From an optimization exercise on the open Yosys and OpenROAD flow, aimed at small area, a short achievable clock period and few clock cycles per item; shortcuts taken in it are not production practice.
Where RTL was checked, it was by simulation tests only, not by an equivalence proof against the original.
Not every run is shown, and edits may drop behaviour that the tests do not exercise.
Function not checked in runs 2 to 14: the RTL went through the layout flow alone.

run_1/met1.png
Supply wires on this layer in gray.
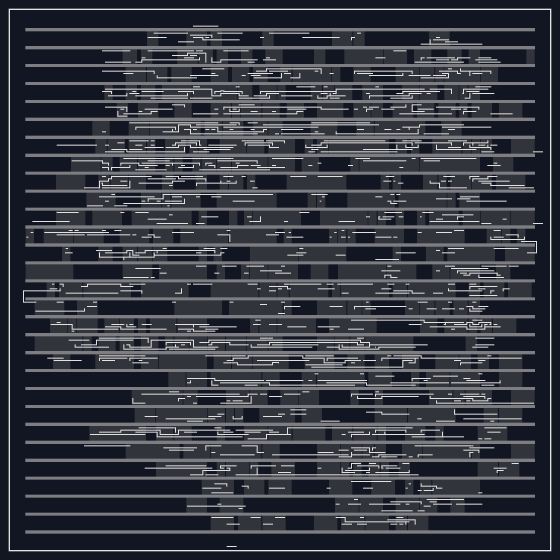
run_1/met2.png
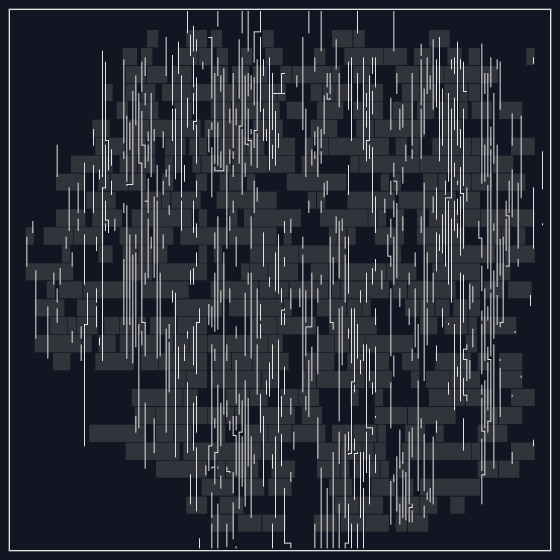
run_1/met3.png
Scale bar: 20 um.
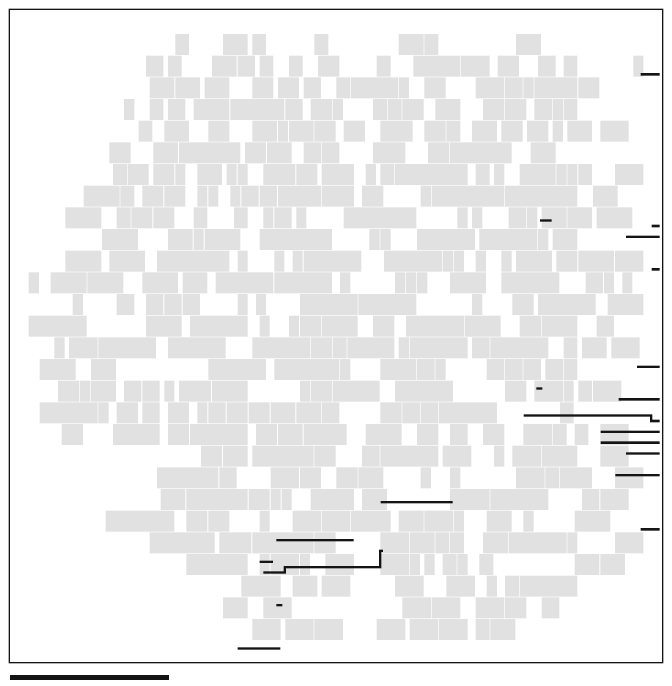
run_1/registers.png
Scale bar: 20 um. Other cells in gray.
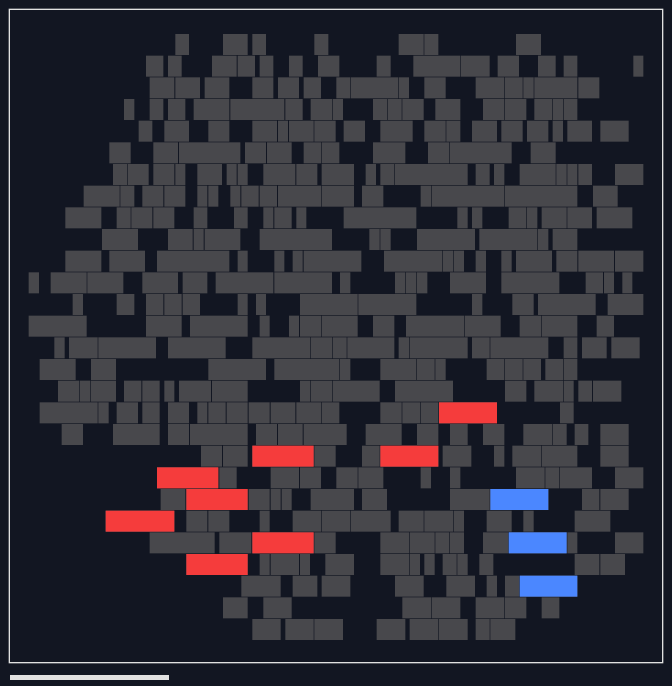
==> design/flow/design.v <==
`timescale 1ns / 1ps
module function_calculator(
    input clk_i,
    input rst_i,
    input [15:0] sw_i,
    input start_i,
    output busy_o,
    output reg [15:0] y_calc
 );
    reg [7:0] a_q;
    reg [2:0] r_q;
    reg [2:0] r_d;
    wire [7:0] b_i = sw_i[7:0];
    always @(*) begin
        if (b_i >= 8'd216)      r_d = 3'd6;
        else if (b_i >= 8'd125) r_d = 3'd5;
        else if (b_i >= 8'd64)  r_d = 3'd4;
        else if (b_i >= 8'd27)  r_d = 3'd3;
        else if (b_i >= 8'd8)   r_d = 3'd2;
        else if (b_i >= 8'd1)   r_d = 3'd1;
        else                    r_d = 3'd0;
    end
    always @(posedge clk_i) begin
        if (rst_i) begin
            a_q <= 8'd0;
            r_q <= 3'd0;
        end else if (start_i) begin
            a_q <= sw_i[15:8];
            r_q <= r_d;
        end
    end
    assign busy_o = 1'b0;
    always @(*) y_calc = a_q * a_q + r_q;
endmodule
==> design/flow/run.sh <==
#!/bin/bash
# synth_recipe.tcl (not shown) runs the flow's synth.tcl, then flattens the netlist and writes it again
# the make line also repeats each setting of config.mk as NAME=value (left out here)
make -C /OpenROAD-flow-scripts/flow DESIGN_CONFIG=/design/flow/config.mk WORK_HOME=/design/flow/orfs CLKGATE_MAP_FILE= SYNTH_SCRIPT=/design/flow/synth_recipe.tcl finish
==> design/flow/config.mk <==
export PLATFORM = sky130hd
export DESIGN_NAME = function_calculator
export DESIGN_NICKNAME = function_calculator
export VERILOG_FILES = /design/flow/design.v
export SDC_FILE = /design/flow/constraint.sdc
export NUM_CORES = 4
export LEC_CHECK = 0
export CAP_MARGIN = 20
export CORE_MARGIN = 2
export CORE_UTILIZATION = 40
export SLEW_MARGIN = 20
==> design/flow/constraint.sdc <==
create_clock -name core_clock -period 5.0 [get_ports {clk_i}]
set_input_delay 1.0000 -clock core_clock [delete_from_list [all_inputs] [get_ports {clk_i}]]
set_output_delay 1.0000 -clock core_clock [all_outputs]
set_load 0.01 [all_outputs]
==> impl_metrics.ini, run 1 <==
[status]
status = complete, but fails checks
failed_checks = setup timing

[floorplanning]
dieWidth_um = 81.9
fp.dieH_um = 81.9

[cts]
clock_sinks = 11
numCtsBuffers = 3
cts_root_buf = clkbuf_8
cts.clk_slew.worst_paths_ns = 0.05
clk_latency_ns = 0.23

[timing]
finalSetupViolCount = 3
finalMaxSlewViolations = 0
finalWorstSetupSlack_ns = -0.138

[place]
portBuffers = 34

[logic_synthesis]
ys.flop_type = dfxtp_1
synth_area_leaders = fa_1, ha_1, dfxtp_1
yosysSeqAreaShare_pct = 9.08
synth.top_cell.area_share_pct = 19.8
synth-seq-cells = 11

[cells_and_area]
area_delta_synth_final_pct = 44.0
largest-register = a_q
final_cell_mix = buf_4, inv_1, clkdlybuf4s50_1, ha_1, fa_1
largest_reg_flops = 8

[critical_path]
worst-path-buf-inv = 5
timing.critical_path.from = a_q[3]

[route]
drt_first_pass_iters = 5
viasPerCell = 4.98
dr_wl_met2_mm = 2.93
drc = 0
routedWlPerCell_um = 12.4

[grt]
grtUsageMet3_pct = 2.20
grt_use_met1_pct = 22.3
Testbench counts for the RTL of run 1, summed over its fixed seeds: cycles 1,280, items 1,280.
About met1.png:
- main direction: horizontal
- longest straight run: 27.6 um
- wire length on this layer: 2530 um
- nets with wire on the layer: 412
- share of all routed wire: 45%

About met2.png:
- nets with wire on the layer: 390
- wire length on this layer: 2930 um
final WL: 5.58 mm
routed via count: 2243
grt met2 use: 34.3%

About met3.png:
- nets with wire on the layer: 16
- main direction: horizontal
- share of all routed wire: 1.8%

About registers.png:
- a_q: red (flops 8)
- r_q: blue (flops 3)

run_1/cts_layout.png
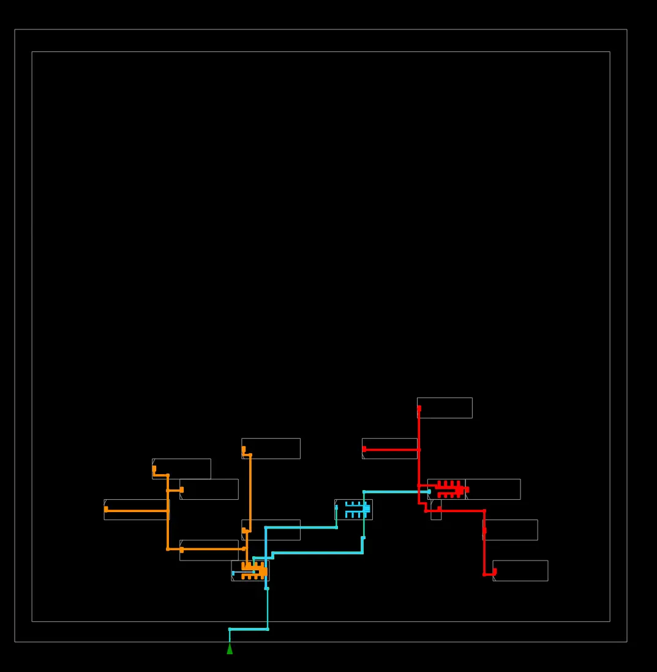

## Run 2: what changed since run 1
==> design/flow/design.v (replaced) <==
`timescale 1ns / 1ps
module function_calculator(
    input clk_i,
    input rst_i,
    input [15:0] sw_i,
    input start_i,
    output busy_o,
    output reg [15:0] y_calc
 );
    wire [7:0] b_i = sw_i[7:0];
    reg [2:0] r_d;
    always @(*) begin
        if (b_i >= 8'd216)      r_d = 3'd6;
        else if (b_i >= 8'd125) r_d = 3'd5;
        else if (b_i >= 8'd64)  r_d = 3'd4;
        else if (b_i >= 8'd27)  r_d = 3'd3;
        else if (b_i >= 8'd8)   r_d = 3'd2;
        else if (b_i >= 8'd1)   r_d = 3'd1;
        else                    r_d = 3'd0;
    end
    wire [7:0] aa = sw_i[15:8];
    wire [2:0] rr = r_d;
    wire n0 = aa[1] & ~aa[0];
    wire n1 = aa[1] & aa[0];
    wire n2 = aa[2] & ~aa[1];
    wire n3 = aa[2] & aa[1];
    wire n4 = aa[3] & ~aa[2];
    wire n5 = aa[3] & aa[2];
    wire n6 = aa[4] & ~aa[3];
    wire n7 = aa[4] & aa[3];
    wire n8 = aa[5] & ~aa[4];
    wire n9 = aa[5] & aa[4];
    wire n10 = aa[6] & ~aa[5];
    wire n11 = aa[6] & aa[5];
    wire n12 = aa[7] & ~aa[6];
    wire n13 = aa[7] & aa[6];
    wire n14 = aa[0] & aa[2];
    wire n15 = aa[0] & aa[3];
    wire n16 = aa[0] & aa[4];
    wire n17 = aa[0] & aa[5];
    wire n18 = aa[0] & aa[6];
    wire n19 = aa[0] & aa[7];
    wire n20 = aa[1] & aa[3];
    wire n21 = aa[1] & aa[4];
    wire n22 = aa[1] & aa[5];
    wire n23 = aa[1] & aa[6];
    wire n24 = aa[1] & aa[7];
    wire n25 = aa[2] & aa[4];
    wire n26 = aa[2] & aa[5];
    wire n27 = aa[2] & aa[6];
    wire n28 = aa[2] & aa[7];
    wire n29 = aa[3] & aa[5];
    wire n30 = aa[3] & aa[6];
    wire n31 = aa[3] & aa[7];
    wire n32 = aa[4] & aa[6];
    wire n33 = aa[4] & aa[7];
    wire n34 = aa[5] & aa[7];
    wire n35 = n5 ^ n18;
    wire n36 = n5 & n18;
    wire n37 = n6 ^ n19 ^ n23;
    wire n38 = (n6 & n19) | (n6 & n23) | (n19 & n23);
    wire n39 = n7 ^ n24 ^ n27;
    wire n40 = (n7 & n24) | (n7 & n27) | (n24 & n27);
    wire n41 = n8 ^ n28;
    wire n42 = n8 & n28;
    wire n43 = n9 ^ n31;
    wire n44 = n9 & n31;
    wire n45 = n3 ^ n16;
    wire n46 = n3 & n16;
    wire n47 = n4 ^ n17 ^ n21;
    wire n48 = (n4 & n17) | (n4 & n21) | (n17 & n21);
    wire n49 = n22 ^ n25 ^ n35;
    wire n50 = (n22 & n25) | (n22 & n35) | (n25 & n35);
    wire n51 = n26 ^ n36 ^ n37;
    wire n52 = (n26 & n36) | (n26 & n37) | (n36 & n37);
    wire n53 = n29 ^ n38 ^ n39;
    wire n54 = (n29 & n38) | (n29 & n39) | (n38 & n39);
    wire n55 = n30 ^ n40 ^ n41;
    wire n56 = (n30 & n40) | (n30 & n41) | (n40 & n41);
    wire n57 = n32 ^ n42 ^ n43;
    wire n58 = (n32 & n42) | (n32 & n43) | (n42 & n43);
    wire n59 = n10 ^ n33 ^ n44;
    wire n60 = (n10 & n33) | (n10 & n44) | (n33 & n44);
    wire n61 = n11 ^ n34;
    wire n62 = n11 & n34;
    wire [15:0] ra = {n13, n12, n60, n58, n56, n54, n52, n50, n48, n46, n20, n2, n1, n0, rr[1], aa[0]};
    wire [15:0] rb = {1'b0, n62, n61, n59, n57, n55, n53, n51, n49, n47, n45, n15, n14, rr[2], 1'b0, rr[0]};
    wire [15:0] sq = ra + rb;
    always @(posedge clk_i) begin
        if (rst_i)
            y_calc <= 16'd0;
        else if (start_i)
            y_calc <= sq;
    end
    assign busy_o = 1'b0;
endmodule
run_2/cts_layout.png
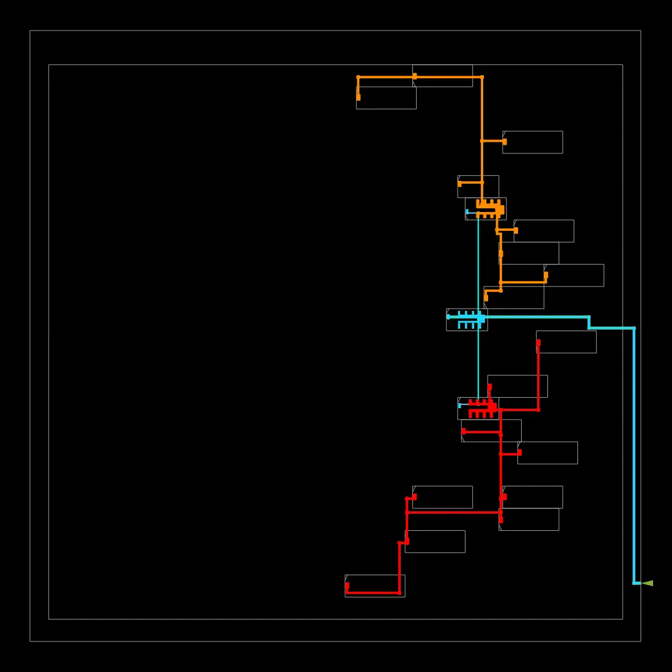
CTS Buf Count: 3
clock sink count: 16
H-tree levels: 1
Seq Cell Count: 16

run_2/port_nets.png
Scale bar: 20 um.
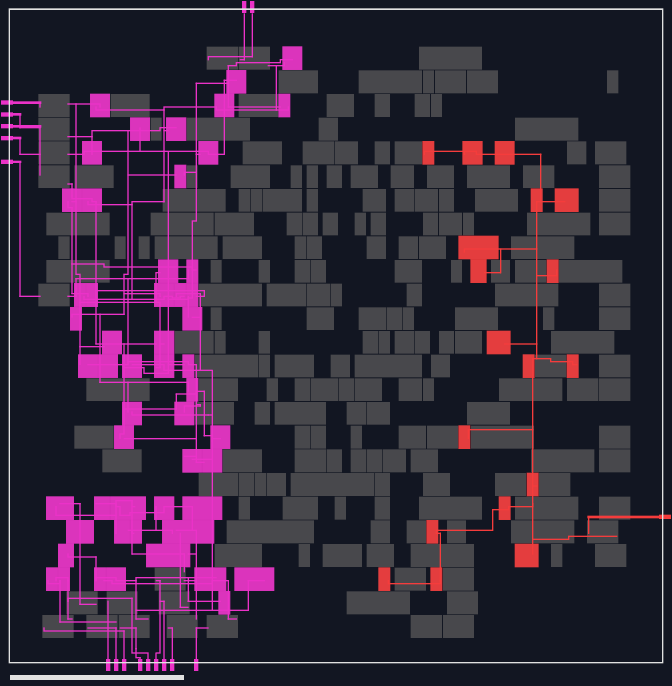
- rst_i: red (bits 1; direction input; edge right; end cells 18; buffers 1; wire 145 um)
number of port buffers: 34
# IOs: 36

run_2/met3.png
Scale bar: 20 um.
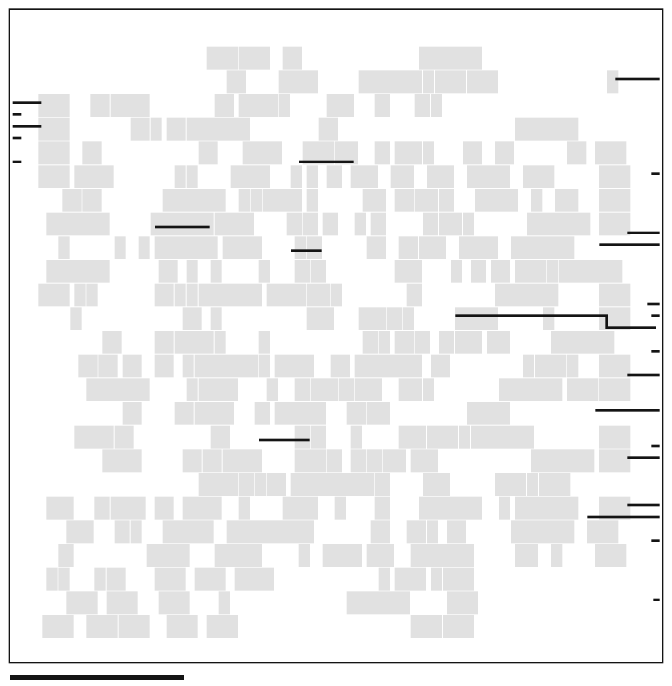
- share of all routed wire: 2.3%
- nets with wire on the layer: 24
final WL: 4.21 mm
routed via count: 1710
met3 usage: 0.803%

==> run 2 against run 1 <==
  * Now clean on timing, DRC and antenna
  * Utilization shrank 8.4 points
  * Non-clock buffer count shrank 53
  * Fmax grew 22%
  * Clock skew is the same
  * Largest cell class unchanged
==> impl_metrics.ini, run 2 <==
[status]
status = finished clean

[grt]
grtUsageMet2_pct = 24.4
grt_use_met1_pct = 25.9

[logic_synthesis]
ys.flop_type = dfxtp_1
synth_area_um2 = 2010
yosysSeqAreaShare_pct = 15.9
yosys-top-cells-count = nand2_1, ha_1, and2_1
synth.top_cell.area_share_pct = 15.9
ys_warn_count = 1
synth_area_leaders = dfxtp_1, ha_1, fa_1
synth-seq-cells = 16
synth_simple_gate_area_share_pct = 25.3
async_flop_share_pct = 0

[cts]
cts_root_buf = clkbuf_8
cts.clk_slew.worst_paths_ns = 0.06
clk_latency_ns = 0.24

[cells_and_area]
multi_input_comb_area_um2 = 1570
post-route-util_pct = 50.9
inv_count = 18
largest_reg_flops = 16
final_cell_mix = clkdlybuf4s50_1, nand2_1, ha_1, and2_1
largest-register = y_calc
num-clock-buffers = 4
clkCellAreaFrac_pct = 2.26
fin_nets = 322
area_delta_synth_final_pct = 21.2
multi_input_area_share_pct = 64.4

[route]
drt_first_pass_iters = 4
drc = 0
viasPerCell = 5.04
routedWlPerCell_um = 12.4
dr_wl_met2_mm = 1.81

[floorplanning]
rows = 25
start_util_pct = 42.0
core_area_um2 = 4790
fp.dieH_um = 74.9
dieWidth_um = 74.9

[critical_path]
worst-path-buf-inv = 2
timing.critical_path.from = sw_i[12]
cp.required_ns = 5.13
arrival_ns = 4.34

[timing]
min_period_ns = 4.22
finalSetupViolCount = 0
finalWorstSetupSlack_ns = 0.784
finalMaxSlewViolations = 0

[power_and_ir_drop]
run_2/met2.png
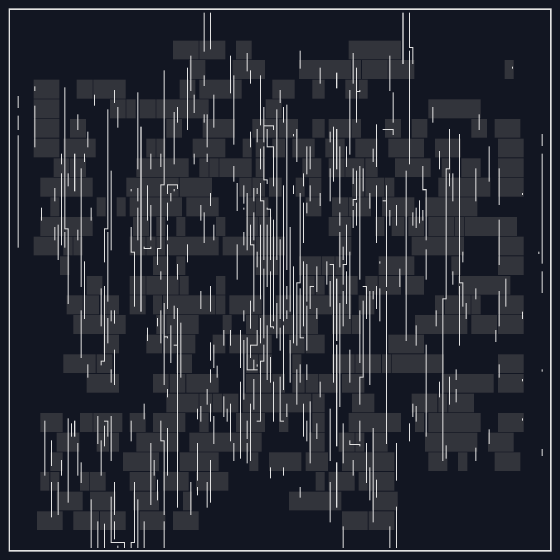

## Run 3: what changed since run 2
--- a/design/flow/config.mk
+++ b/design/flow/config.mk
@@ -6,4 +6,5 @@
 export NUM_CORES = 4
 export LEC_CHECK = 0
+export ABC_AREA = 1
 export CAP_MARGIN = 20
 export CORE_MARGIN = 2
run_3/met2.png
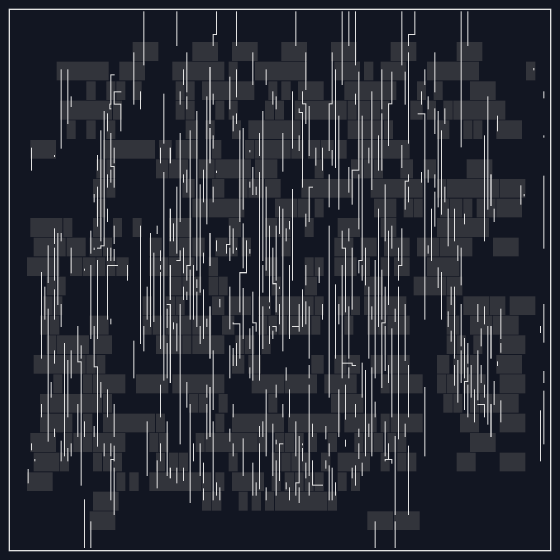
- share of all routed wire: 48%
- wire length on this layer: 2190 um
- longest straight run: 28.9 um

run_3/cts_layout.png
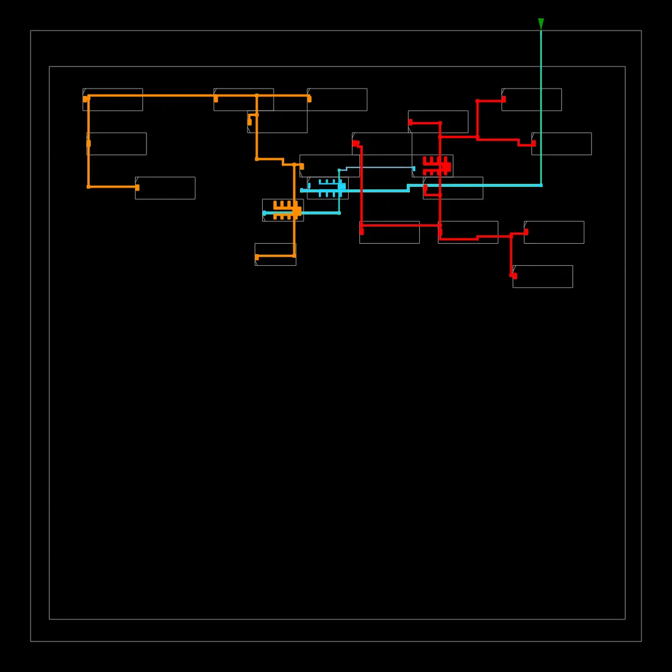
Root Driver: clkbuf_8

run_3/port_nets.png
Scale bar: 20 um.
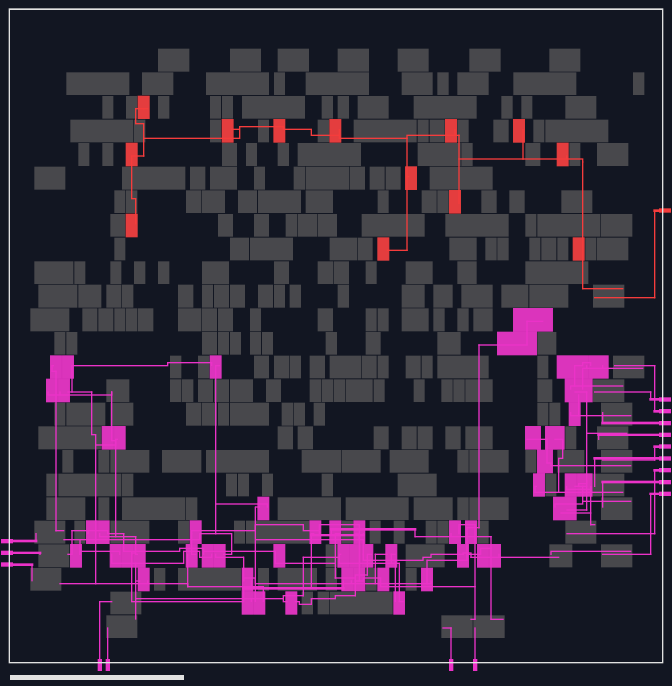
- rst_i: red (bits 1; direction input; edge right; end cells 13; buffers 1; wire 138 um)

==> run 3 against run 2 <==
  * Clock skew is the same
  * Sequential share of layout area decreased by 0.12 points
  * Design area up 0.92%
  * Still clean
  * Global-route usage increased by 1.5 points
  * Register-to-register slack improved by 0.18 ns
  * Flip-flop and latch count did not move
==> impl_metrics.ini, run 3 <==
[status]
status = finished clean

[route]
vias = 1957
drc = 0
drt_first_pass_iters = 4
routedWlPerCell_um = 11.0
dr_wl_met2_mm = 2.19

[critical_path]
arrival_ns = 4.14
worst-path-buf-inv = 4
timing.critical_path.from = sw_i[11]

[cells_and_area]
largest-register = y_calc
multi_input_comb_area_um2 = 1410
clkCellAreaFrac_pct = 2.24
post-route-util_pct = 51.0
area_delta_synth_final_pct = 21.4
fin_nets = 398
multi_input_area_share_pct = 57.3
final_cell_mix = inv_1, nand2_1, nor2_1, clkdlybuf4s50_1, ha_1
num-clock-buffers = 4
seq_cell_count = 16
inv_count = 65

[floorplanning]
fp.dieH_um = 75.1
start_util_pct = 42.0
rows = 25
io_pins = 36
dieWidth_um = 75.1
core_area_um2 = 4820

[logic_synthesis]
async_flop_share_pct = 0
synth-seq-cells = 16
synth.top_cell.area_share_pct = 15.8
yosys-top-cells-count = inv_1, nand2_1, nor2_1
synth_simple_gate_area_share_pct = 28.6
ys_warn_count = 1

[grt]
grt_use_met1_pct = 24.0
grtUsageMet2_pct = 31.9

[cts]
htreeDepth = 1
cts.clk_slew.worst_paths_ns = 0.07
clk_latency_ns = 0.25
clock_sinks = 16

[timing]
min_period_ns = 4.00
finalMaxSlewViolations = 0
finalSetupViolCount = 0

[place]
portBuffers = 34
run_3/met1.png
Supply wires on this layer in gray.
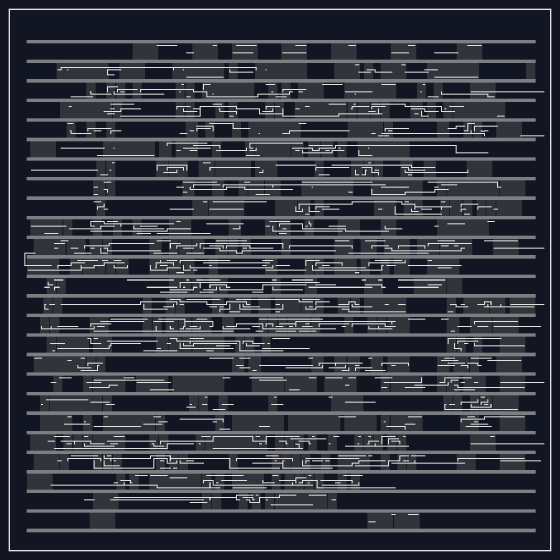

## Run 4: what changed since run 3
--- a/design/flow/design.v
+++ b/design/flow/design.v
@@ -6,5 +6,5 @@
     input start_i,
     output busy_o,
-    output reg [15:0] y_calc
+    output [15:0] y_calc
  );
     wire [7:0] b_i = sw_i[7:0];
@@ -19,6 +19,15 @@
         else                    r_d = 3'd0;
     end
-    wire [7:0] aa = sw_i[15:8];
-    wire [2:0] rr = r_d;
+    reg [7:0] aa;
+    reg [2:0] rr;
+    always @(posedge clk_i) begin
+        if (rst_i) begin
+            aa <= 8'd0;
+            rr <= 3'd0;
+        end else if (start_i) begin
+            aa <= sw_i[15:8];
+            rr <= r_d;
+        end
+    end
     wire n0 = aa[1] & ~aa[0];
     wire n1 = aa[1] & aa[0];
@@ -87,10 +96,5 @@
     wire [15:0] rb = {1'b0, n62, n61, n59, n57, n55, n53, n51, n49, n47, n45, n15, n14, rr[2], 1'b0, rr[0]};
     wire [15:0] sq = ra + rb;
-    always @(posedge clk_i) begin
-        if (rst_i)
-            y_calc <= 16'd0;
-        else if (start_i)
-            y_calc <= sq;
-    end
+    assign y_calc = sq;
     assign busy_o = 1'b0;
 endmodule
--- a/design/flow/config.mk
+++ b/design/flow/config.mk
@@ -6,5 +6,4 @@
 export NUM_CORES = 4
 export LEC_CHECK = 0
-export ABC_AREA = 1
 export CAP_MARGIN = 20
 export CORE_MARGIN = 2
run_4/met1.png
Supply wires on this layer in gray.
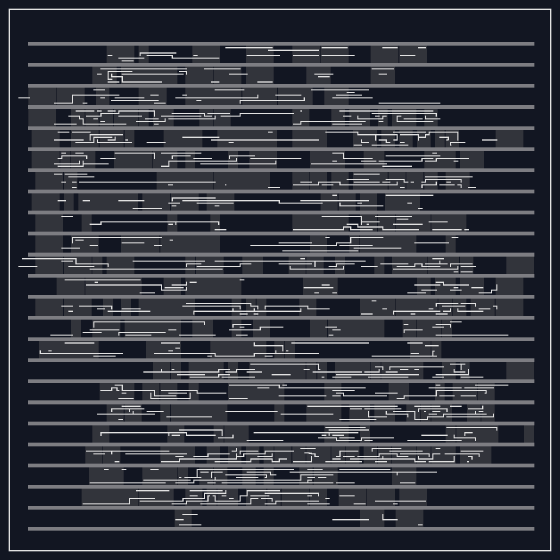
- main direction: horizontal
- nets with wire on the layer: 258
- share of all routed wire: 52%

run_4/cts_layout.png
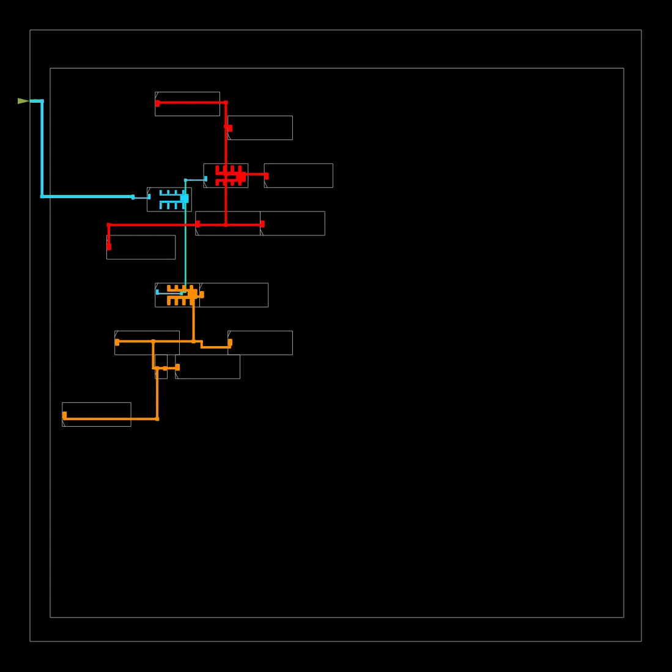
Seq Cell Count: 11
clock sink count: 11

run_4/met2.png
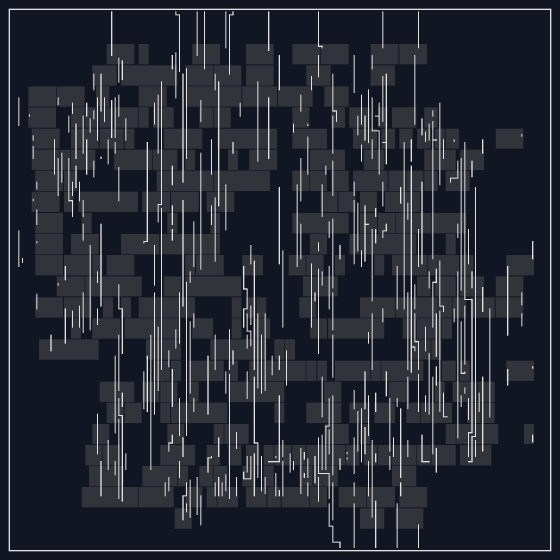
- main direction: vertical
- share of all routed wire: 45%
- wire length on this layer: 1650 um
routed via count: 1579
grt met2 use: 26.3%
final WL: 3.68 mm

==> run 4 against run 3 <==
  * Register-to-register slack got worse by 0.08 ns
  * Area after synthesis down 15%
  * Non-clock buffer count rose by 1
  * Critical endpoint is now y_calc[11]
==> impl_metrics.ini, run 4 <==
[grt]
grt_use_met1_pct = 22.8
grtUsageMet3_pct = 0.872

[route]
viasPerCell = 5.30
drt_first_pass_iters = 5
routedWlPerCell_um = 12.3
drc = 0
ant_nets = 0

[floorplanning]
io_pins = 36
core_area_um2 = 4090
fp.dieH_um = 69.6
rows = 23
start_util_pct = 42.2

[cells_and_area]
final_cell_mix = clkdlybuf4s50_1, ha_1, and2_1, nand2_1, a21oi_1
multi_input_comb_area_um2 = 1420
fin_nets = 297
inv_count = 15
num-clock-buffers = 4
area_delta_synth_final_pct = 25.3
largest_reg_flops = 8
multi_input_area_share_pct = 65.5
largest-register = aa

[timing]
finalWorstSetupSlack_ns = 0.213
finalSetupViolCount = 0
finalMaxSlewViolations = 0
min_period_ns = 4.79

[logic_synthesis]
synth_top_family_by_area = adder cells
async_flop_share_pct = 0
synth.distinct_cells = 46
yosys-top-cells-count = ha_1, and2_1, a21oi_1, nand2_1
synth_area_leaders = ha_1, dfxtp_1, fa_1
synth_simple_gate_area_share_pct = 24.4
synth-seq-cells = 11
yosysSeqAreaShare_pct = 12.8
synth.top_cell.area_share_pct = 14.5

[critical_path]
worst-path-buf-inv = 2
crit_end = y_calc[11]
arrival_ns = 3.79
crit_cells = 11
r2r-end = aa[6]
timing.critical_path.from = aa[3]

[status]
status = finished clean

[cts]
cts_root_buf = clkbuf_8
cts.clk_slew.worst_paths_ns = 0.05
clk_latency_ns = 0.23
numCtsBuffers = 3

[place]
portBuffers = 34
run_4/registers.png
Scale bar: 20 um. Other cells in gray.
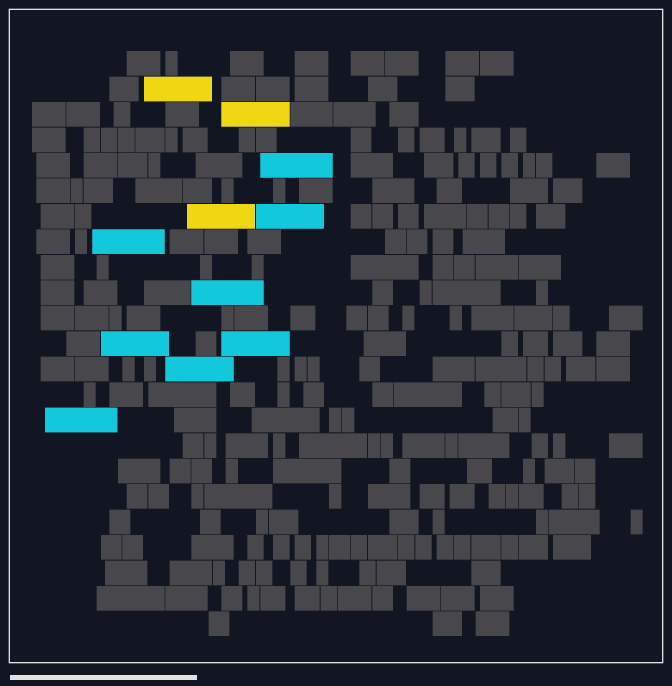

## Run 5: what changed since run 4
--- a/design/flow/config.mk
+++ b/design/flow/config.mk
@@ -6,4 +6,5 @@
 export NUM_CORES = 4
 export LEC_CHECK = 0
+export ABC_AREA = 1
 export CAP_MARGIN = 20
 export CORE_MARGIN = 2
run_5/registers.png
Scale bar: 20 um. Other cells in gray.
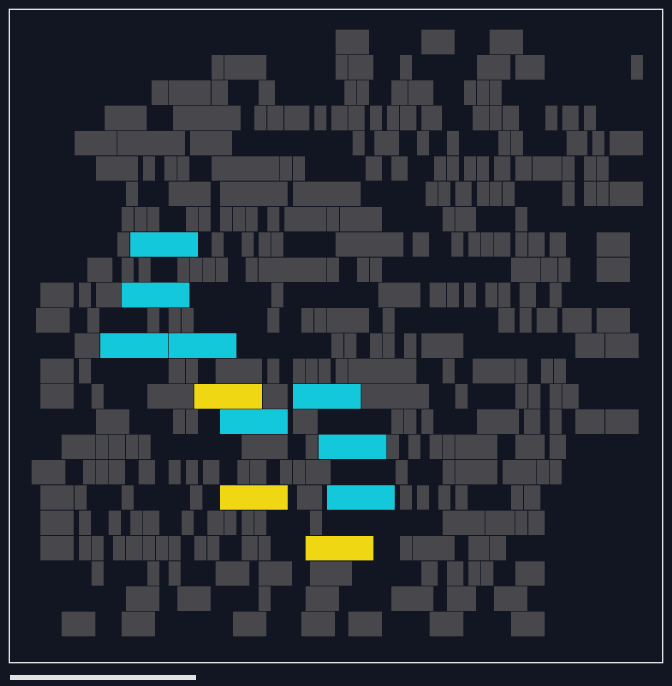
- rr: yellow (flops 3)
- aa: cyan (flops 8)

run_5/cts_layout.png
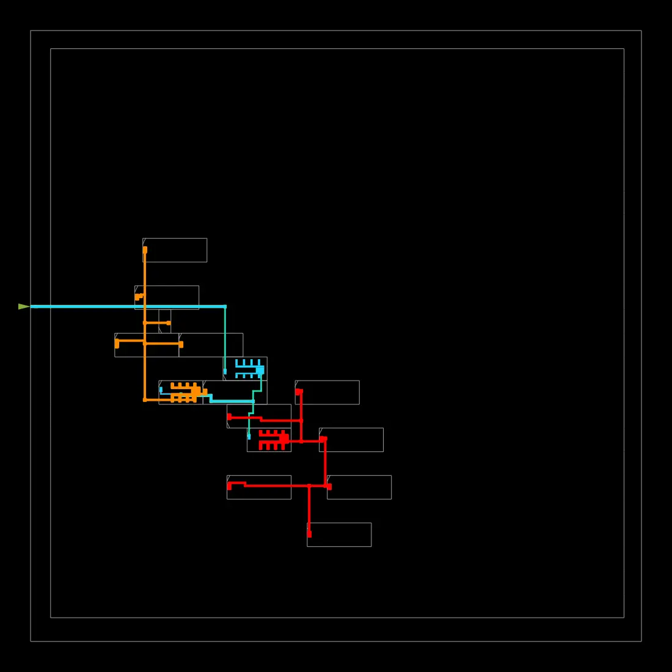

==> run 5 against run 4 <==
  * Setup slack better by 0.25 ns
  * Sequential share of layout area is 0.22 points lower
  * Clock skew did not move
  * Flip-flop and latch count did not move
  * Largest cell class unchanged
  * Routed wire length rose by 0.54%
  * Design area is 0.12% lower
  * Critical path depth did not move
  * Non-clock buffer count is 1 lower
  * Synthesized cell count is 33% higher
  * Clock-buffer cell count did not move
==> impl_metrics.ini, run 5 <==
[route]
routed_wl_mm = 3.70
drt_first_pass_iters = 5
dr_wl_met2_mm = 1.70
ant_nets = 0

[cells_and_area]
num-clock-buffers = 4
final_cell_mix = nand2_1, inv_1, clkdlybuf4s50_1, nor2_1, ha_1
post-route-util_pct = 50.2
largest-register = aa

[status]
status = finished clean

[logic_synthesis]
async_flop_share_pct = 0
yosysSeqAreaShare_pct = 12.6
synth.distinct_cells = 26
ys_warn_count = 1

[cts]
clock_sinks = 11
cts.clk_slew.worst_paths_ns = 0.05
numCtsBuffers = 3

[floorplanning]
dieWidth_um = 70.1
io_pins = 36
rows = 24

[timing]
finalSetupViolCount = 0
finalMaxSlewViolations = 0

[critical_path]
r2r-end = aa[2]
cp.required_ns = 4.00
run_5/met3.png
Scale bar: 20 um.
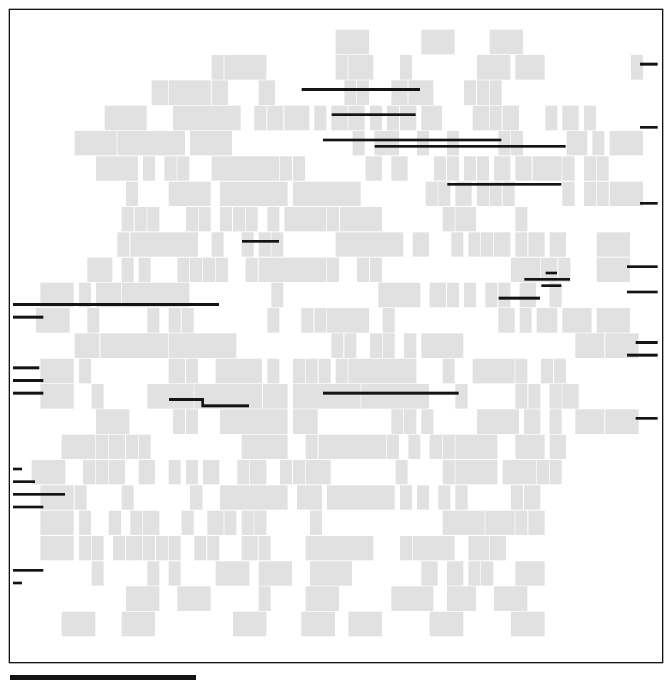
- wire length on this layer: 177 um
- share of all routed wire: 4.8%
- longest straight run: 21.8 um

run_5/met2.png
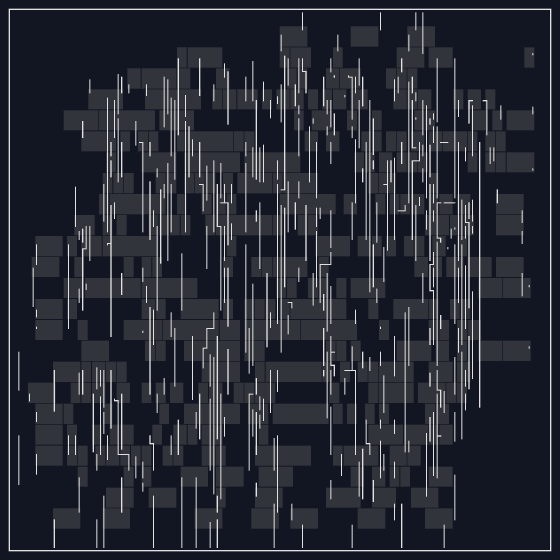

## Run 6: what changed since run 5
--- a/design/flow/design.v
+++ b/design/flow/design.v
@@ -6,5 +6,5 @@
     input start_i,
     output busy_o,
-    output [15:0] y_calc
+    output reg [15:0] y_calc
  );
     wire [7:0] b_i = sw_i[7:0];
@@ -19,15 +19,6 @@
         else                    r_d = 3'd0;
     end
-    reg [7:0] aa;
-    reg [2:0] rr;
-    always @(posedge clk_i) begin
-        if (rst_i) begin
-            aa <= 8'd0;
-            rr <= 3'd0;
-        end else if (start_i) begin
-            aa <= sw_i[15:8];
-            rr <= r_d;
-        end
-    end
+    wire [7:0] aa = sw_i[15:8];
+    wire [2:0] rr = r_d;
     wire n0 = aa[1] & ~aa[0];
     wire n1 = aa[1] & aa[0];
@@ -96,5 +87,10 @@
     wire [15:0] rb = {1'b0, n62, n61, n59, n57, n55, n53, n51, n49, n47, n45, n15, n14, rr[2], 1'b0, rr[0]};
     wire [15:0] sq = ra + rb;
-    assign y_calc = sq;
+    always @(posedge clk_i) begin
+        if (rst_i)
+            y_calc <= 16'd0;
+        else if (start_i)
+            y_calc <= sq;
+    end
     assign busy_o = 1'b0;
 endmodule
==> design/flow/flow/run.sh (new file) <==
#!/bin/bash
# Standard layout, with the port buffers inserted as buf_1 cells instead of
# the resizer's default choice (clkdlybuf4s50_1, larger and slower).
set -euo pipefail
echo 'export BUFFER_PORTS_ARGS = -buffer_cell sky130_fd_sc_hd__buf_1' >> config.mk
bash standard.sh > standard.log 2>&1
==> design/flow/standard.sh (new file) <==
#!/bin/bash
# synth_recipe.tcl (not shown) runs the flow's synth.tcl, then flattens the netlist and writes it again
# the make line also repeats each setting of config.mk as NAME=value (left out here)
make -C /OpenROAD-flow-scripts/flow DESIGN_CONFIG=/design/flow/config.mk WORK_HOME=/design/flow/orfs CLKGATE_MAP_FILE= SYNTH_SCRIPT=/design/flow/synth_recipe.tcl "${@:-finish}"
--- a/design/flow/config.mk
+++ b/design/flow/config.mk
@@ -11,2 +11,3 @@
 export CORE_UTILIZATION = 40
 export SLEW_MARGIN = 20
+export BUFFER_PORTS_ARGS = -buffer_cell sky130_fd_sc_hd__buf_1
removed: design/flow/run.sh
run_6/met2.png
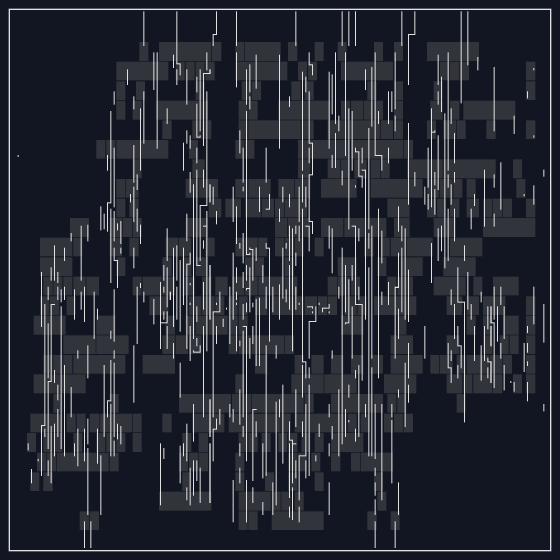
- wire length on this layer: 2190 um
- share of all routed wire: 48%
- longest straight run: 27.2 um
- main direction: vertical
- nets with wire on the layer: 320

run_6/met1.png
Supply wires on this layer in gray.
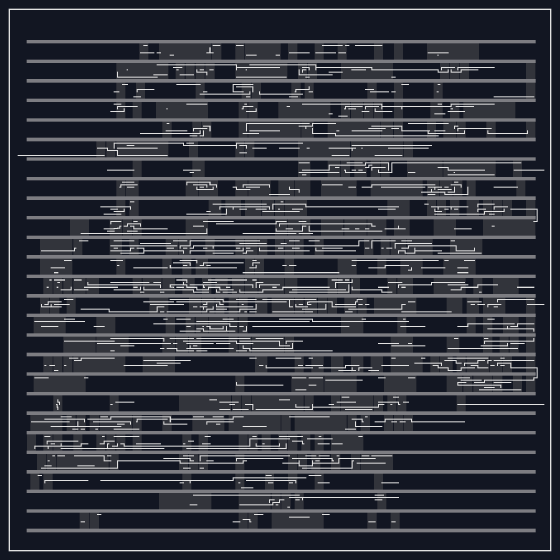
- nets with wire on the layer: 359
- wire length on this layer: 2150 um

==> run 6 against run 5 <==
  * Still clean on timing, DRC and antenna
  * First-iteration DRC count is the same
  * Die area up 15%
  * Critical path type is now in2reg
  * Clock skew unchanged
  * Critical path depth rose by 3
  * Flip-flop and latch count increased by 5
  * Clock-buffer cell count is 1 lower
  * Fmax grew 20%
  * Largest cell class unchanged
  * Sequential share of layout area increased by 4.2 points
==> impl_metrics.ini, run 6 <==
[timing]
finalMaxSlewViolations = 0
finalWorstSetupSlack_ns = 1.23

[cells_and_area]
num-clock-buffers = 3
final_cell_mix = inv_1, nand2_1, nor2_1, buf_1, ha_1
largest_reg_flops = 16
multi_input_comb_area_um2 = 1410
inv_count = 65
area_delta_synth_final_pct = 9.89
clkCellAreaFrac_pct = 1.86
fin_nets = 397

[critical_path]
cp.required_ns = 5.15
timing.critical_path.from = sw_i[8]
r2r-end = y_calc[10]
worst-path-buf-inv = 3
crit_cells = 14

[cts]
numCtsBuffers = 3
cts.clk_slew.worst_paths_ns = 0.06
htreeDepth = 1

[logic_synthesis]
synth_area_um2 = 2020
async_flop_share_pct = 0
synth_top_family_by_area = simple AND/OR/NAND/NOR gates

[place]
portBuffers = 34

[route]
ant_nets = 0
drc = 0
viasPerCell = 4.84
vias = 1999
drt_first_pass_iters = 4
routedWlPerCell_um = 11.0

[floorplanning]
start_util_pct = 42.0
io_pins = 36
core_area_um2 = 4820
dieWidth_um = 75.1
rows = 25

[status]
status = finished clean
run_6/cts_layout.png
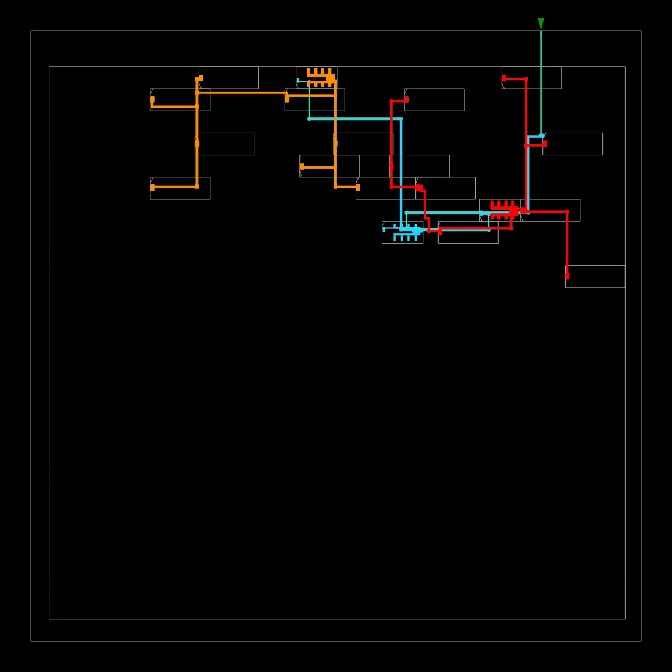
Seq Cell Count: 16
clock sink count: 16

run_6/met3.png
Scale bar: 20 um.
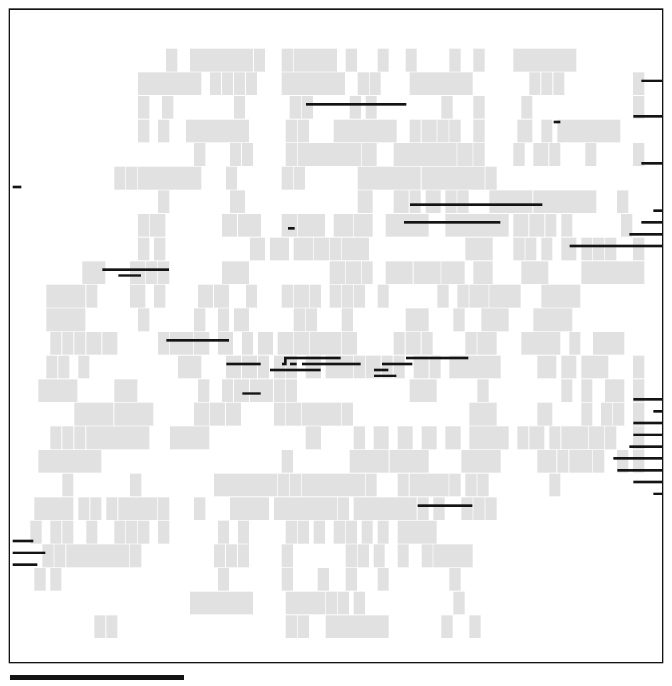

## Run 7: what changed since run 6
--- a/design/flow/config.mk
+++ b/design/flow/config.mk
@@ -6,5 +6,4 @@
 export NUM_CORES = 4
 export LEC_CHECK = 0
-export ABC_AREA = 1
 export CAP_MARGIN = 20
 export CORE_MARGIN = 2
run_7/met3.png
Scale bar: 20 um.
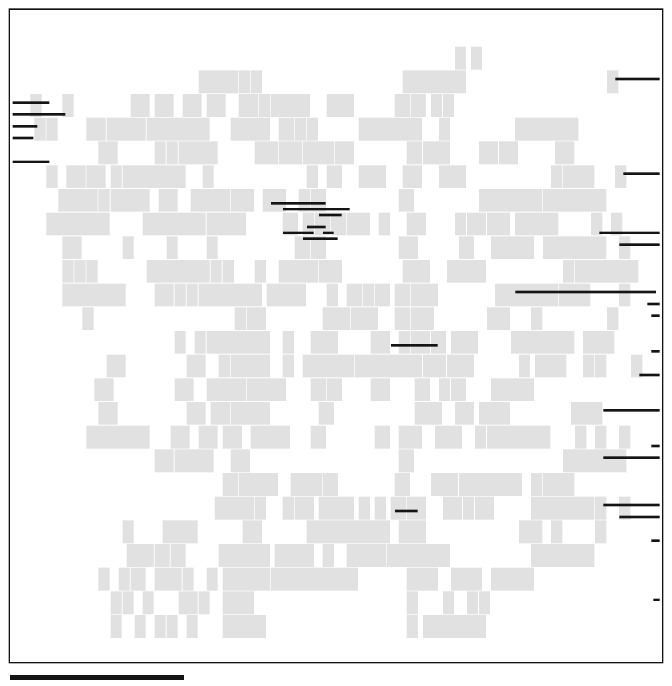
- wire length on this layer: 116 um
- longest straight run: 15.9 um
- nets with wire on the layer: 29
- main direction: horizontal

run_7/met1.png
Supply wires on this layer in gray.
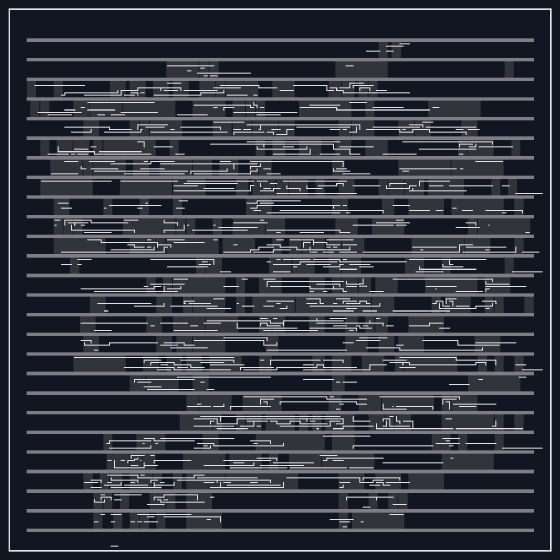
- wire length on this layer: 2230 um
- nets with wire on the layer: 292
- share of all routed wire: 53%
- longest straight run: 22.1 um
- main direction: horizontal

run_7/met2.png
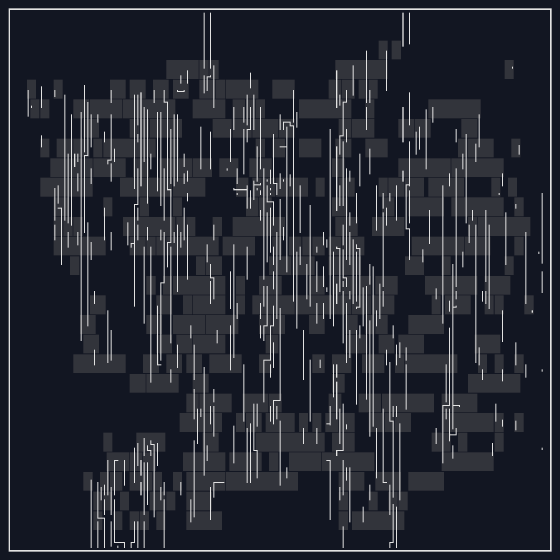
- share of all routed wire: 44%
- nets with wire on the layer: 257
- wire length on this layer: 1850 um
- longest straight run: 31.6 um

==> run 7 against run 6 <==
  * Design area about the same
  * Critical path depth decreased by 2
  * Highest routed layer unchanged
  * Clock skew unchanged
  * Clock-buffer cell count increased by 1
  * Setup slack got worse by 0.12 ns
  * Cell count decreased by 18%
  * Still clean
  * Routed wire length decreased by 6.6%
  * Die area decreased by 0.64%
  * Critical path type unchanged
  * Via count decreased by 14%
  * Flip-flop and latch count unchanged
==> impl_metrics.ini, run 7 <==
[status]
status = finished clean

[cells_and_area]
fin_nets = 322
seq_cell_count = 16
final_cell_mix = buf_1, nand2_1, ha_1, and2_1
inv_count = 18
post-route-util_pct = 46.5
multi_input_comb_area_um2 = 1570
largest_reg_flops = 16
clkCellAreaFrac_pct = 2.48
multi_input_area_share_pct = 70.6

[route]
drt_first_pass_iters = 4
vias = 1716
routed_wl_mm = 4.23
viasPerCell = 5.06
routedWlPerCell_um = 12.5
dr_wl_met2_mm = 1.85
drc = 0

[cts]
cts_root_buf = clkbuf_8
htreeDepth = 1
clock_sinks = 16
numCtsBuffers = 3
clk_latency_ns = 0.24

[grt]
grt_use_met1_pct = 23.7
grtUsageMet2_pct = 26.3
grtUsageMet3_pct = 0.402

[floorplanning]
fp.dieH_um = 74.9
start_util_pct = 42.0
rows = 25
dieWidth_um = 74.9
core_area_um2 = 4790

[logic_synthesis]
yosysSeqAreaShare_pct = 15.9
synth_area_leaders = dfxtp_1, ha_1, fa_1
synth.distinct_cells = 51
ys_warn_count = 1
synth_simple_gate_area_share_pct = 25.3
synth.top_cell.area_share_pct = 15.9
synth_area_um2 = 2010
async_flop_share_pct = 0
synth-seq-cells = 16
yosys-top-cells-count = nand2_1, ha_1, and2_1
synth_top_family_by_area = simple AND/OR/NAND/NOR gates

[critical_path]
arrival_ns = 4.02
timing.critical_path.from = sw_i[12]
worst-path-buf-inv = 2
crit_end = y_calc[12]
cp.required_ns = 5.13

[timing]
finalWorstSetupSlack_ns = 1.11
finalMaxSlewViolations = 0

[place]
portBuffers = 34
run_7/cts_layout.png
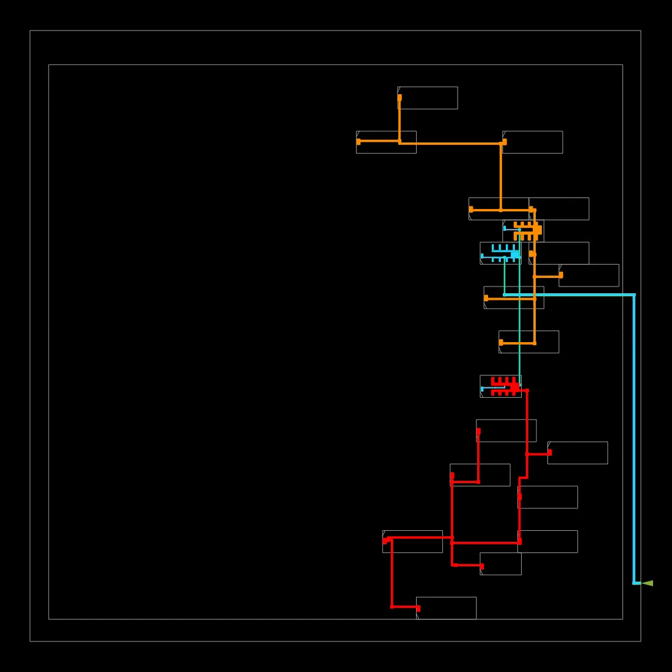

## Run 8: what changed since run 7
--- a/design/flow/design.v
+++ b/design/flow/design.v
@@ -84,7 +84,37 @@
     wire n61 = n11 ^ n34;
     wire n62 = n11 & n34;
-    wire [15:0] ra = {n13, n12, n60, n58, n56, n54, n52, n50, n48, n46, n20, n2, n1, n0, rr[1], aa[0]};
-    wire [15:0] rb = {1'b0, n62, n61, n59, n57, n55, n53, n51, n49, n47, n45, n15, n14, rr[2], 1'b0, rr[0]};
-    wire [15:0] sq = ra + rb;
+    wire n63 = aa[0] ^ rr[0];
+    wire n64 = aa[0] & rr[0];
+    wire n65 = rr[1] ^ n64;
+    wire n66 = rr[1] & n64;
+    wire n67 = n0 ^ rr[2] ^ n66;
+    wire n68 = (n0 & rr[2]) | (n0 & n66) | (rr[2] & n66);
+    wire n69 = n1 ^ n14 ^ n68;
+    wire n70 = (n1 & n14) | (n1 & n68) | (n14 & n68);
+    wire n71 = n2 ^ n15 ^ n70;
+    wire n72 = (n2 & n15) | (n2 & n70) | (n15 & n70);
+    wire n73 = n20 ^ n45 ^ n72;
+    wire n74 = (n20 & n45) | (n20 & n72) | (n45 & n72);
+    wire n75 = n46 ^ n47 ^ n74;
+    wire n76 = (n46 & n47) | (n46 & n74) | (n47 & n74);
+    wire n77 = n48 ^ n49 ^ n76;
+    wire n78 = (n48 & n49) | (n48 & n76) | (n49 & n76);
+    wire n79 = n50 ^ n51 ^ n78;
+    wire n80 = (n50 & n51) | (n50 & n78) | (n51 & n78);
+    wire n81 = n52 ^ n53 ^ n80;
+    wire n82 = (n52 & n53) | (n52 & n80) | (n53 & n80);
+    wire n83 = n54 ^ n55 ^ n82;
+    wire n84 = (n54 & n55) | (n54 & n82) | (n55 & n82);
+    wire n85 = n56 ^ n57 ^ n84;
+    wire n86 = (n56 & n57) | (n56 & n84) | (n57 & n84);
+    wire n87 = n58 ^ n59 ^ n86;
+    wire n88 = (n58 & n59) | (n58 & n86) | (n59 & n86);
+    wire n89 = n60 ^ n61 ^ n88;
+    wire n90 = (n60 & n61) | (n60 & n88) | (n61 & n88);
+    wire n91 = n12 ^ n62 ^ n90;
+    wire n92 = (n12 & n62) | (n12 & n90) | (n62 & n90);
+    wire n93 = n13 ^ n92;
+    wire n94 = n13 & n92;
+    wire [15:0] sq = {n93, n91, n89, n87, n85, n83, n81, n79, n77, n75, n73, n71, n69, n67, n65, n63};
     always @(posedge clk_i) begin
         if (rst_i)
==> design/flow/run.sh (new file) <==
#!/bin/bash
# synth_recipe.tcl (not shown) runs the flow's synth.tcl, then flattens the netlist and writes it again
# the make line also repeats each setting of config.mk as NAME=value (left out here)
make -C /OpenROAD-flow-scripts/flow DESIGN_CONFIG=/design/flow/config.mk WORK_HOME=/design/flow/orfs CLKGATE_MAP_FILE= SYNTH_SCRIPT=/design/flow/synth_recipe.tcl finish
--- a/design/flow/config.mk
+++ b/design/flow/config.mk
@@ -10,3 +10,2 @@
 export CORE_UTILIZATION = 40
 export SLEW_MARGIN = 20
-export BUFFER_PORTS_ARGS = -buffer_cell sky130_fd_sc_hd__buf_1
removed: design/flow/flow/run.sh
removed: design/flow/standard.sh
run_8/cts_layout.png
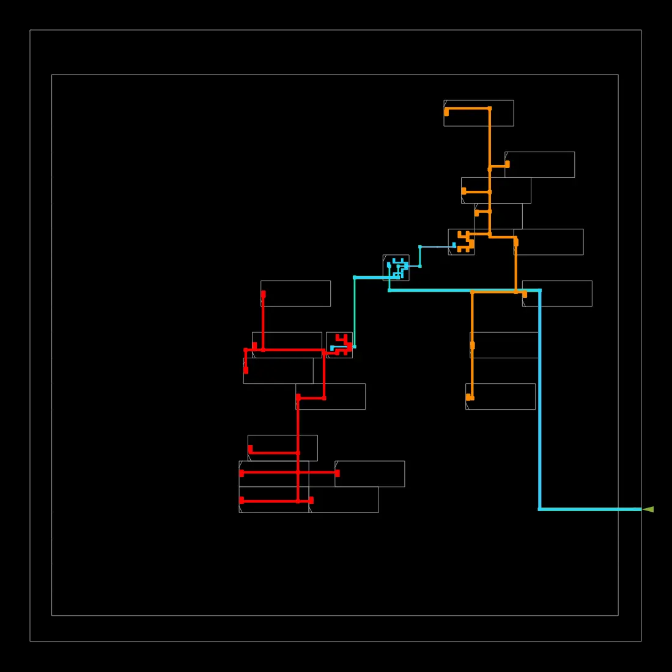
Root Driver: clkbuf_4

run_8/met1.png
Supply wires on this layer in gray.
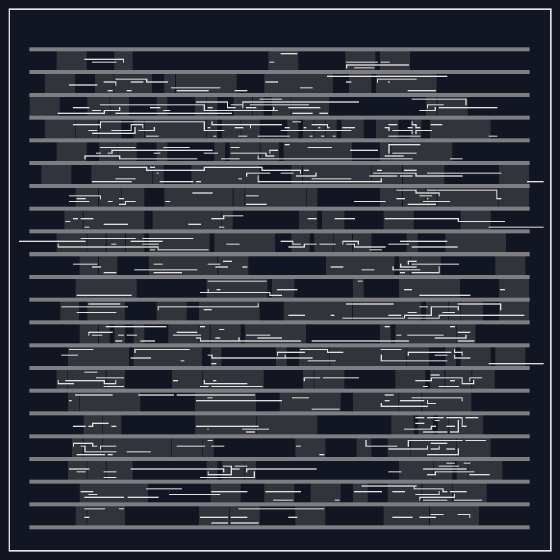
- nets with wire on the layer: 215
- wire length on this layer: 1210 um

==> run 8 against run 7 <==
  * Now fails the layout checks on setup timing
  * Clock-buffer cell count stayed put
  * Critical path type unchanged
  * Design area is 7.7% lower
  * Via count is 32% lower
==> impl_metrics.ini, run 8 <==
[floorplanning]
core_area_um2 = 3420
start_util_pct = 42.9
fp.dieH_um = 64.5
io_pins = 36

[route]
drc = 0
drt_first_pass_iters = 4
ant_nets = 0
viasPerCell = 4.75
vias = 1160
routed_wl_mm = 3.02

[logic_synthesis]
synth-seq-cells = 16
ys.flop_type = dfxtp_1
synth_area_leaders = fa_1, dfxtp_1, and2_1
ys_warn_count = 1
yosysSeqAreaShare_pct = 21.8
yosys-top-cells-count = and2_1, fa_1, inv_1
synth_area_um2 = 1470
synth_top_family_by_area = adder cells
async_flop_share_pct = 0
synth_simple_gate_area_share_pct = 19.7

[cells_and_area]
post-route-util_pct = 60.1
area_delta_synth_final_pct = 39.9
seq_cell_count = 16
fin_nets = 247
multi_input_area_share_pct = 54.5
num-clock-buffers = 4

[critical_path]
timing.critical_path.from = sw_i[4]
crit_cells = 25
arrival_ns = 6.65
crit_end = y_calc[15]

[timing]
finalWorstSetupSlack_ns = -1.46
finalMaxSlewViolations = 0
finalSetupViolCount = 6

[place]
portBuffers = 34

[status]
failed_checks = setup timing
status = complete, but fails checks

[cts]
clock_sinks = 16
cts.clk_slew.worst_paths_ns = 0.09
clk_latency_ns = 0.27

[grt]
grtUsageMet3_pct = 3.65
grt_use_met1_pct = 17.8
run_8/met3.png
Scale bar: 20 um.
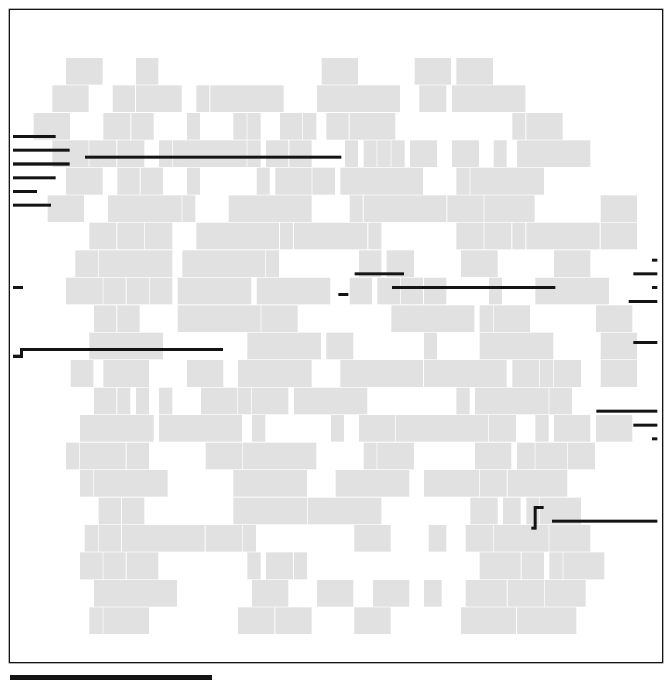
- wire length on this layer: 120 um
- nets with wire on the layer: 20
- main direction: horizontal
- longest straight run: 25.1 um
- share of all routed wire: 4.0%

run_8/met2.png
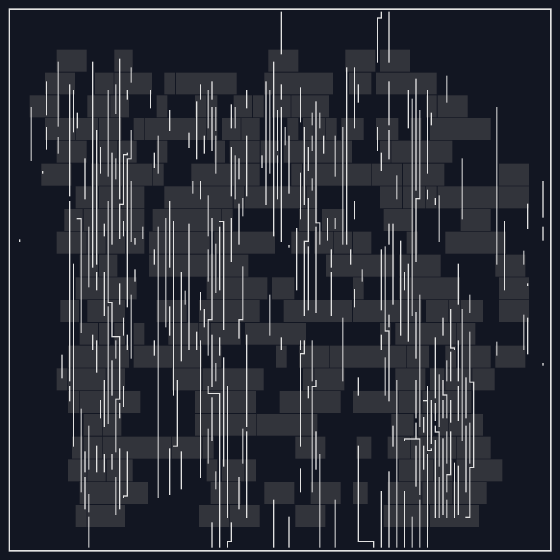

## Run 9: what changed since run 8
--- a/design/flow/design.v
+++ b/design/flow/design.v
@@ -6,5 +6,5 @@
     input start_i,
     output busy_o,
-    output reg [15:0] y_calc
+    output [15:0] y_calc
  );
     wire [7:0] b_i = sw_i[7:0];
@@ -19,6 +19,15 @@
         else                    r_d = 3'd0;
     end
-    wire [7:0] aa = sw_i[15:8];
-    wire [2:0] rr = r_d;
+    reg [7:0] aa;
+    reg [2:0] rr;
+    always @(posedge clk_i) begin
+        if (rst_i) begin
+            aa <= 8'd0;
+            rr <= 3'd0;
+        end else if (start_i) begin
+            aa <= sw_i[15:8];
+            rr <= r_d;
+        end
+    end
     wire n0 = aa[1] & ~aa[0];
     wire n1 = aa[1] & aa[0];
@@ -117,10 +126,5 @@
     wire n94 = n13 & n92;
     wire [15:0] sq = {n93, n91, n89, n87, n85, n83, n81, n79, n77, n75, n73, n71, n69, n67, n65, n63};
-    always @(posedge clk_i) begin
-        if (rst_i)
-            y_calc <= 16'd0;
-        else if (start_i)
-            y_calc <= sq;
-    end
+    assign y_calc = sq;
     assign busy_o = 1'b0;
 endmodule
run_9/met2.png
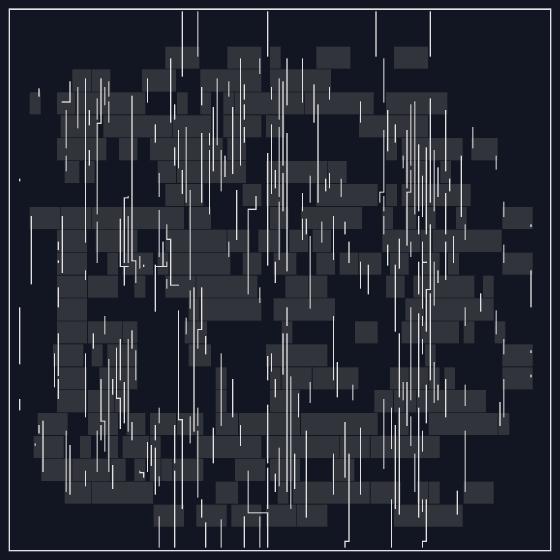
- wire length on this layer: 1230 um
- share of all routed wire: 49%
- main direction: vertical
- nets with wire on the layer: 204
routed via count: 1054
grt met2 use: 23.6%
final WL: 2.50 mm

run_9/met3.png
Scale bar: 20 um.
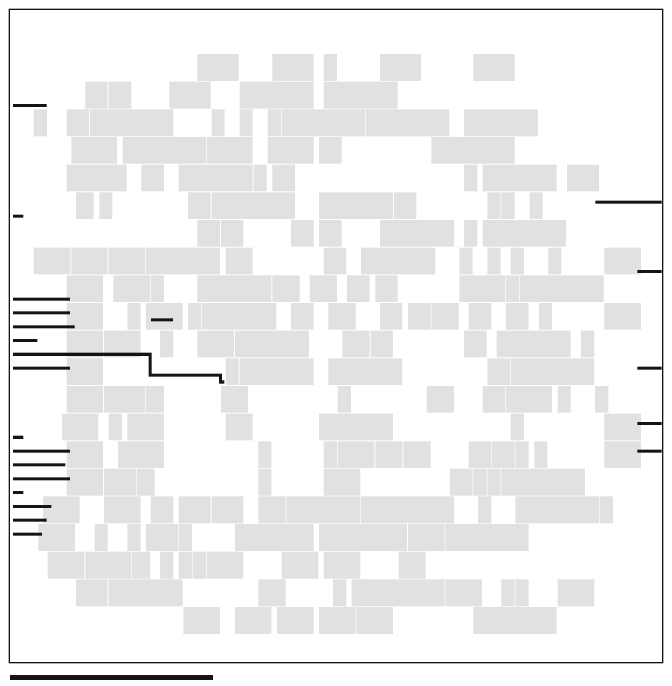
- main direction: horizontal
- wire length on this layer: 92.7 um
- share of all routed wire: 3.7%
- longest straight run: 13.3 um
- nets with wire on the layer: 22
met3 usage: 1.58%

==> run 9 against run 8 <==
  * The layout still fails its checks (setup timing)
  * Area after synthesis decreased by 1.4%
  * Non-clock buffer count down 3
  * Die area shrank 1.3%
  * Sequential share of layout area fell by 3.6 points
  * Setup slack gained 0.0056 ns
==> impl_metrics.ini, run 9 <==
[logic_synthesis]
yosys-top-cells-count = inv_1, fa_1, and2_1
ys.flop_type = dfxtp_1
synth-seq-cells = 11
synth.top_cell.area_share_pct = 30.4
yosysSeqAreaShare_pct = 15.2
synth_simple_gate_area_share_pct = 17.6
ys_warn_count = 1
async_flop_share_pct = 0
synth_area_leaders = fa_1, dfxtp_1, buf_4
synth_top_family_by_area = adder cells
synth_area_um2 = 1450
synth.distinct_cells = 24

[floorplanning]
fp.dieH_um = 64.1
dieWidth_um = 64.1
core_area_um2 = 3420
io_pins = 36
start_util_pct = 42.3
die_area_um2 = 4110

[route]
drc = 0
drt_first_pass_iters = 4
viasPerCell = 4.56
routedWlPerCell_um = 10.8
dr_wl_met2_mm = 1.23
ant_nets = 0

[cells_and_area]
largest-register = aa
fin_nets = 234
post-route-util_pct = 54.9
multi_input_comb_area_um2 = 1050
clkCellAreaFrac_pct = 1.40
final_cell_mix = clkdlybuf4s50_1, and2_1, inv_1, fa_2
area_delta_synth_final_pct = 29.8
largest_reg_flops = 8
inv_count = 25

[timing]
finalSetupViolCount = 6
finalWorstSetupSlack_ns = -1.46
min_period_ns = 6.46
finalMaxSlewViolations = 0

[cts]
cts.clk_slew.worst_paths_ns = 0.07
cts_root_buf = clkbuf_4
htreeDepth = 1
clock_path_buffers = 2

[critical_path]
r2r-end = rr[0]
arrival_ns = 5.46
timing.critical_path.from = aa[0]
cp.required_ns = 4.00
crit_end = y_calc[15]

[grt]
grt_use_met1_pct = 17.7

[status]
failed_checks = setup timing
status = complete, but fails checks

[place]
portBuffers = 34
dp.final_hpwl_mm = 2.16
run_9/cts_layout.png
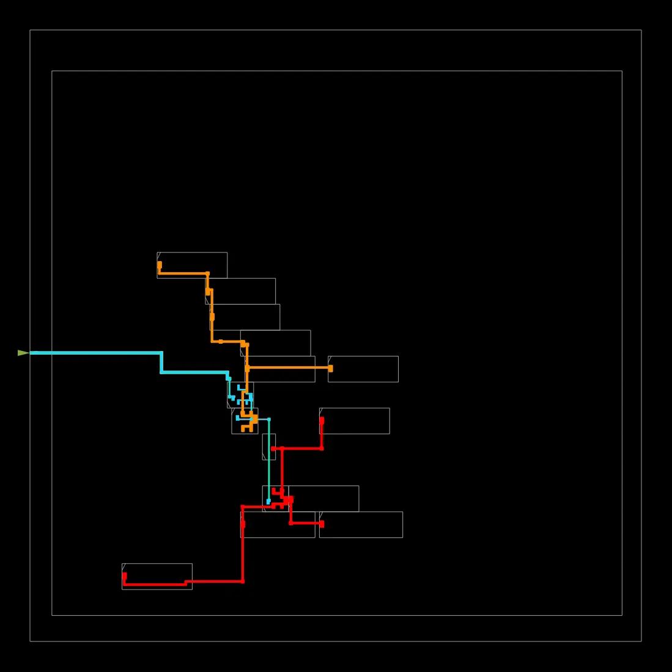
Seq Cell Count: 11
clock sink count: 11

run_9/registers.png
Scale bar: 20 um. Other cells in gray.
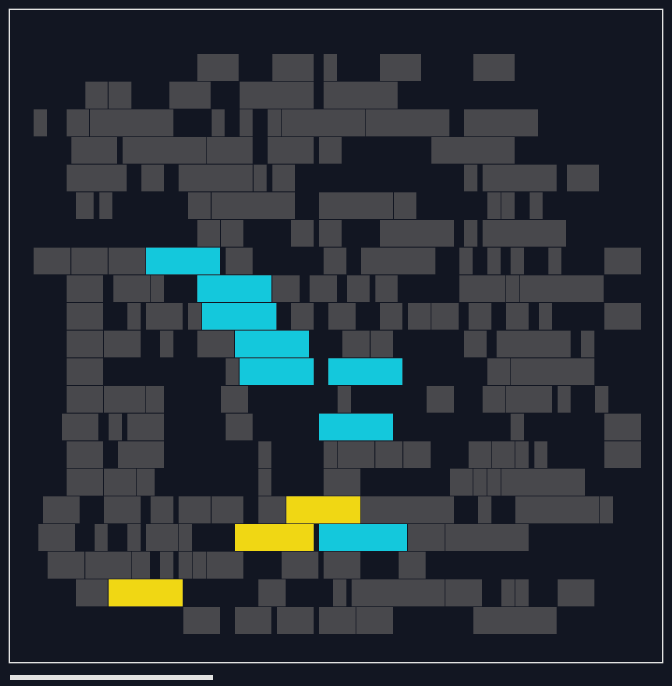

## Run 10: what changed since run 9
--- a/design/flow/design.v
+++ b/design/flow/design.v
@@ -9,14 +9,10 @@
  );
     wire [7:0] b_i = sw_i[7:0];
-    reg [2:0] r_d;
-    always @(*) begin
-        if (b_i >= 8'd216)      r_d = 3'd6;
-        else if (b_i >= 8'd125) r_d = 3'd5;
-        else if (b_i >= 8'd64)  r_d = 3'd4;
-        else if (b_i >= 8'd27)  r_d = 3'd3;
-        else if (b_i >= 8'd8)   r_d = 3'd2;
-        else if (b_i >= 8'd1)   r_d = 3'd1;
-        else                    r_d = 3'd0;
-    end
+    wire [2:0] r_d = (b_i >= 8'd216) ? 3'd6 :
+                     (b_i >= 8'd125) ? 3'd5 :
+                     (b_i >= 8'd64)  ? 3'd4 :
+                     (b_i >= 8'd27)  ? 3'd3 :
+                     (b_i >= 8'd8)   ? 3'd2 :
+                     (b_i >= 8'd1)   ? 3'd1 : 3'd0;
     reg [7:0] aa;
     reg [2:0] rr;
==> design/flow/flow/run.sh (new file) <==
#!/bin/bash
# Standard layout, with the port buffers inserted as buf_1 cells instead of
# the resizer's default choice (clkdlybuf4s50_1, larger and slower).
set -euo pipefail
echo 'export BUFFER_PORTS_ARGS = -buffer_cell sky130_fd_sc_hd__buf_1' >> config.mk
bash standard.sh > standard.log 2>&1
==> design/flow/standard.sh (new file) <==
#!/bin/bash
# synth_recipe.tcl (not shown) runs the flow's synth.tcl, then flattens the netlist and writes it again
# the make line also repeats each setting of config.mk as NAME=value (left out here)
make -C /OpenROAD-flow-scripts/flow DESIGN_CONFIG=/design/flow/config.mk WORK_HOME=/design/flow/orfs CLKGATE_MAP_FILE= SYNTH_SCRIPT=/design/flow/synth_recipe.tcl "${@:-finish}"
--- a/design/flow/config.mk
+++ b/design/flow/config.mk
@@ -6,6 +6,8 @@
 export NUM_CORES = 4
 export LEC_CHECK = 0
+export ABC_AREA = 1
 export CAP_MARGIN = 20
 export CORE_MARGIN = 2
 export CORE_UTILIZATION = 40
 export SLEW_MARGIN = 20
+export BUFFER_PORTS_ARGS = -buffer_cell sky130_fd_sc_hd__buf_1
removed: design/flow/run.sh
run_10/registers.png
Scale bar: 20 um. Other cells in gray.
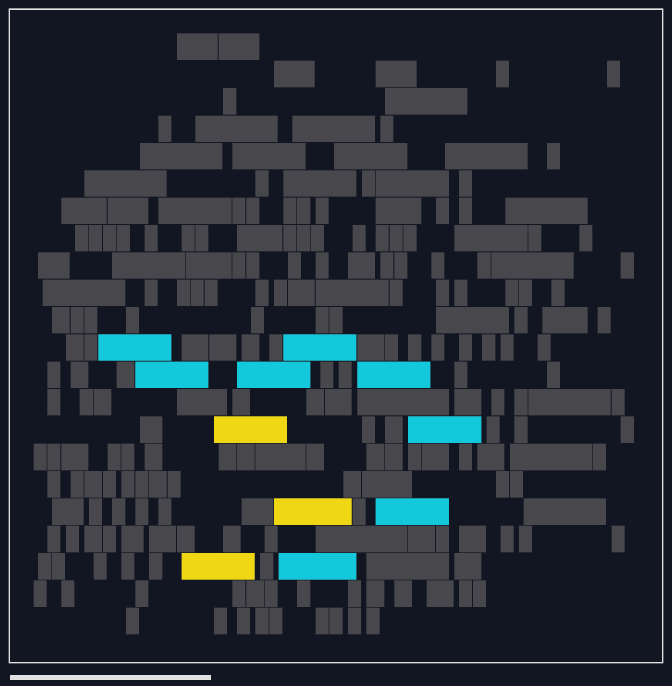
- rr: yellow (flops 3)
- aa: cyan (flops 8; where center)

run_10/cts_layout.png
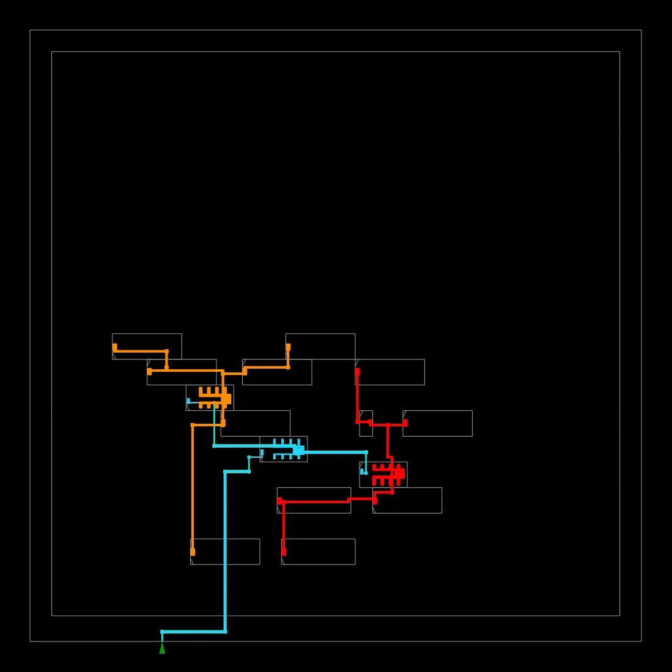
Root Driver: clkbuf_8

run_10/met2.png
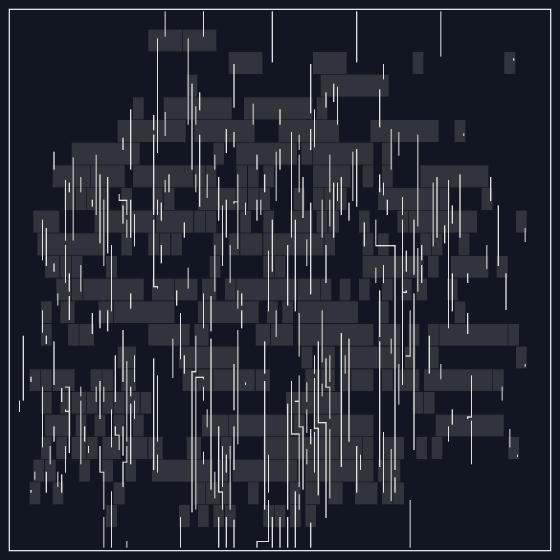
- wire length on this layer: 1240 um
- nets with wire on the layer: 214
- longest straight run: 26.9 um
grt met2 use: 26.2%
final WL: 2.44 mm
routed via count: 1158

==> run 10 against run 9 <==
  * The layout still fails its checks (setup timing)
  * Clock-buffer cell count did not move
  * Non-clock buffer count grew 2
  * Global-route usage is 0.35 points higher
  * Setup slack improved by 0.011 ns
  * Fmax up 0.17%
  * Die area increased by 2.3%
  * Critical path depth fell by 3
  * First-iteration DRC count down 38%
  * Highest routed layer is now met4
==> impl_metrics.ini, run 10 <==
[cells_and_area]
final_cell_mix = inv_1, nand2_1, buf_1, fa_2, buf_4
num-clock-buffers = 4
area_delta_synth_final_pct = 18.0
largest-register = aa
post-route-util_pct = 48.5

[cts]
cts.clk_slew.worst_paths_ns = 0.05
numCtsBuffers = 3
clock_path_buffers = 2
clk_latency_ns = 0.23
clock_sinks = 11
htreeDepth = 1

[logic_synthesis]
synth_area_um2 = 1480
synth.distinct_cells = 21
yosys-top-cells-count = inv_1, nand2_1, fa_1
yosysSeqAreaShare_pct = 14.9
ys_warn_count = 1
async_flop_share_pct = 0
synth_area_leaders = fa_1, dfxtp_1, inv_1

[floorplanning]
rows = 22
start_util_pct = 41.1
io_pins = 36
dieWidth_um = 64.9

[place]
portBuffers = 34
dp.final_hpwl_mm = 2.17

[critical_path]
crit_end = y_calc[14]
worst-path-buf-inv = 3
r2r-end = aa[0]
arrival_ns = 5.45
crit_cells = 18

[timing]
finalSetupViolCount = 6
finalWorstSetupSlack_ns = -1.45

[grt]
grt_use_met1_pct = 15.6

[route]
drt_first_pass_iters = 3

[status]
failed_checks = setup timing
status = complete, but fails checks
run_10/met3.png
Scale bar: 20 um.
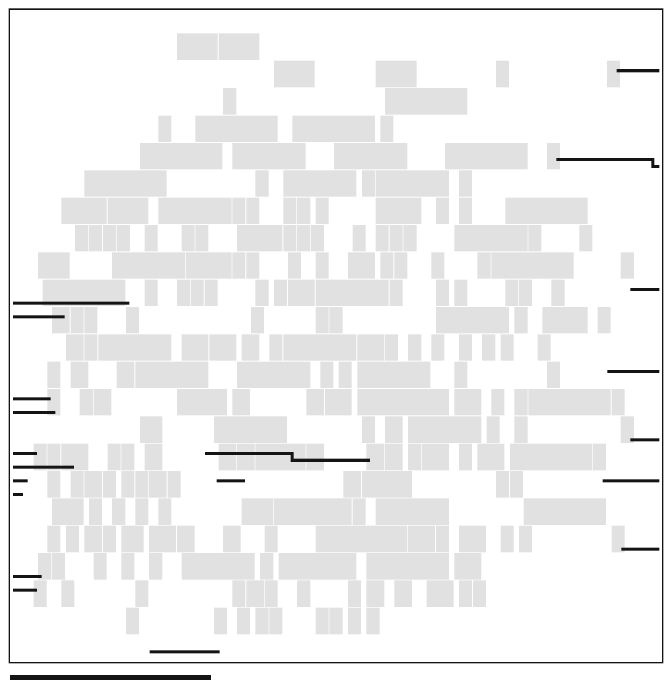

## Run 11: what changed since run 10
--- a/design/flow/design.v
+++ b/design/flow/design.v
@@ -105,6 +105,6 @@
     wire n77 = n48 ^ n49 ^ n76;
     wire n78 = (n48 & n49) | (n48 & n76) | (n49 & n76);
-    wire n79 = n50 ^ n51 ^ n78;
-    wire n80 = (n50 & n51) | (n50 & n78) | (n51 & n78);
+    wire n79 = n50 ^ n51;
+    wire n80 = n50 & n51;
     wire n81 = n52 ^ n53 ^ n80;
     wire n82 = (n52 & n53) | (n52 & n80) | (n53 & n80);
@@ -121,5 +121,24 @@
     wire n93 = n13 ^ n92;
     wire n94 = n13 & n92;
-    wire [15:0] sq = {n93, n91, n89, n87, n85, n83, n81, n79, n77, n75, n73, n71, n69, n67, n65, n63};
+    wire n95 = n50 ^ n51 ^ 1'b1;
+    wire n96 = (n50 & n51) | (n50 & 1'b1) | (n51 & 1'b1);
+    wire n97 = n52 ^ n53 ^ n96;
+    wire n98 = (n52 & n53) | (n52 & n96) | (n53 & n96);
+    wire n99 = n54 ^ n55 ^ n98;
+    wire n100 = (n54 & n55) | (n54 & n98) | (n55 & n98);
+    wire n101 = n56 ^ n57 ^ n100;
+    wire n102 = (n56 & n57) | (n56 & n100) | (n57 & n100);
+    wire n103 = n58 ^ n59 ^ n102;
+    wire n104 = (n58 & n59) | (n58 & n102) | (n59 & n102);
+    wire n105 = n60 ^ n61 ^ n104;
+    wire n106 = (n60 & n61) | (n60 & n104) | (n61 & n104);
+    wire n107 = n12 ^ n62 ^ n106;
+    wire n108 = (n12 & n62) | (n12 & n106) | (n62 & n106);
+    wire n109 = n13 ^ n108;
+    wire n110 = n13 & n108;
+    wire [7:0] hi0 = {n93, n91, n89, n87, n85, n83, n81, n79};
+    wire [7:0] hi1 = {n109, n107, n105, n103, n101, n99, n97, n95};
+    wire [7:0] lo = {n77, n75, n73, n71, n69, n67, n65, n63};
+    wire [15:0] sq = {n78 ? hi1 : hi0, lo};
     assign y_calc = sq;
     assign busy_o = 1'b0;
run_11/met3.png
Scale bar: 20 um.
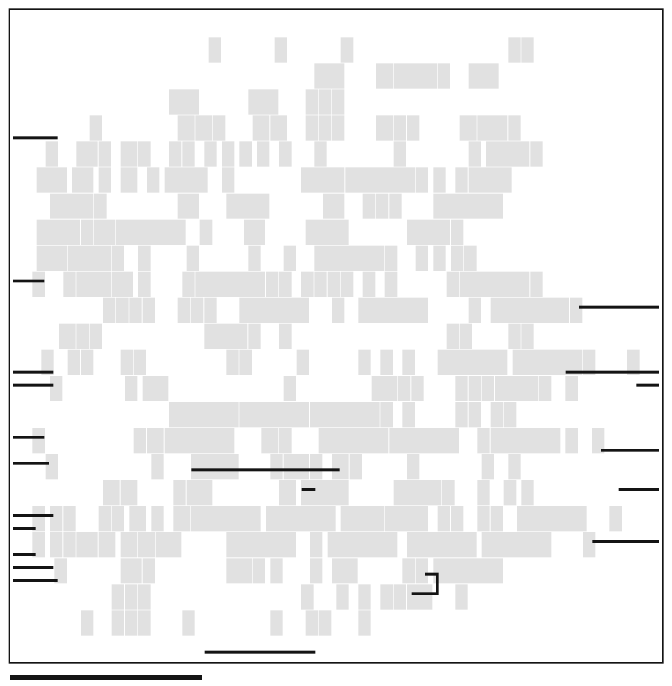
- longest straight run: 15.2 um
- main direction: horizontal
- wire length on this layer: 107 um
met3 usage: 2.47%
final WL: 2.81 mm
routed via count: 1391

run_11/cts_layout.png
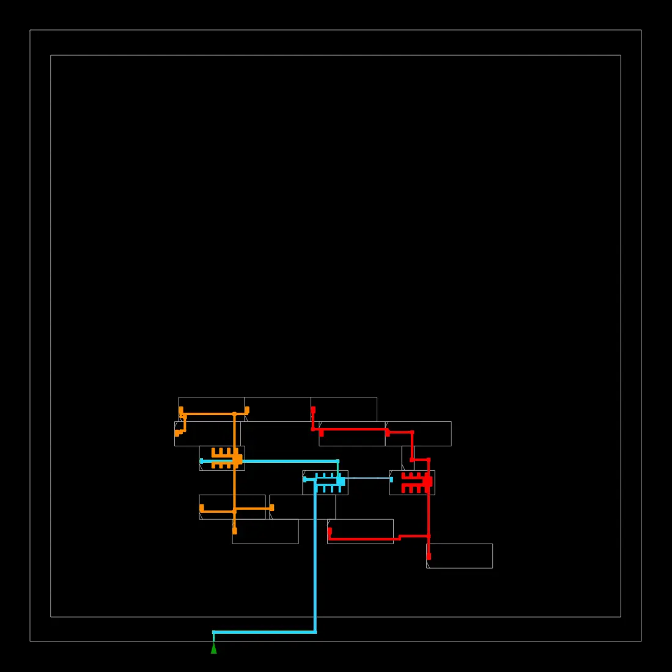

run_11/met1.png
Supply wires on this layer in gray.
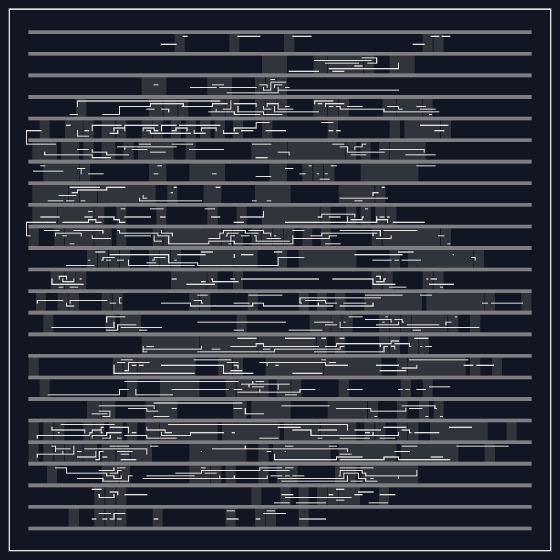
- wire length on this layer: 1410 um
- longest straight run: 22.5 um
- share of all routed wire: 50%
- nets with wire on the layer: 271

==> run 11 against run 10 <==
  * The run now finishes clean
  * Hold slack got worse by 0.033 ns
  * Cell count rose by 14%
  * Global-route usage rose by 0.78 points
  * Setup slack improved by 1.7 ns
  * Via count rose by 20%
  * Area after synthesis rose by 11%
  * Clock skew did not move
  * First-iteration DRC count rose to 4.7 times the previous value
==> impl_metrics.ini, run 11 <==
[logic_synthesis]
synth_area_leaders = fa_1, nand2_1, dfxtp_1
ys_warn_count = 1
synth.distinct_cells = 26
ys.flop_type = dfxtp_1
async_flop_share_pct = 0
synth_top_family_by_area = adder cells
yosysSeqAreaShare_pct = 13.4
synth-seq-cells = 11

[grt]
grtUsageMet2_pct = 26.0

[critical_path]
timing.critical_path.from = aa[0]
crit_end = y_calc[14]
worst-path-buf-inv = 4
arrival_ns = 3.73
r2r-end = aa[2]

[timing]
finalWorstSetupSlack_ns = 0.270
finalSetupViolCount = 0
finalMaxSlewViolations = 0

[cells_and_area]
fin_nets = 315
area_delta_synth_final_pct = 7.39
final_cell_mix = nand2_1, inv_1, buf_1, nor2_1, ha_1
largest_reg_flops = 8
largest-register = aa
multi_input_area_share_pct = 62.7
num-clock-buffers = 4

[place]
portBuffers = 34

[route]
dr_wl_met2_mm = 1.27
routedWlPerCell_um = 8.92
drc = 0
viasPerCell = 4.42

[floorplanning]
dieWidth_um = 68.1
fp.dieH_um = 68.1
rows = 23
core_area_um2 = 3970

[status]
status = finished clean

[cts]
clock_path_buffers = 2
run_11/registers.png
Scale bar: 20 um. Other cells in gray.
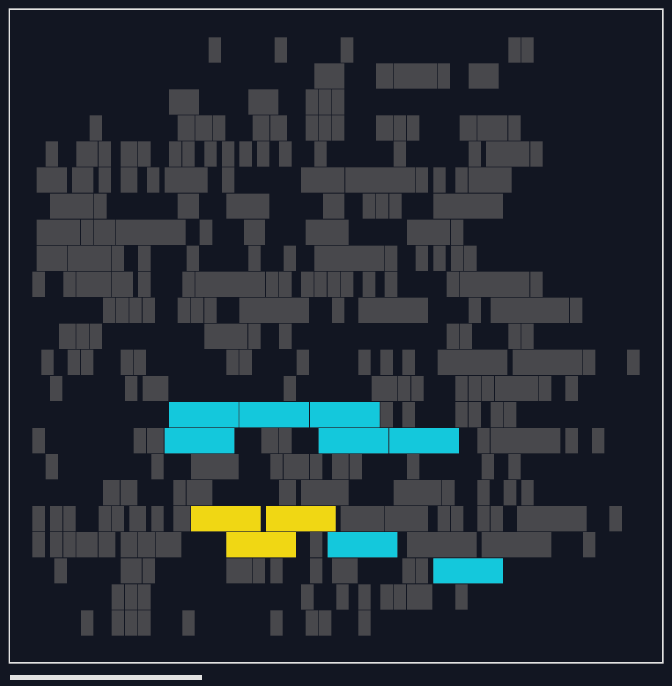

## Run 12: what changed since run 11
==> design/flow/design.v (replaced) <==
`timescale 1ns / 1ps
module fa3(input x, input y, input z, output s, output c);
    assign s = x ^ y ^ z;
    assign c = (x & y) | (x & z) | (y & z);
endmodule
module ha2(input x, input y, output s, output c);
    assign s = x ^ y;
    assign c = x & y;
endmodule
`timescale 1ns / 1ps
module function_calculator(
    input clk_i,
    input rst_i,
    input [15:0] sw_i,
    input start_i,
    output busy_o,
    output [15:0] y_calc
 );
    wire [7:0] b_i = sw_i[7:0];
    wire [2:0] r_d = (b_i >= 8'd216) ? 3'd6 :
                     (b_i >= 8'd125) ? 3'd5 :
                     (b_i >= 8'd64)  ? 3'd4 :
                     (b_i >= 8'd27)  ? 3'd3 :
                     (b_i >= 8'd8)   ? 3'd2 :
                     (b_i >= 8'd1)   ? 3'd1 : 3'd0;
    reg [7:0] aa;
    reg [2:0] rr;
    always @(posedge clk_i) begin
        if (rst_i) begin
            aa <= 8'd0;
            rr <= 3'd0;
        end else if (start_i) begin
            aa <= sw_i[15:8];
            rr <= r_d;
        end
    end
    wire n0 = aa[1] & ~aa[0];
    wire n1 = aa[1] & aa[0];
    wire n2 = aa[2] & ~aa[1];
    wire n3 = aa[2] & aa[1];
    wire n4 = aa[3] & ~aa[2];
    wire n5 = aa[3] & aa[2];
    wire n6 = aa[4] & ~aa[3];
    wire n7 = aa[4] & aa[3];
    wire n8 = aa[5] & ~aa[4];
    wire n9 = aa[5] & aa[4];
    wire n10 = aa[6] & ~aa[5];
    wire n11 = aa[6] & aa[5];
    wire n12 = aa[7] & ~aa[6];
    wire n13 = aa[7] & aa[6];
    wire n14 = aa[0] & aa[2];
    wire n15 = aa[0] & aa[3];
    wire n16 = aa[0] & aa[4];
    wire n17 = aa[0] & aa[5];
    wire n18 = aa[0] & aa[6];
    wire n19 = aa[0] & aa[7];
    wire n20 = aa[1] & aa[3];
    wire n21 = aa[1] & aa[4];
    wire n22 = aa[1] & aa[5];
    wire n23 = aa[1] & aa[6];
    wire n24 = aa[1] & aa[7];
    wire n25 = aa[2] & aa[4];
    wire n26 = aa[2] & aa[5];
    wire n27 = aa[2] & aa[6];
    wire n28 = aa[2] & aa[7];
    wire n29 = aa[3] & aa[5];
    wire n30 = aa[3] & aa[6];
    wire n31 = aa[3] & aa[7];
    wire n32 = aa[4] & aa[6];
    wire n33 = aa[4] & aa[7];
    wire n34 = aa[5] & aa[7];
    wire n35, n36;
    ha2 un35 (.x(n5), .y(n18), .s(n35), .c(n36));
    wire n37, n38;
    fa3 un37 (.x(n6), .y(n19), .z(n23), .s(n37), .c(n38));
    wire n39, n40;
    fa3 un39 (.x(n7), .y(n24), .z(n27), .s(n39), .c(n40));
    wire n41, n42;
    ha2 un41 (.x(n8), .y(n28), .s(n41), .c(n42));
    wire n43, n44;
    ha2 un43 (.x(n9), .y(n31), .s(n43), .c(n44));
    wire n45, n46;
    ha2 un45 (.x(n3), .y(n16), .s(n45), .c(n46));
    wire n47, n48;
    fa3 un47 (.x(n4), .y(n17), .z(n21), .s(n47), .c(n48));
    wire n49, n50;
    fa3 un49 (.x(n22), .y(n25), .z(n35), .s(n49), .c(n50));
    wire n51, n52;
    fa3 un51 (.x(n26), .y(n36), .z(n37), .s(n51), .c(n52));
    wire n53, n54;
    fa3 un53 (.x(n29), .y(n38), .z(n39), .s(n53), .c(n54));
    wire n55, n56;
    fa3 un55 (.x(n30), .y(n40), .z(n41), .s(n55), .c(n56));
    wire n57, n58;
    fa3 un57 (.x(n32), .y(n42), .z(n43), .s(n57), .c(n58));
    wire n59, n60;
    fa3 un59 (.x(n10), .y(n33), .z(n44), .s(n59), .c(n60));
    wire n61, n62;
    ha2 un61 (.x(n11), .y(n34), .s(n61), .c(n62));
    wire [15:0] ra = {n13, n12, n60, n58, n56, n54, n52, n50, n48, n46, n20, n2, n1, n0, rr[1], aa[0]};
    wire [15:0] rb = {1'b0, n62, n61, n59, n57, n55, n53, n51, n49, n47, n45, n15, n14, rr[2], 1'b0, rr[0]};
    wire [15:0] sq = ra + rb;
    assign y_calc = sq;
    assign busy_o = 1'b0;
endmodule
--- a/design/flow/config.mk
+++ b/design/flow/config.mk
@@ -6,8 +6,10 @@
 export NUM_CORES = 4
 export LEC_CHECK = 0
-export ABC_AREA = 1
+export ABC_AREA = 0
 export CAP_MARGIN = 20
 export CORE_MARGIN = 2
 export CORE_UTILIZATION = 40
 export SLEW_MARGIN = 20
+export SYNTH_HIERARCHICAL = 1
+export SYNTH_MINIMUM_KEEP_SIZE = 0
 export BUFFER_PORTS_ARGS = -buffer_cell sky130_fd_sc_hd__buf_1
run_12/registers.png
Scale bar: 20 um. Other cells in gray.
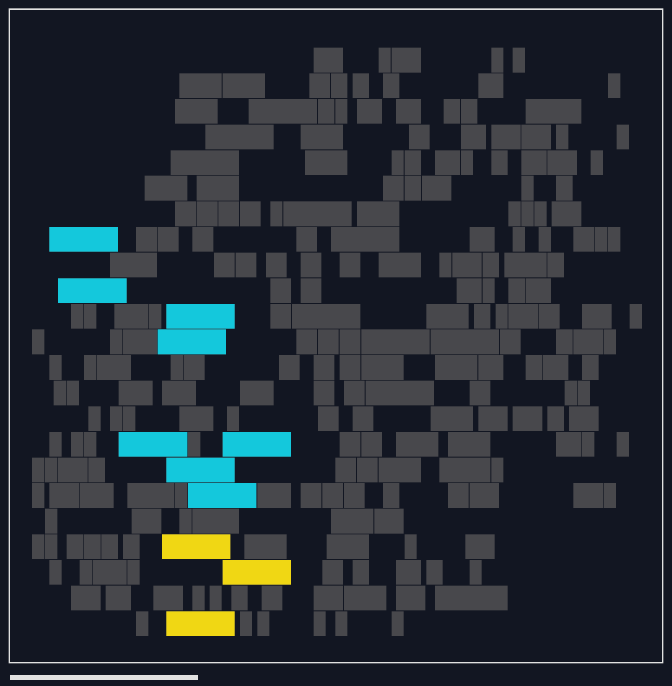
- aa: cyan (flops 8)
- rr: yellow (flops 3)

run_12/met3.png
Scale bar: 20 um.
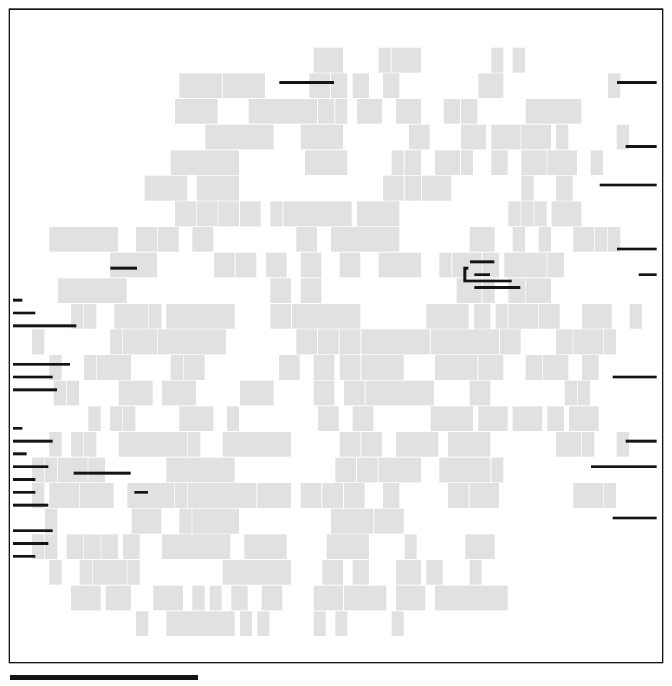
- longest straight run: 6.70 um
- nets with wire on the layer: 31
routed via count: 1505
met3 usage: 1.16%
final WL: 3.58 mm

==> run 12 against run 11 <==
  * Clock skew is the same
  * Setup slack better by 0.42 ns
  * Fmax increased by 9.7%
  * Routed wire length rose by 27%
  * Cell count is 9.2% lower
  * Flip-flop and latch count is the same
  * Sequential share of layout area is 0.97 points lower
  * Design area up 8.4%
  * Area after synthesis is 3.7% higher
  * Utilization grew 2.7 points
  * Critical path depth fell by 6
  * Highest routed layer unchanged
==> impl_metrics.ini, run 12 <==
[cells_and_area]
multi_input_area_share_pct = 74.8
area_delta_synth_final_pct = 12.3
final_cell_mix = buf_1, and2_1, nor2_1, ha_1, a21oi_1
clkCellAreaFrac_pct = 2.35
seq_cell_count = 11

[timing]
finalWorstSetupSlack_ns = 0.688

[floorplanning]
die_area_um2 = 4790
io_pins = 36
dieWidth_um = 69.2

[place]
dp.final_hpwl_mm = 2.91
portBuffers = 34

[route]
viasPerCell = 5.26
drc = 0
ant_nets = 0

[cts]
clock_path_buffers = 2
cts_root_buf = clkbuf_8

[grt]
grtUsageMet2_pct = 23.6

[logic_synthesis]
ys_warn_count = 7
synth_top_family_by_area = adder cells
yosysSeqAreaShare_pct = 12.9
synth-seq-cells = 11
yosys-top-cells-count = and2_1, nor2_1, ha_1
synth_area_um2 = 1700

[critical_path]
crit_end = y_calc[13]

[status]
status = finished clean
run_12/cts_layout.png
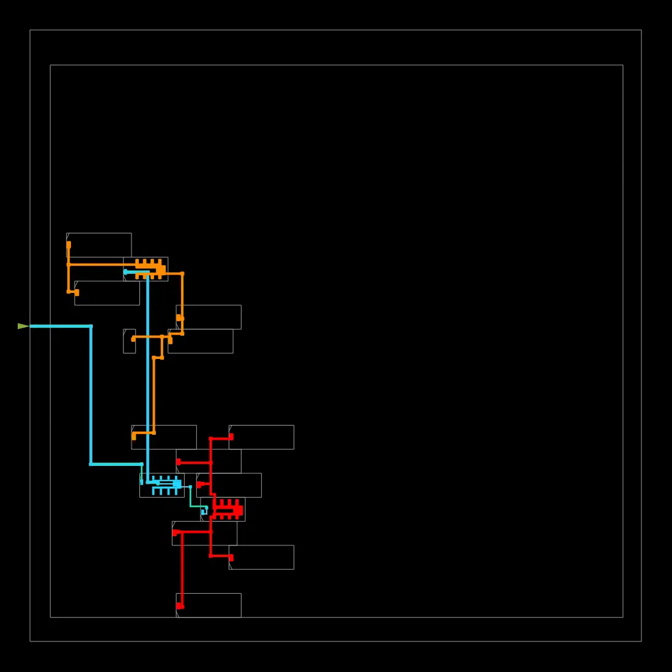

run_12/met2.png
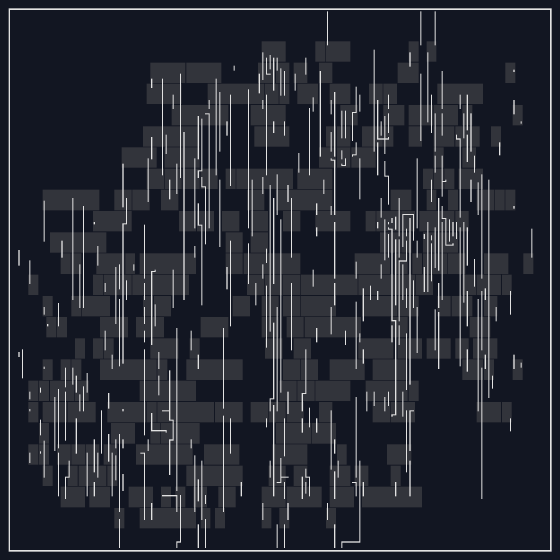

## Run 13: what changed since run 12
--- a/design/flow/design.v
+++ b/design/flow/design.v
@@ -98,7 +98,37 @@
     wire n61, n62;
     ha2 un61 (.x(n11), .y(n34), .s(n61), .c(n62));
-    wire [15:0] ra = {n13, n12, n60, n58, n56, n54, n52, n50, n48, n46, n20, n2, n1, n0, rr[1], aa[0]};
-    wire [15:0] rb = {1'b0, n62, n61, n59, n57, n55, n53, n51, n49, n47, n45, n15, n14, rr[2], 1'b0, rr[0]};
-    wire [15:0] sq = ra + rb;
+    wire n63, n64;
+    ha2 un63 (.x(aa[0]), .y(rr[0]), .s(n63), .c(n64));
+    wire n65, n66;
+    ha2 un65 (.x(rr[1]), .y(n64), .s(n65), .c(n66));
+    wire n67, n68;
+    fa3 un67 (.x(n0), .y(rr[2]), .z(n66), .s(n67), .c(n68));
+    wire n69, n70;
+    fa3 un69 (.x(n1), .y(n14), .z(n68), .s(n69), .c(n70));
+    wire n71, n72;
+    fa3 un71 (.x(n2), .y(n15), .z(n70), .s(n71), .c(n72));
+    wire n73, n74;
+    fa3 un73 (.x(n20), .y(n45), .z(n72), .s(n73), .c(n74));
+    wire n75, n76;
+    fa3 un75 (.x(n46), .y(n47), .z(n74), .s(n75), .c(n76));
+    wire n77, n78;
+    fa3 un77 (.x(n48), .y(n49), .z(n76), .s(n77), .c(n78));
+    wire n79, n80;
+    fa3 un79 (.x(n50), .y(n51), .z(n78), .s(n79), .c(n80));
+    wire n81, n82;
+    fa3 un81 (.x(n52), .y(n53), .z(n80), .s(n81), .c(n82));
+    wire n83, n84;
+    fa3 un83 (.x(n54), .y(n55), .z(n82), .s(n83), .c(n84));
+    wire n85, n86;
+    fa3 un85 (.x(n56), .y(n57), .z(n84), .s(n85), .c(n86));
+    wire n87, n88;
+    fa3 un87 (.x(n58), .y(n59), .z(n86), .s(n87), .c(n88));
+    wire n89, n90;
+    fa3 un89 (.x(n60), .y(n61), .z(n88), .s(n89), .c(n90));
+    wire n91, n92;
+    fa3 un91 (.x(n12), .y(n62), .z(n90), .s(n91), .c(n92));
+    wire n93, n94;
+    ha2 un93 (.x(n13), .y(n92), .s(n93), .c(n94));
+    wire [15:0] sq = {n93, n91, n89, n87, n85, n83, n81, n79, n77, n75, n73, n71, n69, n67, n65, n63};
     assign y_calc = sq;
     assign busy_o = 1'b0;
run_13/met2.png
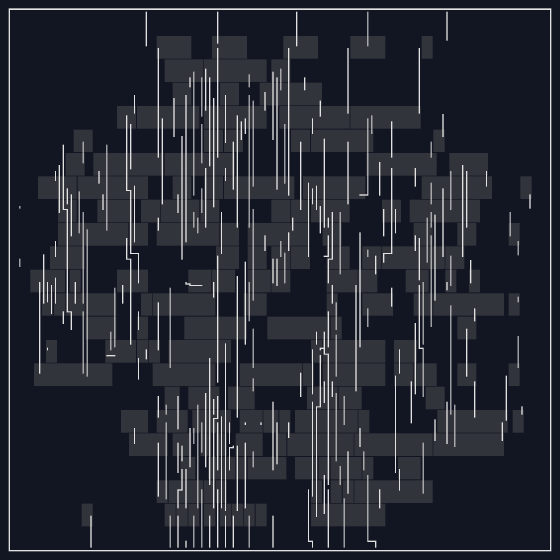
- main direction: vertical
- wire length on this layer: 1240 um
- nets with wire on the layer: 182
- share of all routed wire: 51%
final WL: 2.41 mm
grt met2 use: 25.4%
routed via count: 975

run_13/met1.png
Supply wires on this layer in gray.
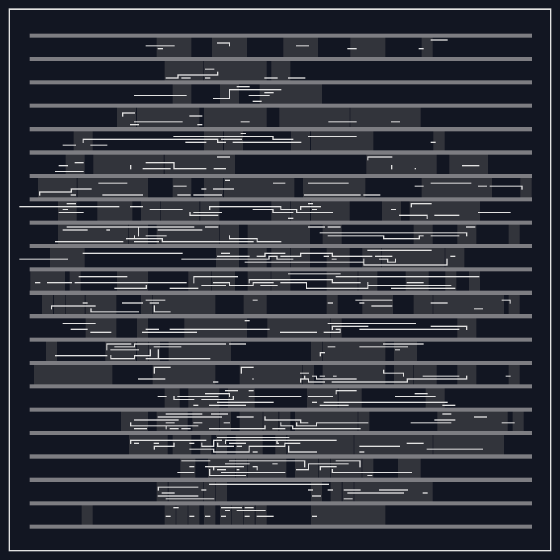
- longest straight run: 17.0 um
- wire length on this layer: 1080 um
- nets with wire on the layer: 173

==> run 13 against run 12 <==
  * The layout now fails its checks (setup timing)
  * Clock-buffer cell count is the same
  * Via count shrank 35%
  * Hold slack better by 0.017 ns
  * Cell count down 27%
  * Register-to-register slack worse by 0.25 ns
  * Critical endpoint is now y_calc[15]
  * Largest cell class unchanged
  * Highest routed layer unchanged
==> impl_metrics.ini, run 13 <==
[status]
status = complete, but fails checks
failed_checks = setup timing

[route]
ant_nets = 0
drt_first_pass_iters = 2
routedWlPerCell_um = 11.5
drc = 0

[place]
dp.final_hpwl_mm = 2.09

[cells_and_area]
multi_input_comb_area_um2 = 1080
multi_input_area_share_pct = 65.1
largest-register = aa
clkCellAreaFrac_pct = 1.58
post-route-util_pct = 49.7
fin_nets = 213

[critical_path]
crit_cells = 17
worst-path-buf-inv = 1
cp.required_ns = 4.00
r2r-end = rr[0]
timing.critical_path.from = aa[0]

[logic_synthesis]
synth_simple_gate_area_share_pct = 19.8
synth.top_cell.area_share_pct = 31.8
yosys-top-cells-count = and2_1, fa_1, buf_4
synth_top_family_by_area = adder cells
yosysSeqAreaShare_pct = 15.9

[timing]
min_period_ns = 6.86
finalSetupViolCount = 7
finalWorstSetupSlack_ns = -1.86

[cts]
clock_path_buffers = 2
clock_sinks = 11
numCtsBuffers = 3

[floorplanning]
start_util_pct = 41.5
dieWidth_um = 62.8
io_pins = 36
rows = 21

[grt]
grt_use_met1_pct = 17.2
run_13/cts_layout.png
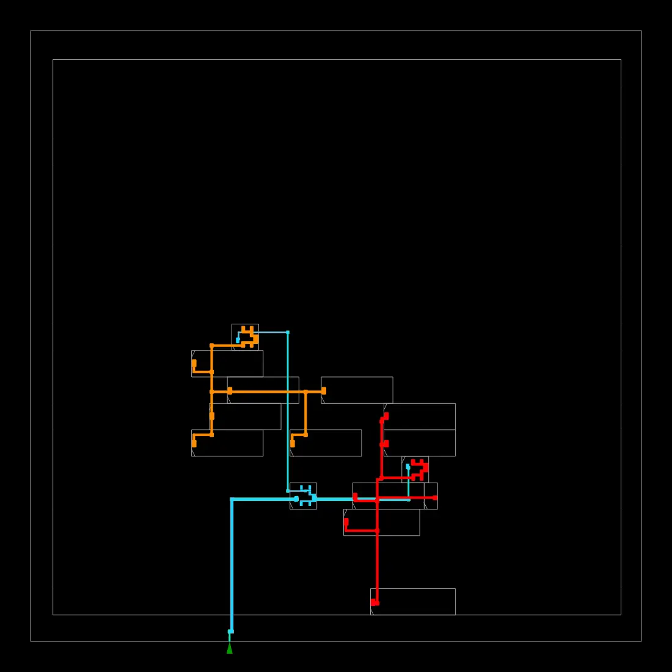
Root Driver: clkbuf_4

run_13/met3.png
Scale bar: 20 um.
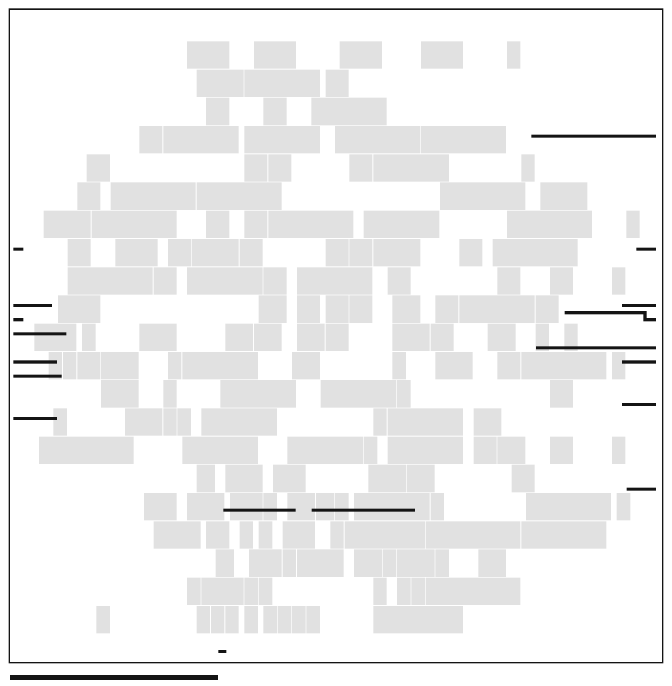

## Run 14: what changed since run 13
--- a/design/flow/design.v
+++ b/design/flow/design.v
@@ -15,5 +15,5 @@
     input start_i,
     output busy_o,
-    output [15:0] y_calc
+    output reg [15:0] y_calc
  );
     wire [7:0] b_i = sw_i[7:0];
@@ -24,15 +24,6 @@
                      (b_i >= 8'd8)   ? 3'd2 :
                      (b_i >= 8'd1)   ? 3'd1 : 3'd0;
-    reg [7:0] aa;
-    reg [2:0] rr;
-    always @(posedge clk_i) begin
-        if (rst_i) begin
-            aa <= 8'd0;
-            rr <= 3'd0;
-        end else if (start_i) begin
-            aa <= sw_i[15:8];
-            rr <= r_d;
-        end
-    end
+    wire [7:0] aa = sw_i[15:8];
+    wire [2:0] rr = r_d;
     wire n0 = aa[1] & ~aa[0];
     wire n1 = aa[1] & aa[0];
@@ -131,5 +122,10 @@
     ha2 un93 (.x(n13), .y(n92), .s(n93), .c(n94));
     wire [15:0] sq = {n93, n91, n89, n87, n85, n83, n81, n79, n77, n75, n73, n71, n69, n67, n65, n63};
-    assign y_calc = sq;
+    always @(posedge clk_i) begin
+        if (rst_i)
+            y_calc <= 16'd0;
+        else if (start_i)
+            y_calc <= sq;
+    end
     assign busy_o = 1'b0;
 endmodule
run_14/met3.png
Scale bar: 20 um.
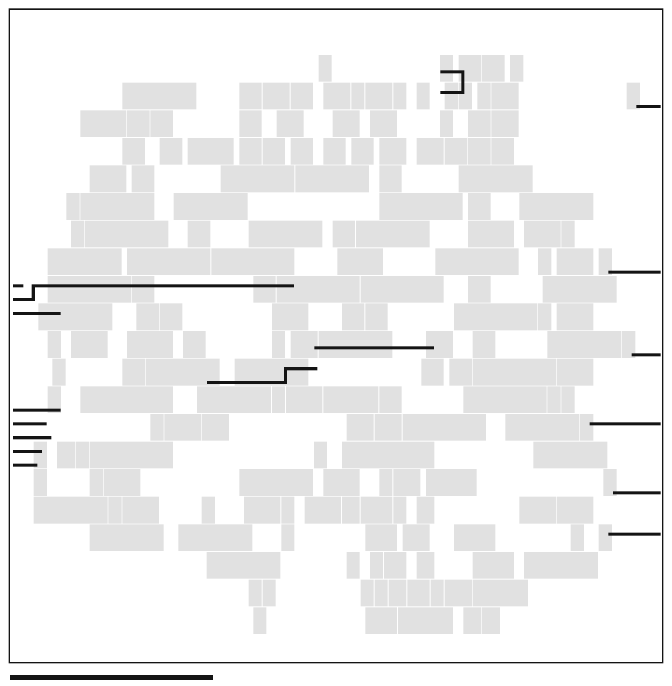
- longest straight run: 25.5 um
- share of all routed wire: 3.5%
- main direction: horizontal
- nets with wire on the layer: 16
- wire length on this layer: 104 um

run_14/cts_layout.png
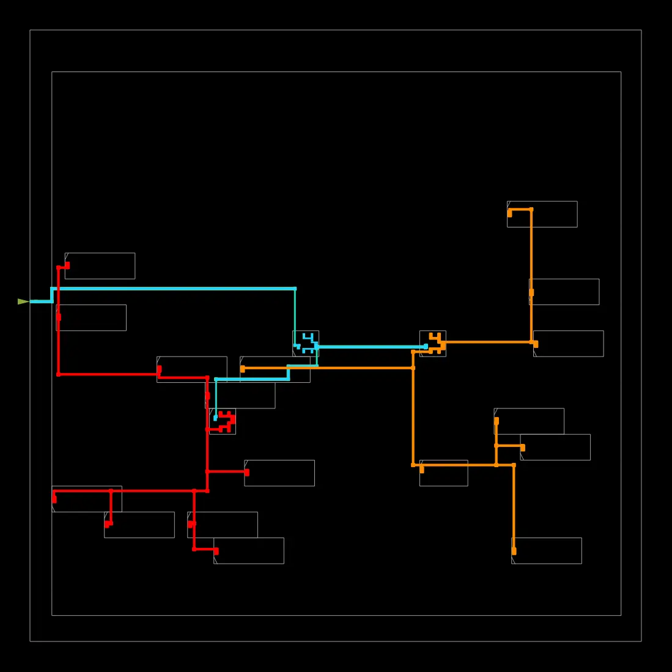
Seq Cell Count: 16
clock sink count: 16

run_14/met1.png
Supply wires on this layer in gray.
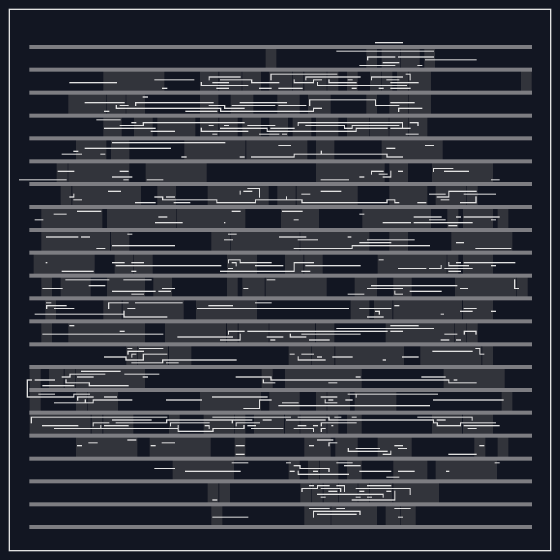
- longest straight run: 21.2 um
- nets with wire on the layer: 189
routed via count: 1108
final WL: 2.97 mm

==> run 14 against run 13 <==
  * Still fails the layout checks on setup timing
  * Setup slack better by 0.030 ns
  * Routed wire length up 23%
  * Non-clock buffer count is 2 higher
  * Clock skew stayed put
==> impl_metrics.ini, run 14 <==
[status]
status = complete, but fails checks
failed_checks = setup timing

[floorplanning]
core_area_um2 = 3420
dieWidth_um = 64.2
io_pins = 36
start_util_pct = 42.5

[critical_path]
crit_cells = 22
r2r-end = y_calc[3]
crit_end = y_calc[15]
cp.required_ns = 5.15

[cts]
cts_root_buf = clkbuf_4
cts.clk_slew.worst_paths_ns = 0.09
clock_path_buffers = 2
clk_latency_ns = 0.28

[cells_and_area]
multi_input_area_share_pct = 63.6
num-clock-buffers = 4
largest-register = y_calc
inv_count = 1
clkCellAreaFrac_pct = 1.99

[logic_synthesis]
yosysSeqAreaShare_pct = 22.1
synth_area_leaders = fa_1, dfxtp_1, and2_1
synth_area_um2 = 1450
async_flop_share_pct = 0
ys_warn_count = 7
synth_top_family_by_area = adder cells
synth.distinct_cells = 26

[timing]
finalSetupViolCount = 6
finalWorstSetupSlack_ns = -1.83

[grt]
grt_use_met1_pct = 20.1
grtUsageMet3_pct = 4.23
grtUsageMet2_pct = 29.2

[place]
portBuffers = 34
dp.final_hpwl_mm = 2.46

[route]
ant_nets = 0
drc = 0
viasPerCell = 4.86
dr_wl_met2_mm = 1.63

## Gallery

Signal wires on met1.
Supply wires on this layer in gray.
panel A
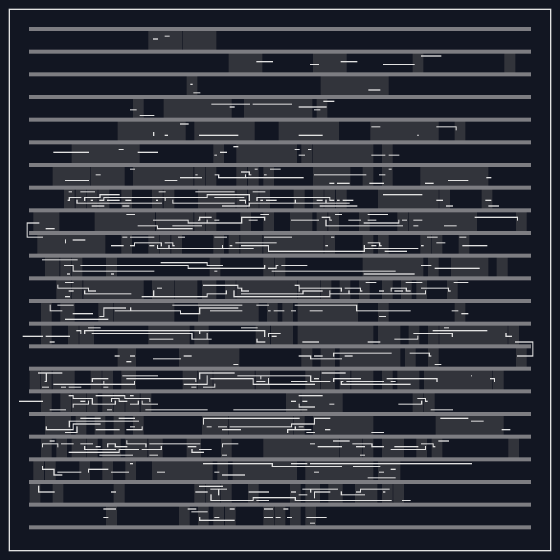
panel B
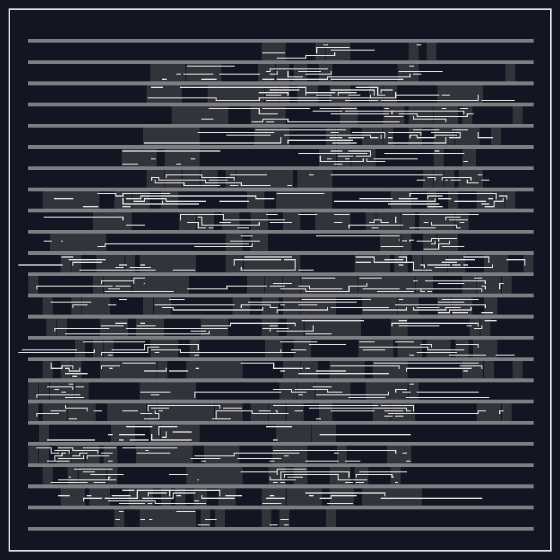
panel C
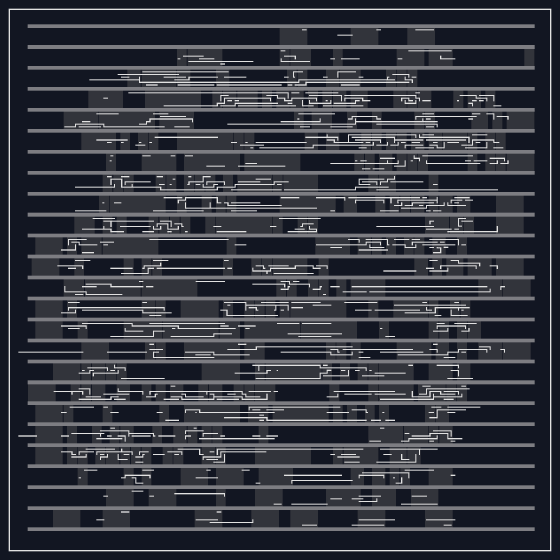
panel D
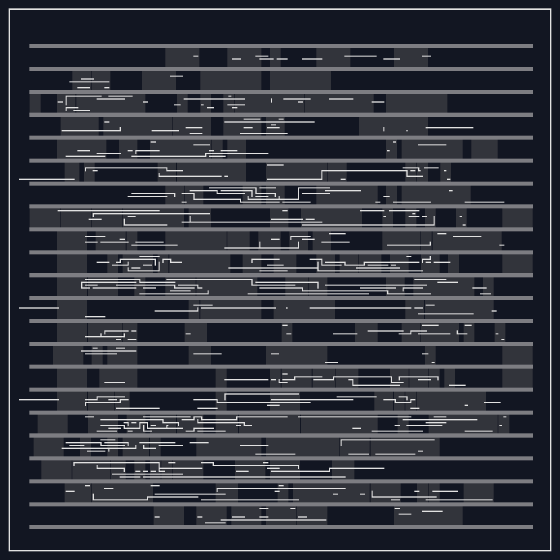
panel E
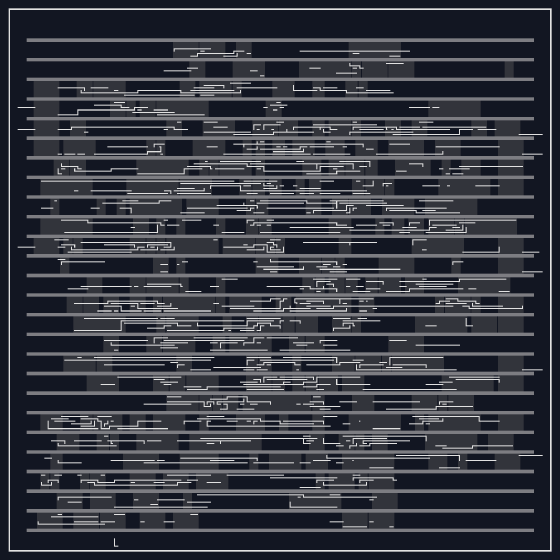
run 2: panel E
run 12: panel B
run 10: panel A
run 5: panel C
run 9: panel D


## Gallery

Port wiring.
Scale bar: 20 um.
(a)
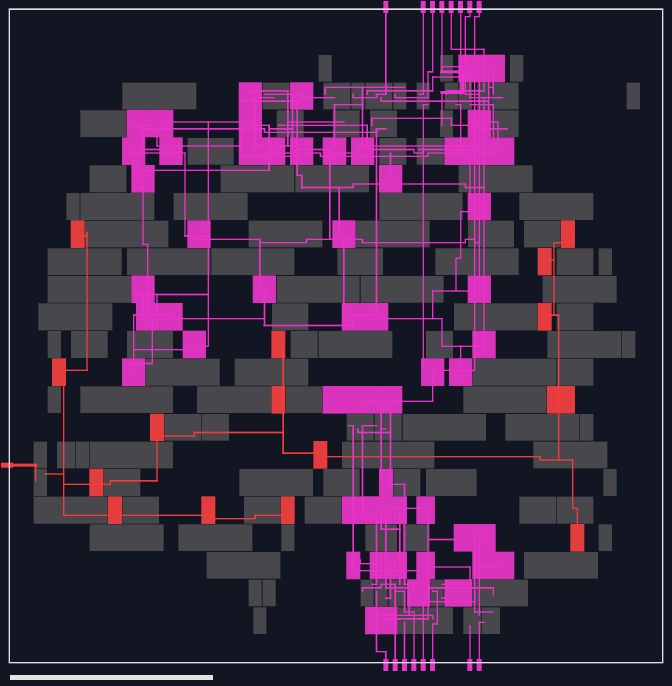
(b)
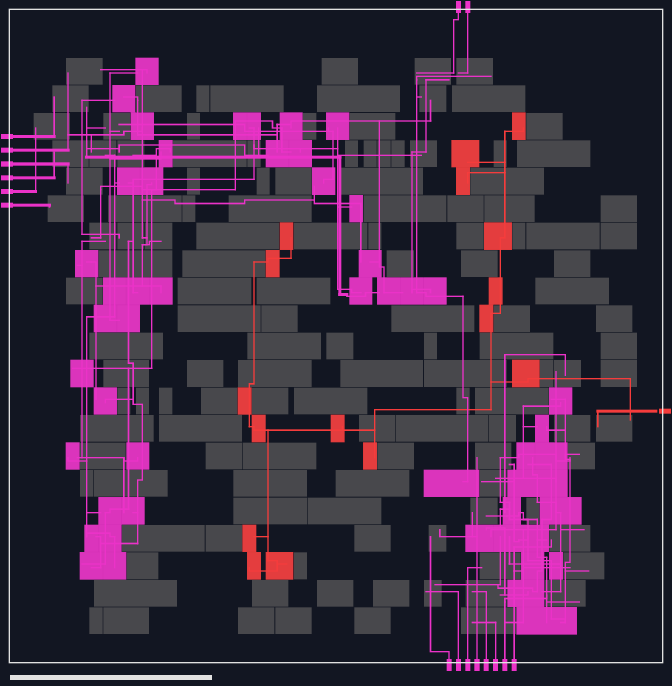
(c)
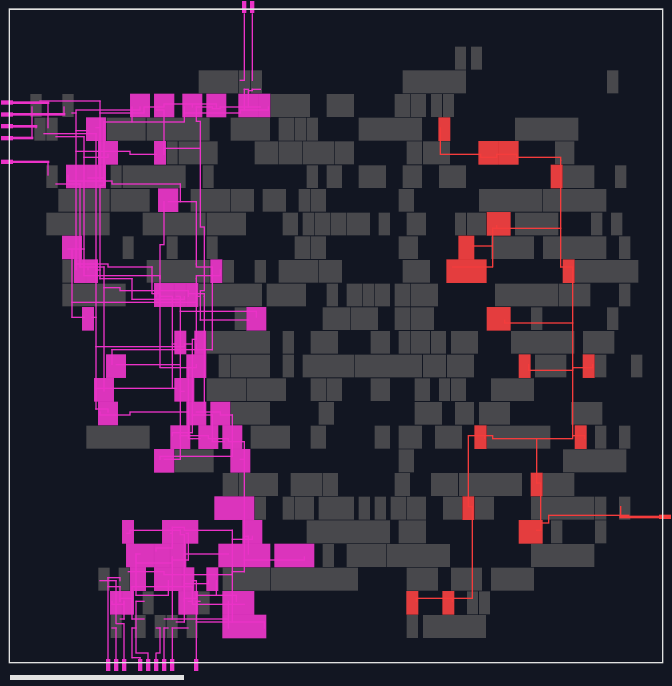
(d)
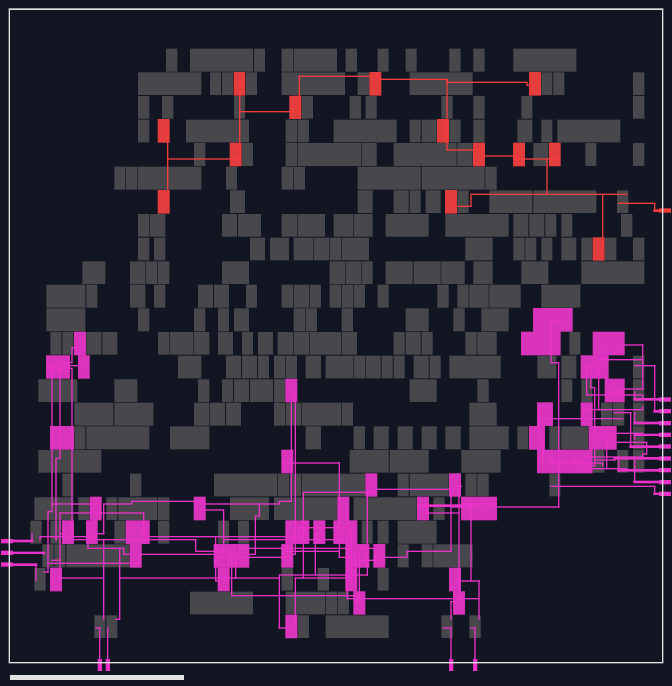
Of these, most cells: (d)
For run 7, see (c).
For run 6, see (d).
For run 14, see (a).
For run 8, see (b).

Key to (d):
- rst_i: red (bits 1; direction input; edge right; end cells 13; buffers 1; wire 127 um)

[re-timing with driven ports]
The results above use ideal ports. As a check the final layouts listed here were re-extracted and re-timed, cells and wires unchanged. Step 1 (the two cells are an assumption about what drives the block):
set clk [get_ports {clk_i}]
set_driving_cell -lib_cell sky130_fd_sc_hd__clkbuf_16 $clk
set_driving_cell -lib_cell sky130_fd_sc_hd__buf_2 [delete_from_list [all_inputs] $clk]
Step 2 moves the port delays by t, midway between the first and last clock arrival at a register: inputs arrive t later, outputs are due t later. That takes back most of the time a late clock gives input paths. Slacks: no drivers / after step 1 / after step 2; pairs: no drivers / after step 1.
run	t (ns)	setup WS [ns]	slew at the worst register clock pin (ns)
run 1	0.257	-0.138 / -0.160 / 0.097	0.05 / 0.05
run 2	0.266	0.784 / 0.786 / 0.520	0.06 / 0.06
run 3	0.269	1.002 / 1.007 / 0.738	0.07 / 0.07
run 4	0.247	0.213 / 0.193 / 0.440	0.05 / 0.05
run 5	0.249	0.467 / 0.446 / 0.695	0.05 / 0.05
run 6	0.272	1.234 / 1.230 / 0.958	0.06 / 0.06
run 7	0.268	1.110 / 1.111 / 0.844	0.06 / 0.06
run 8	0.298	-1.461 / -1.472 / -1.770	0.09 / 0.09
run 9	0.270	-1.456 / -1.473 / -1.204	0.07 / 0.07
run 10	0.252	-1.445 / -1.466 / -1.214	0.05 / 0.05
run 11	0.249	0.270 / 0.249 / 0.499	0.05 / 0.05
run 12	0.255	0.688 / 0.667 / 0.921	0.05 / 0.05
run 13	0.281	-1.856 / -1.874 / -1.592	0.07 / 0.07
run 14	0.302	-1.826 / -1.847 / -2.150	0.10 / 0.10
For run 14, which loses most, drivers alone change the setup slack by -0.021 ns; drivers and shift together by -0.324 ns.
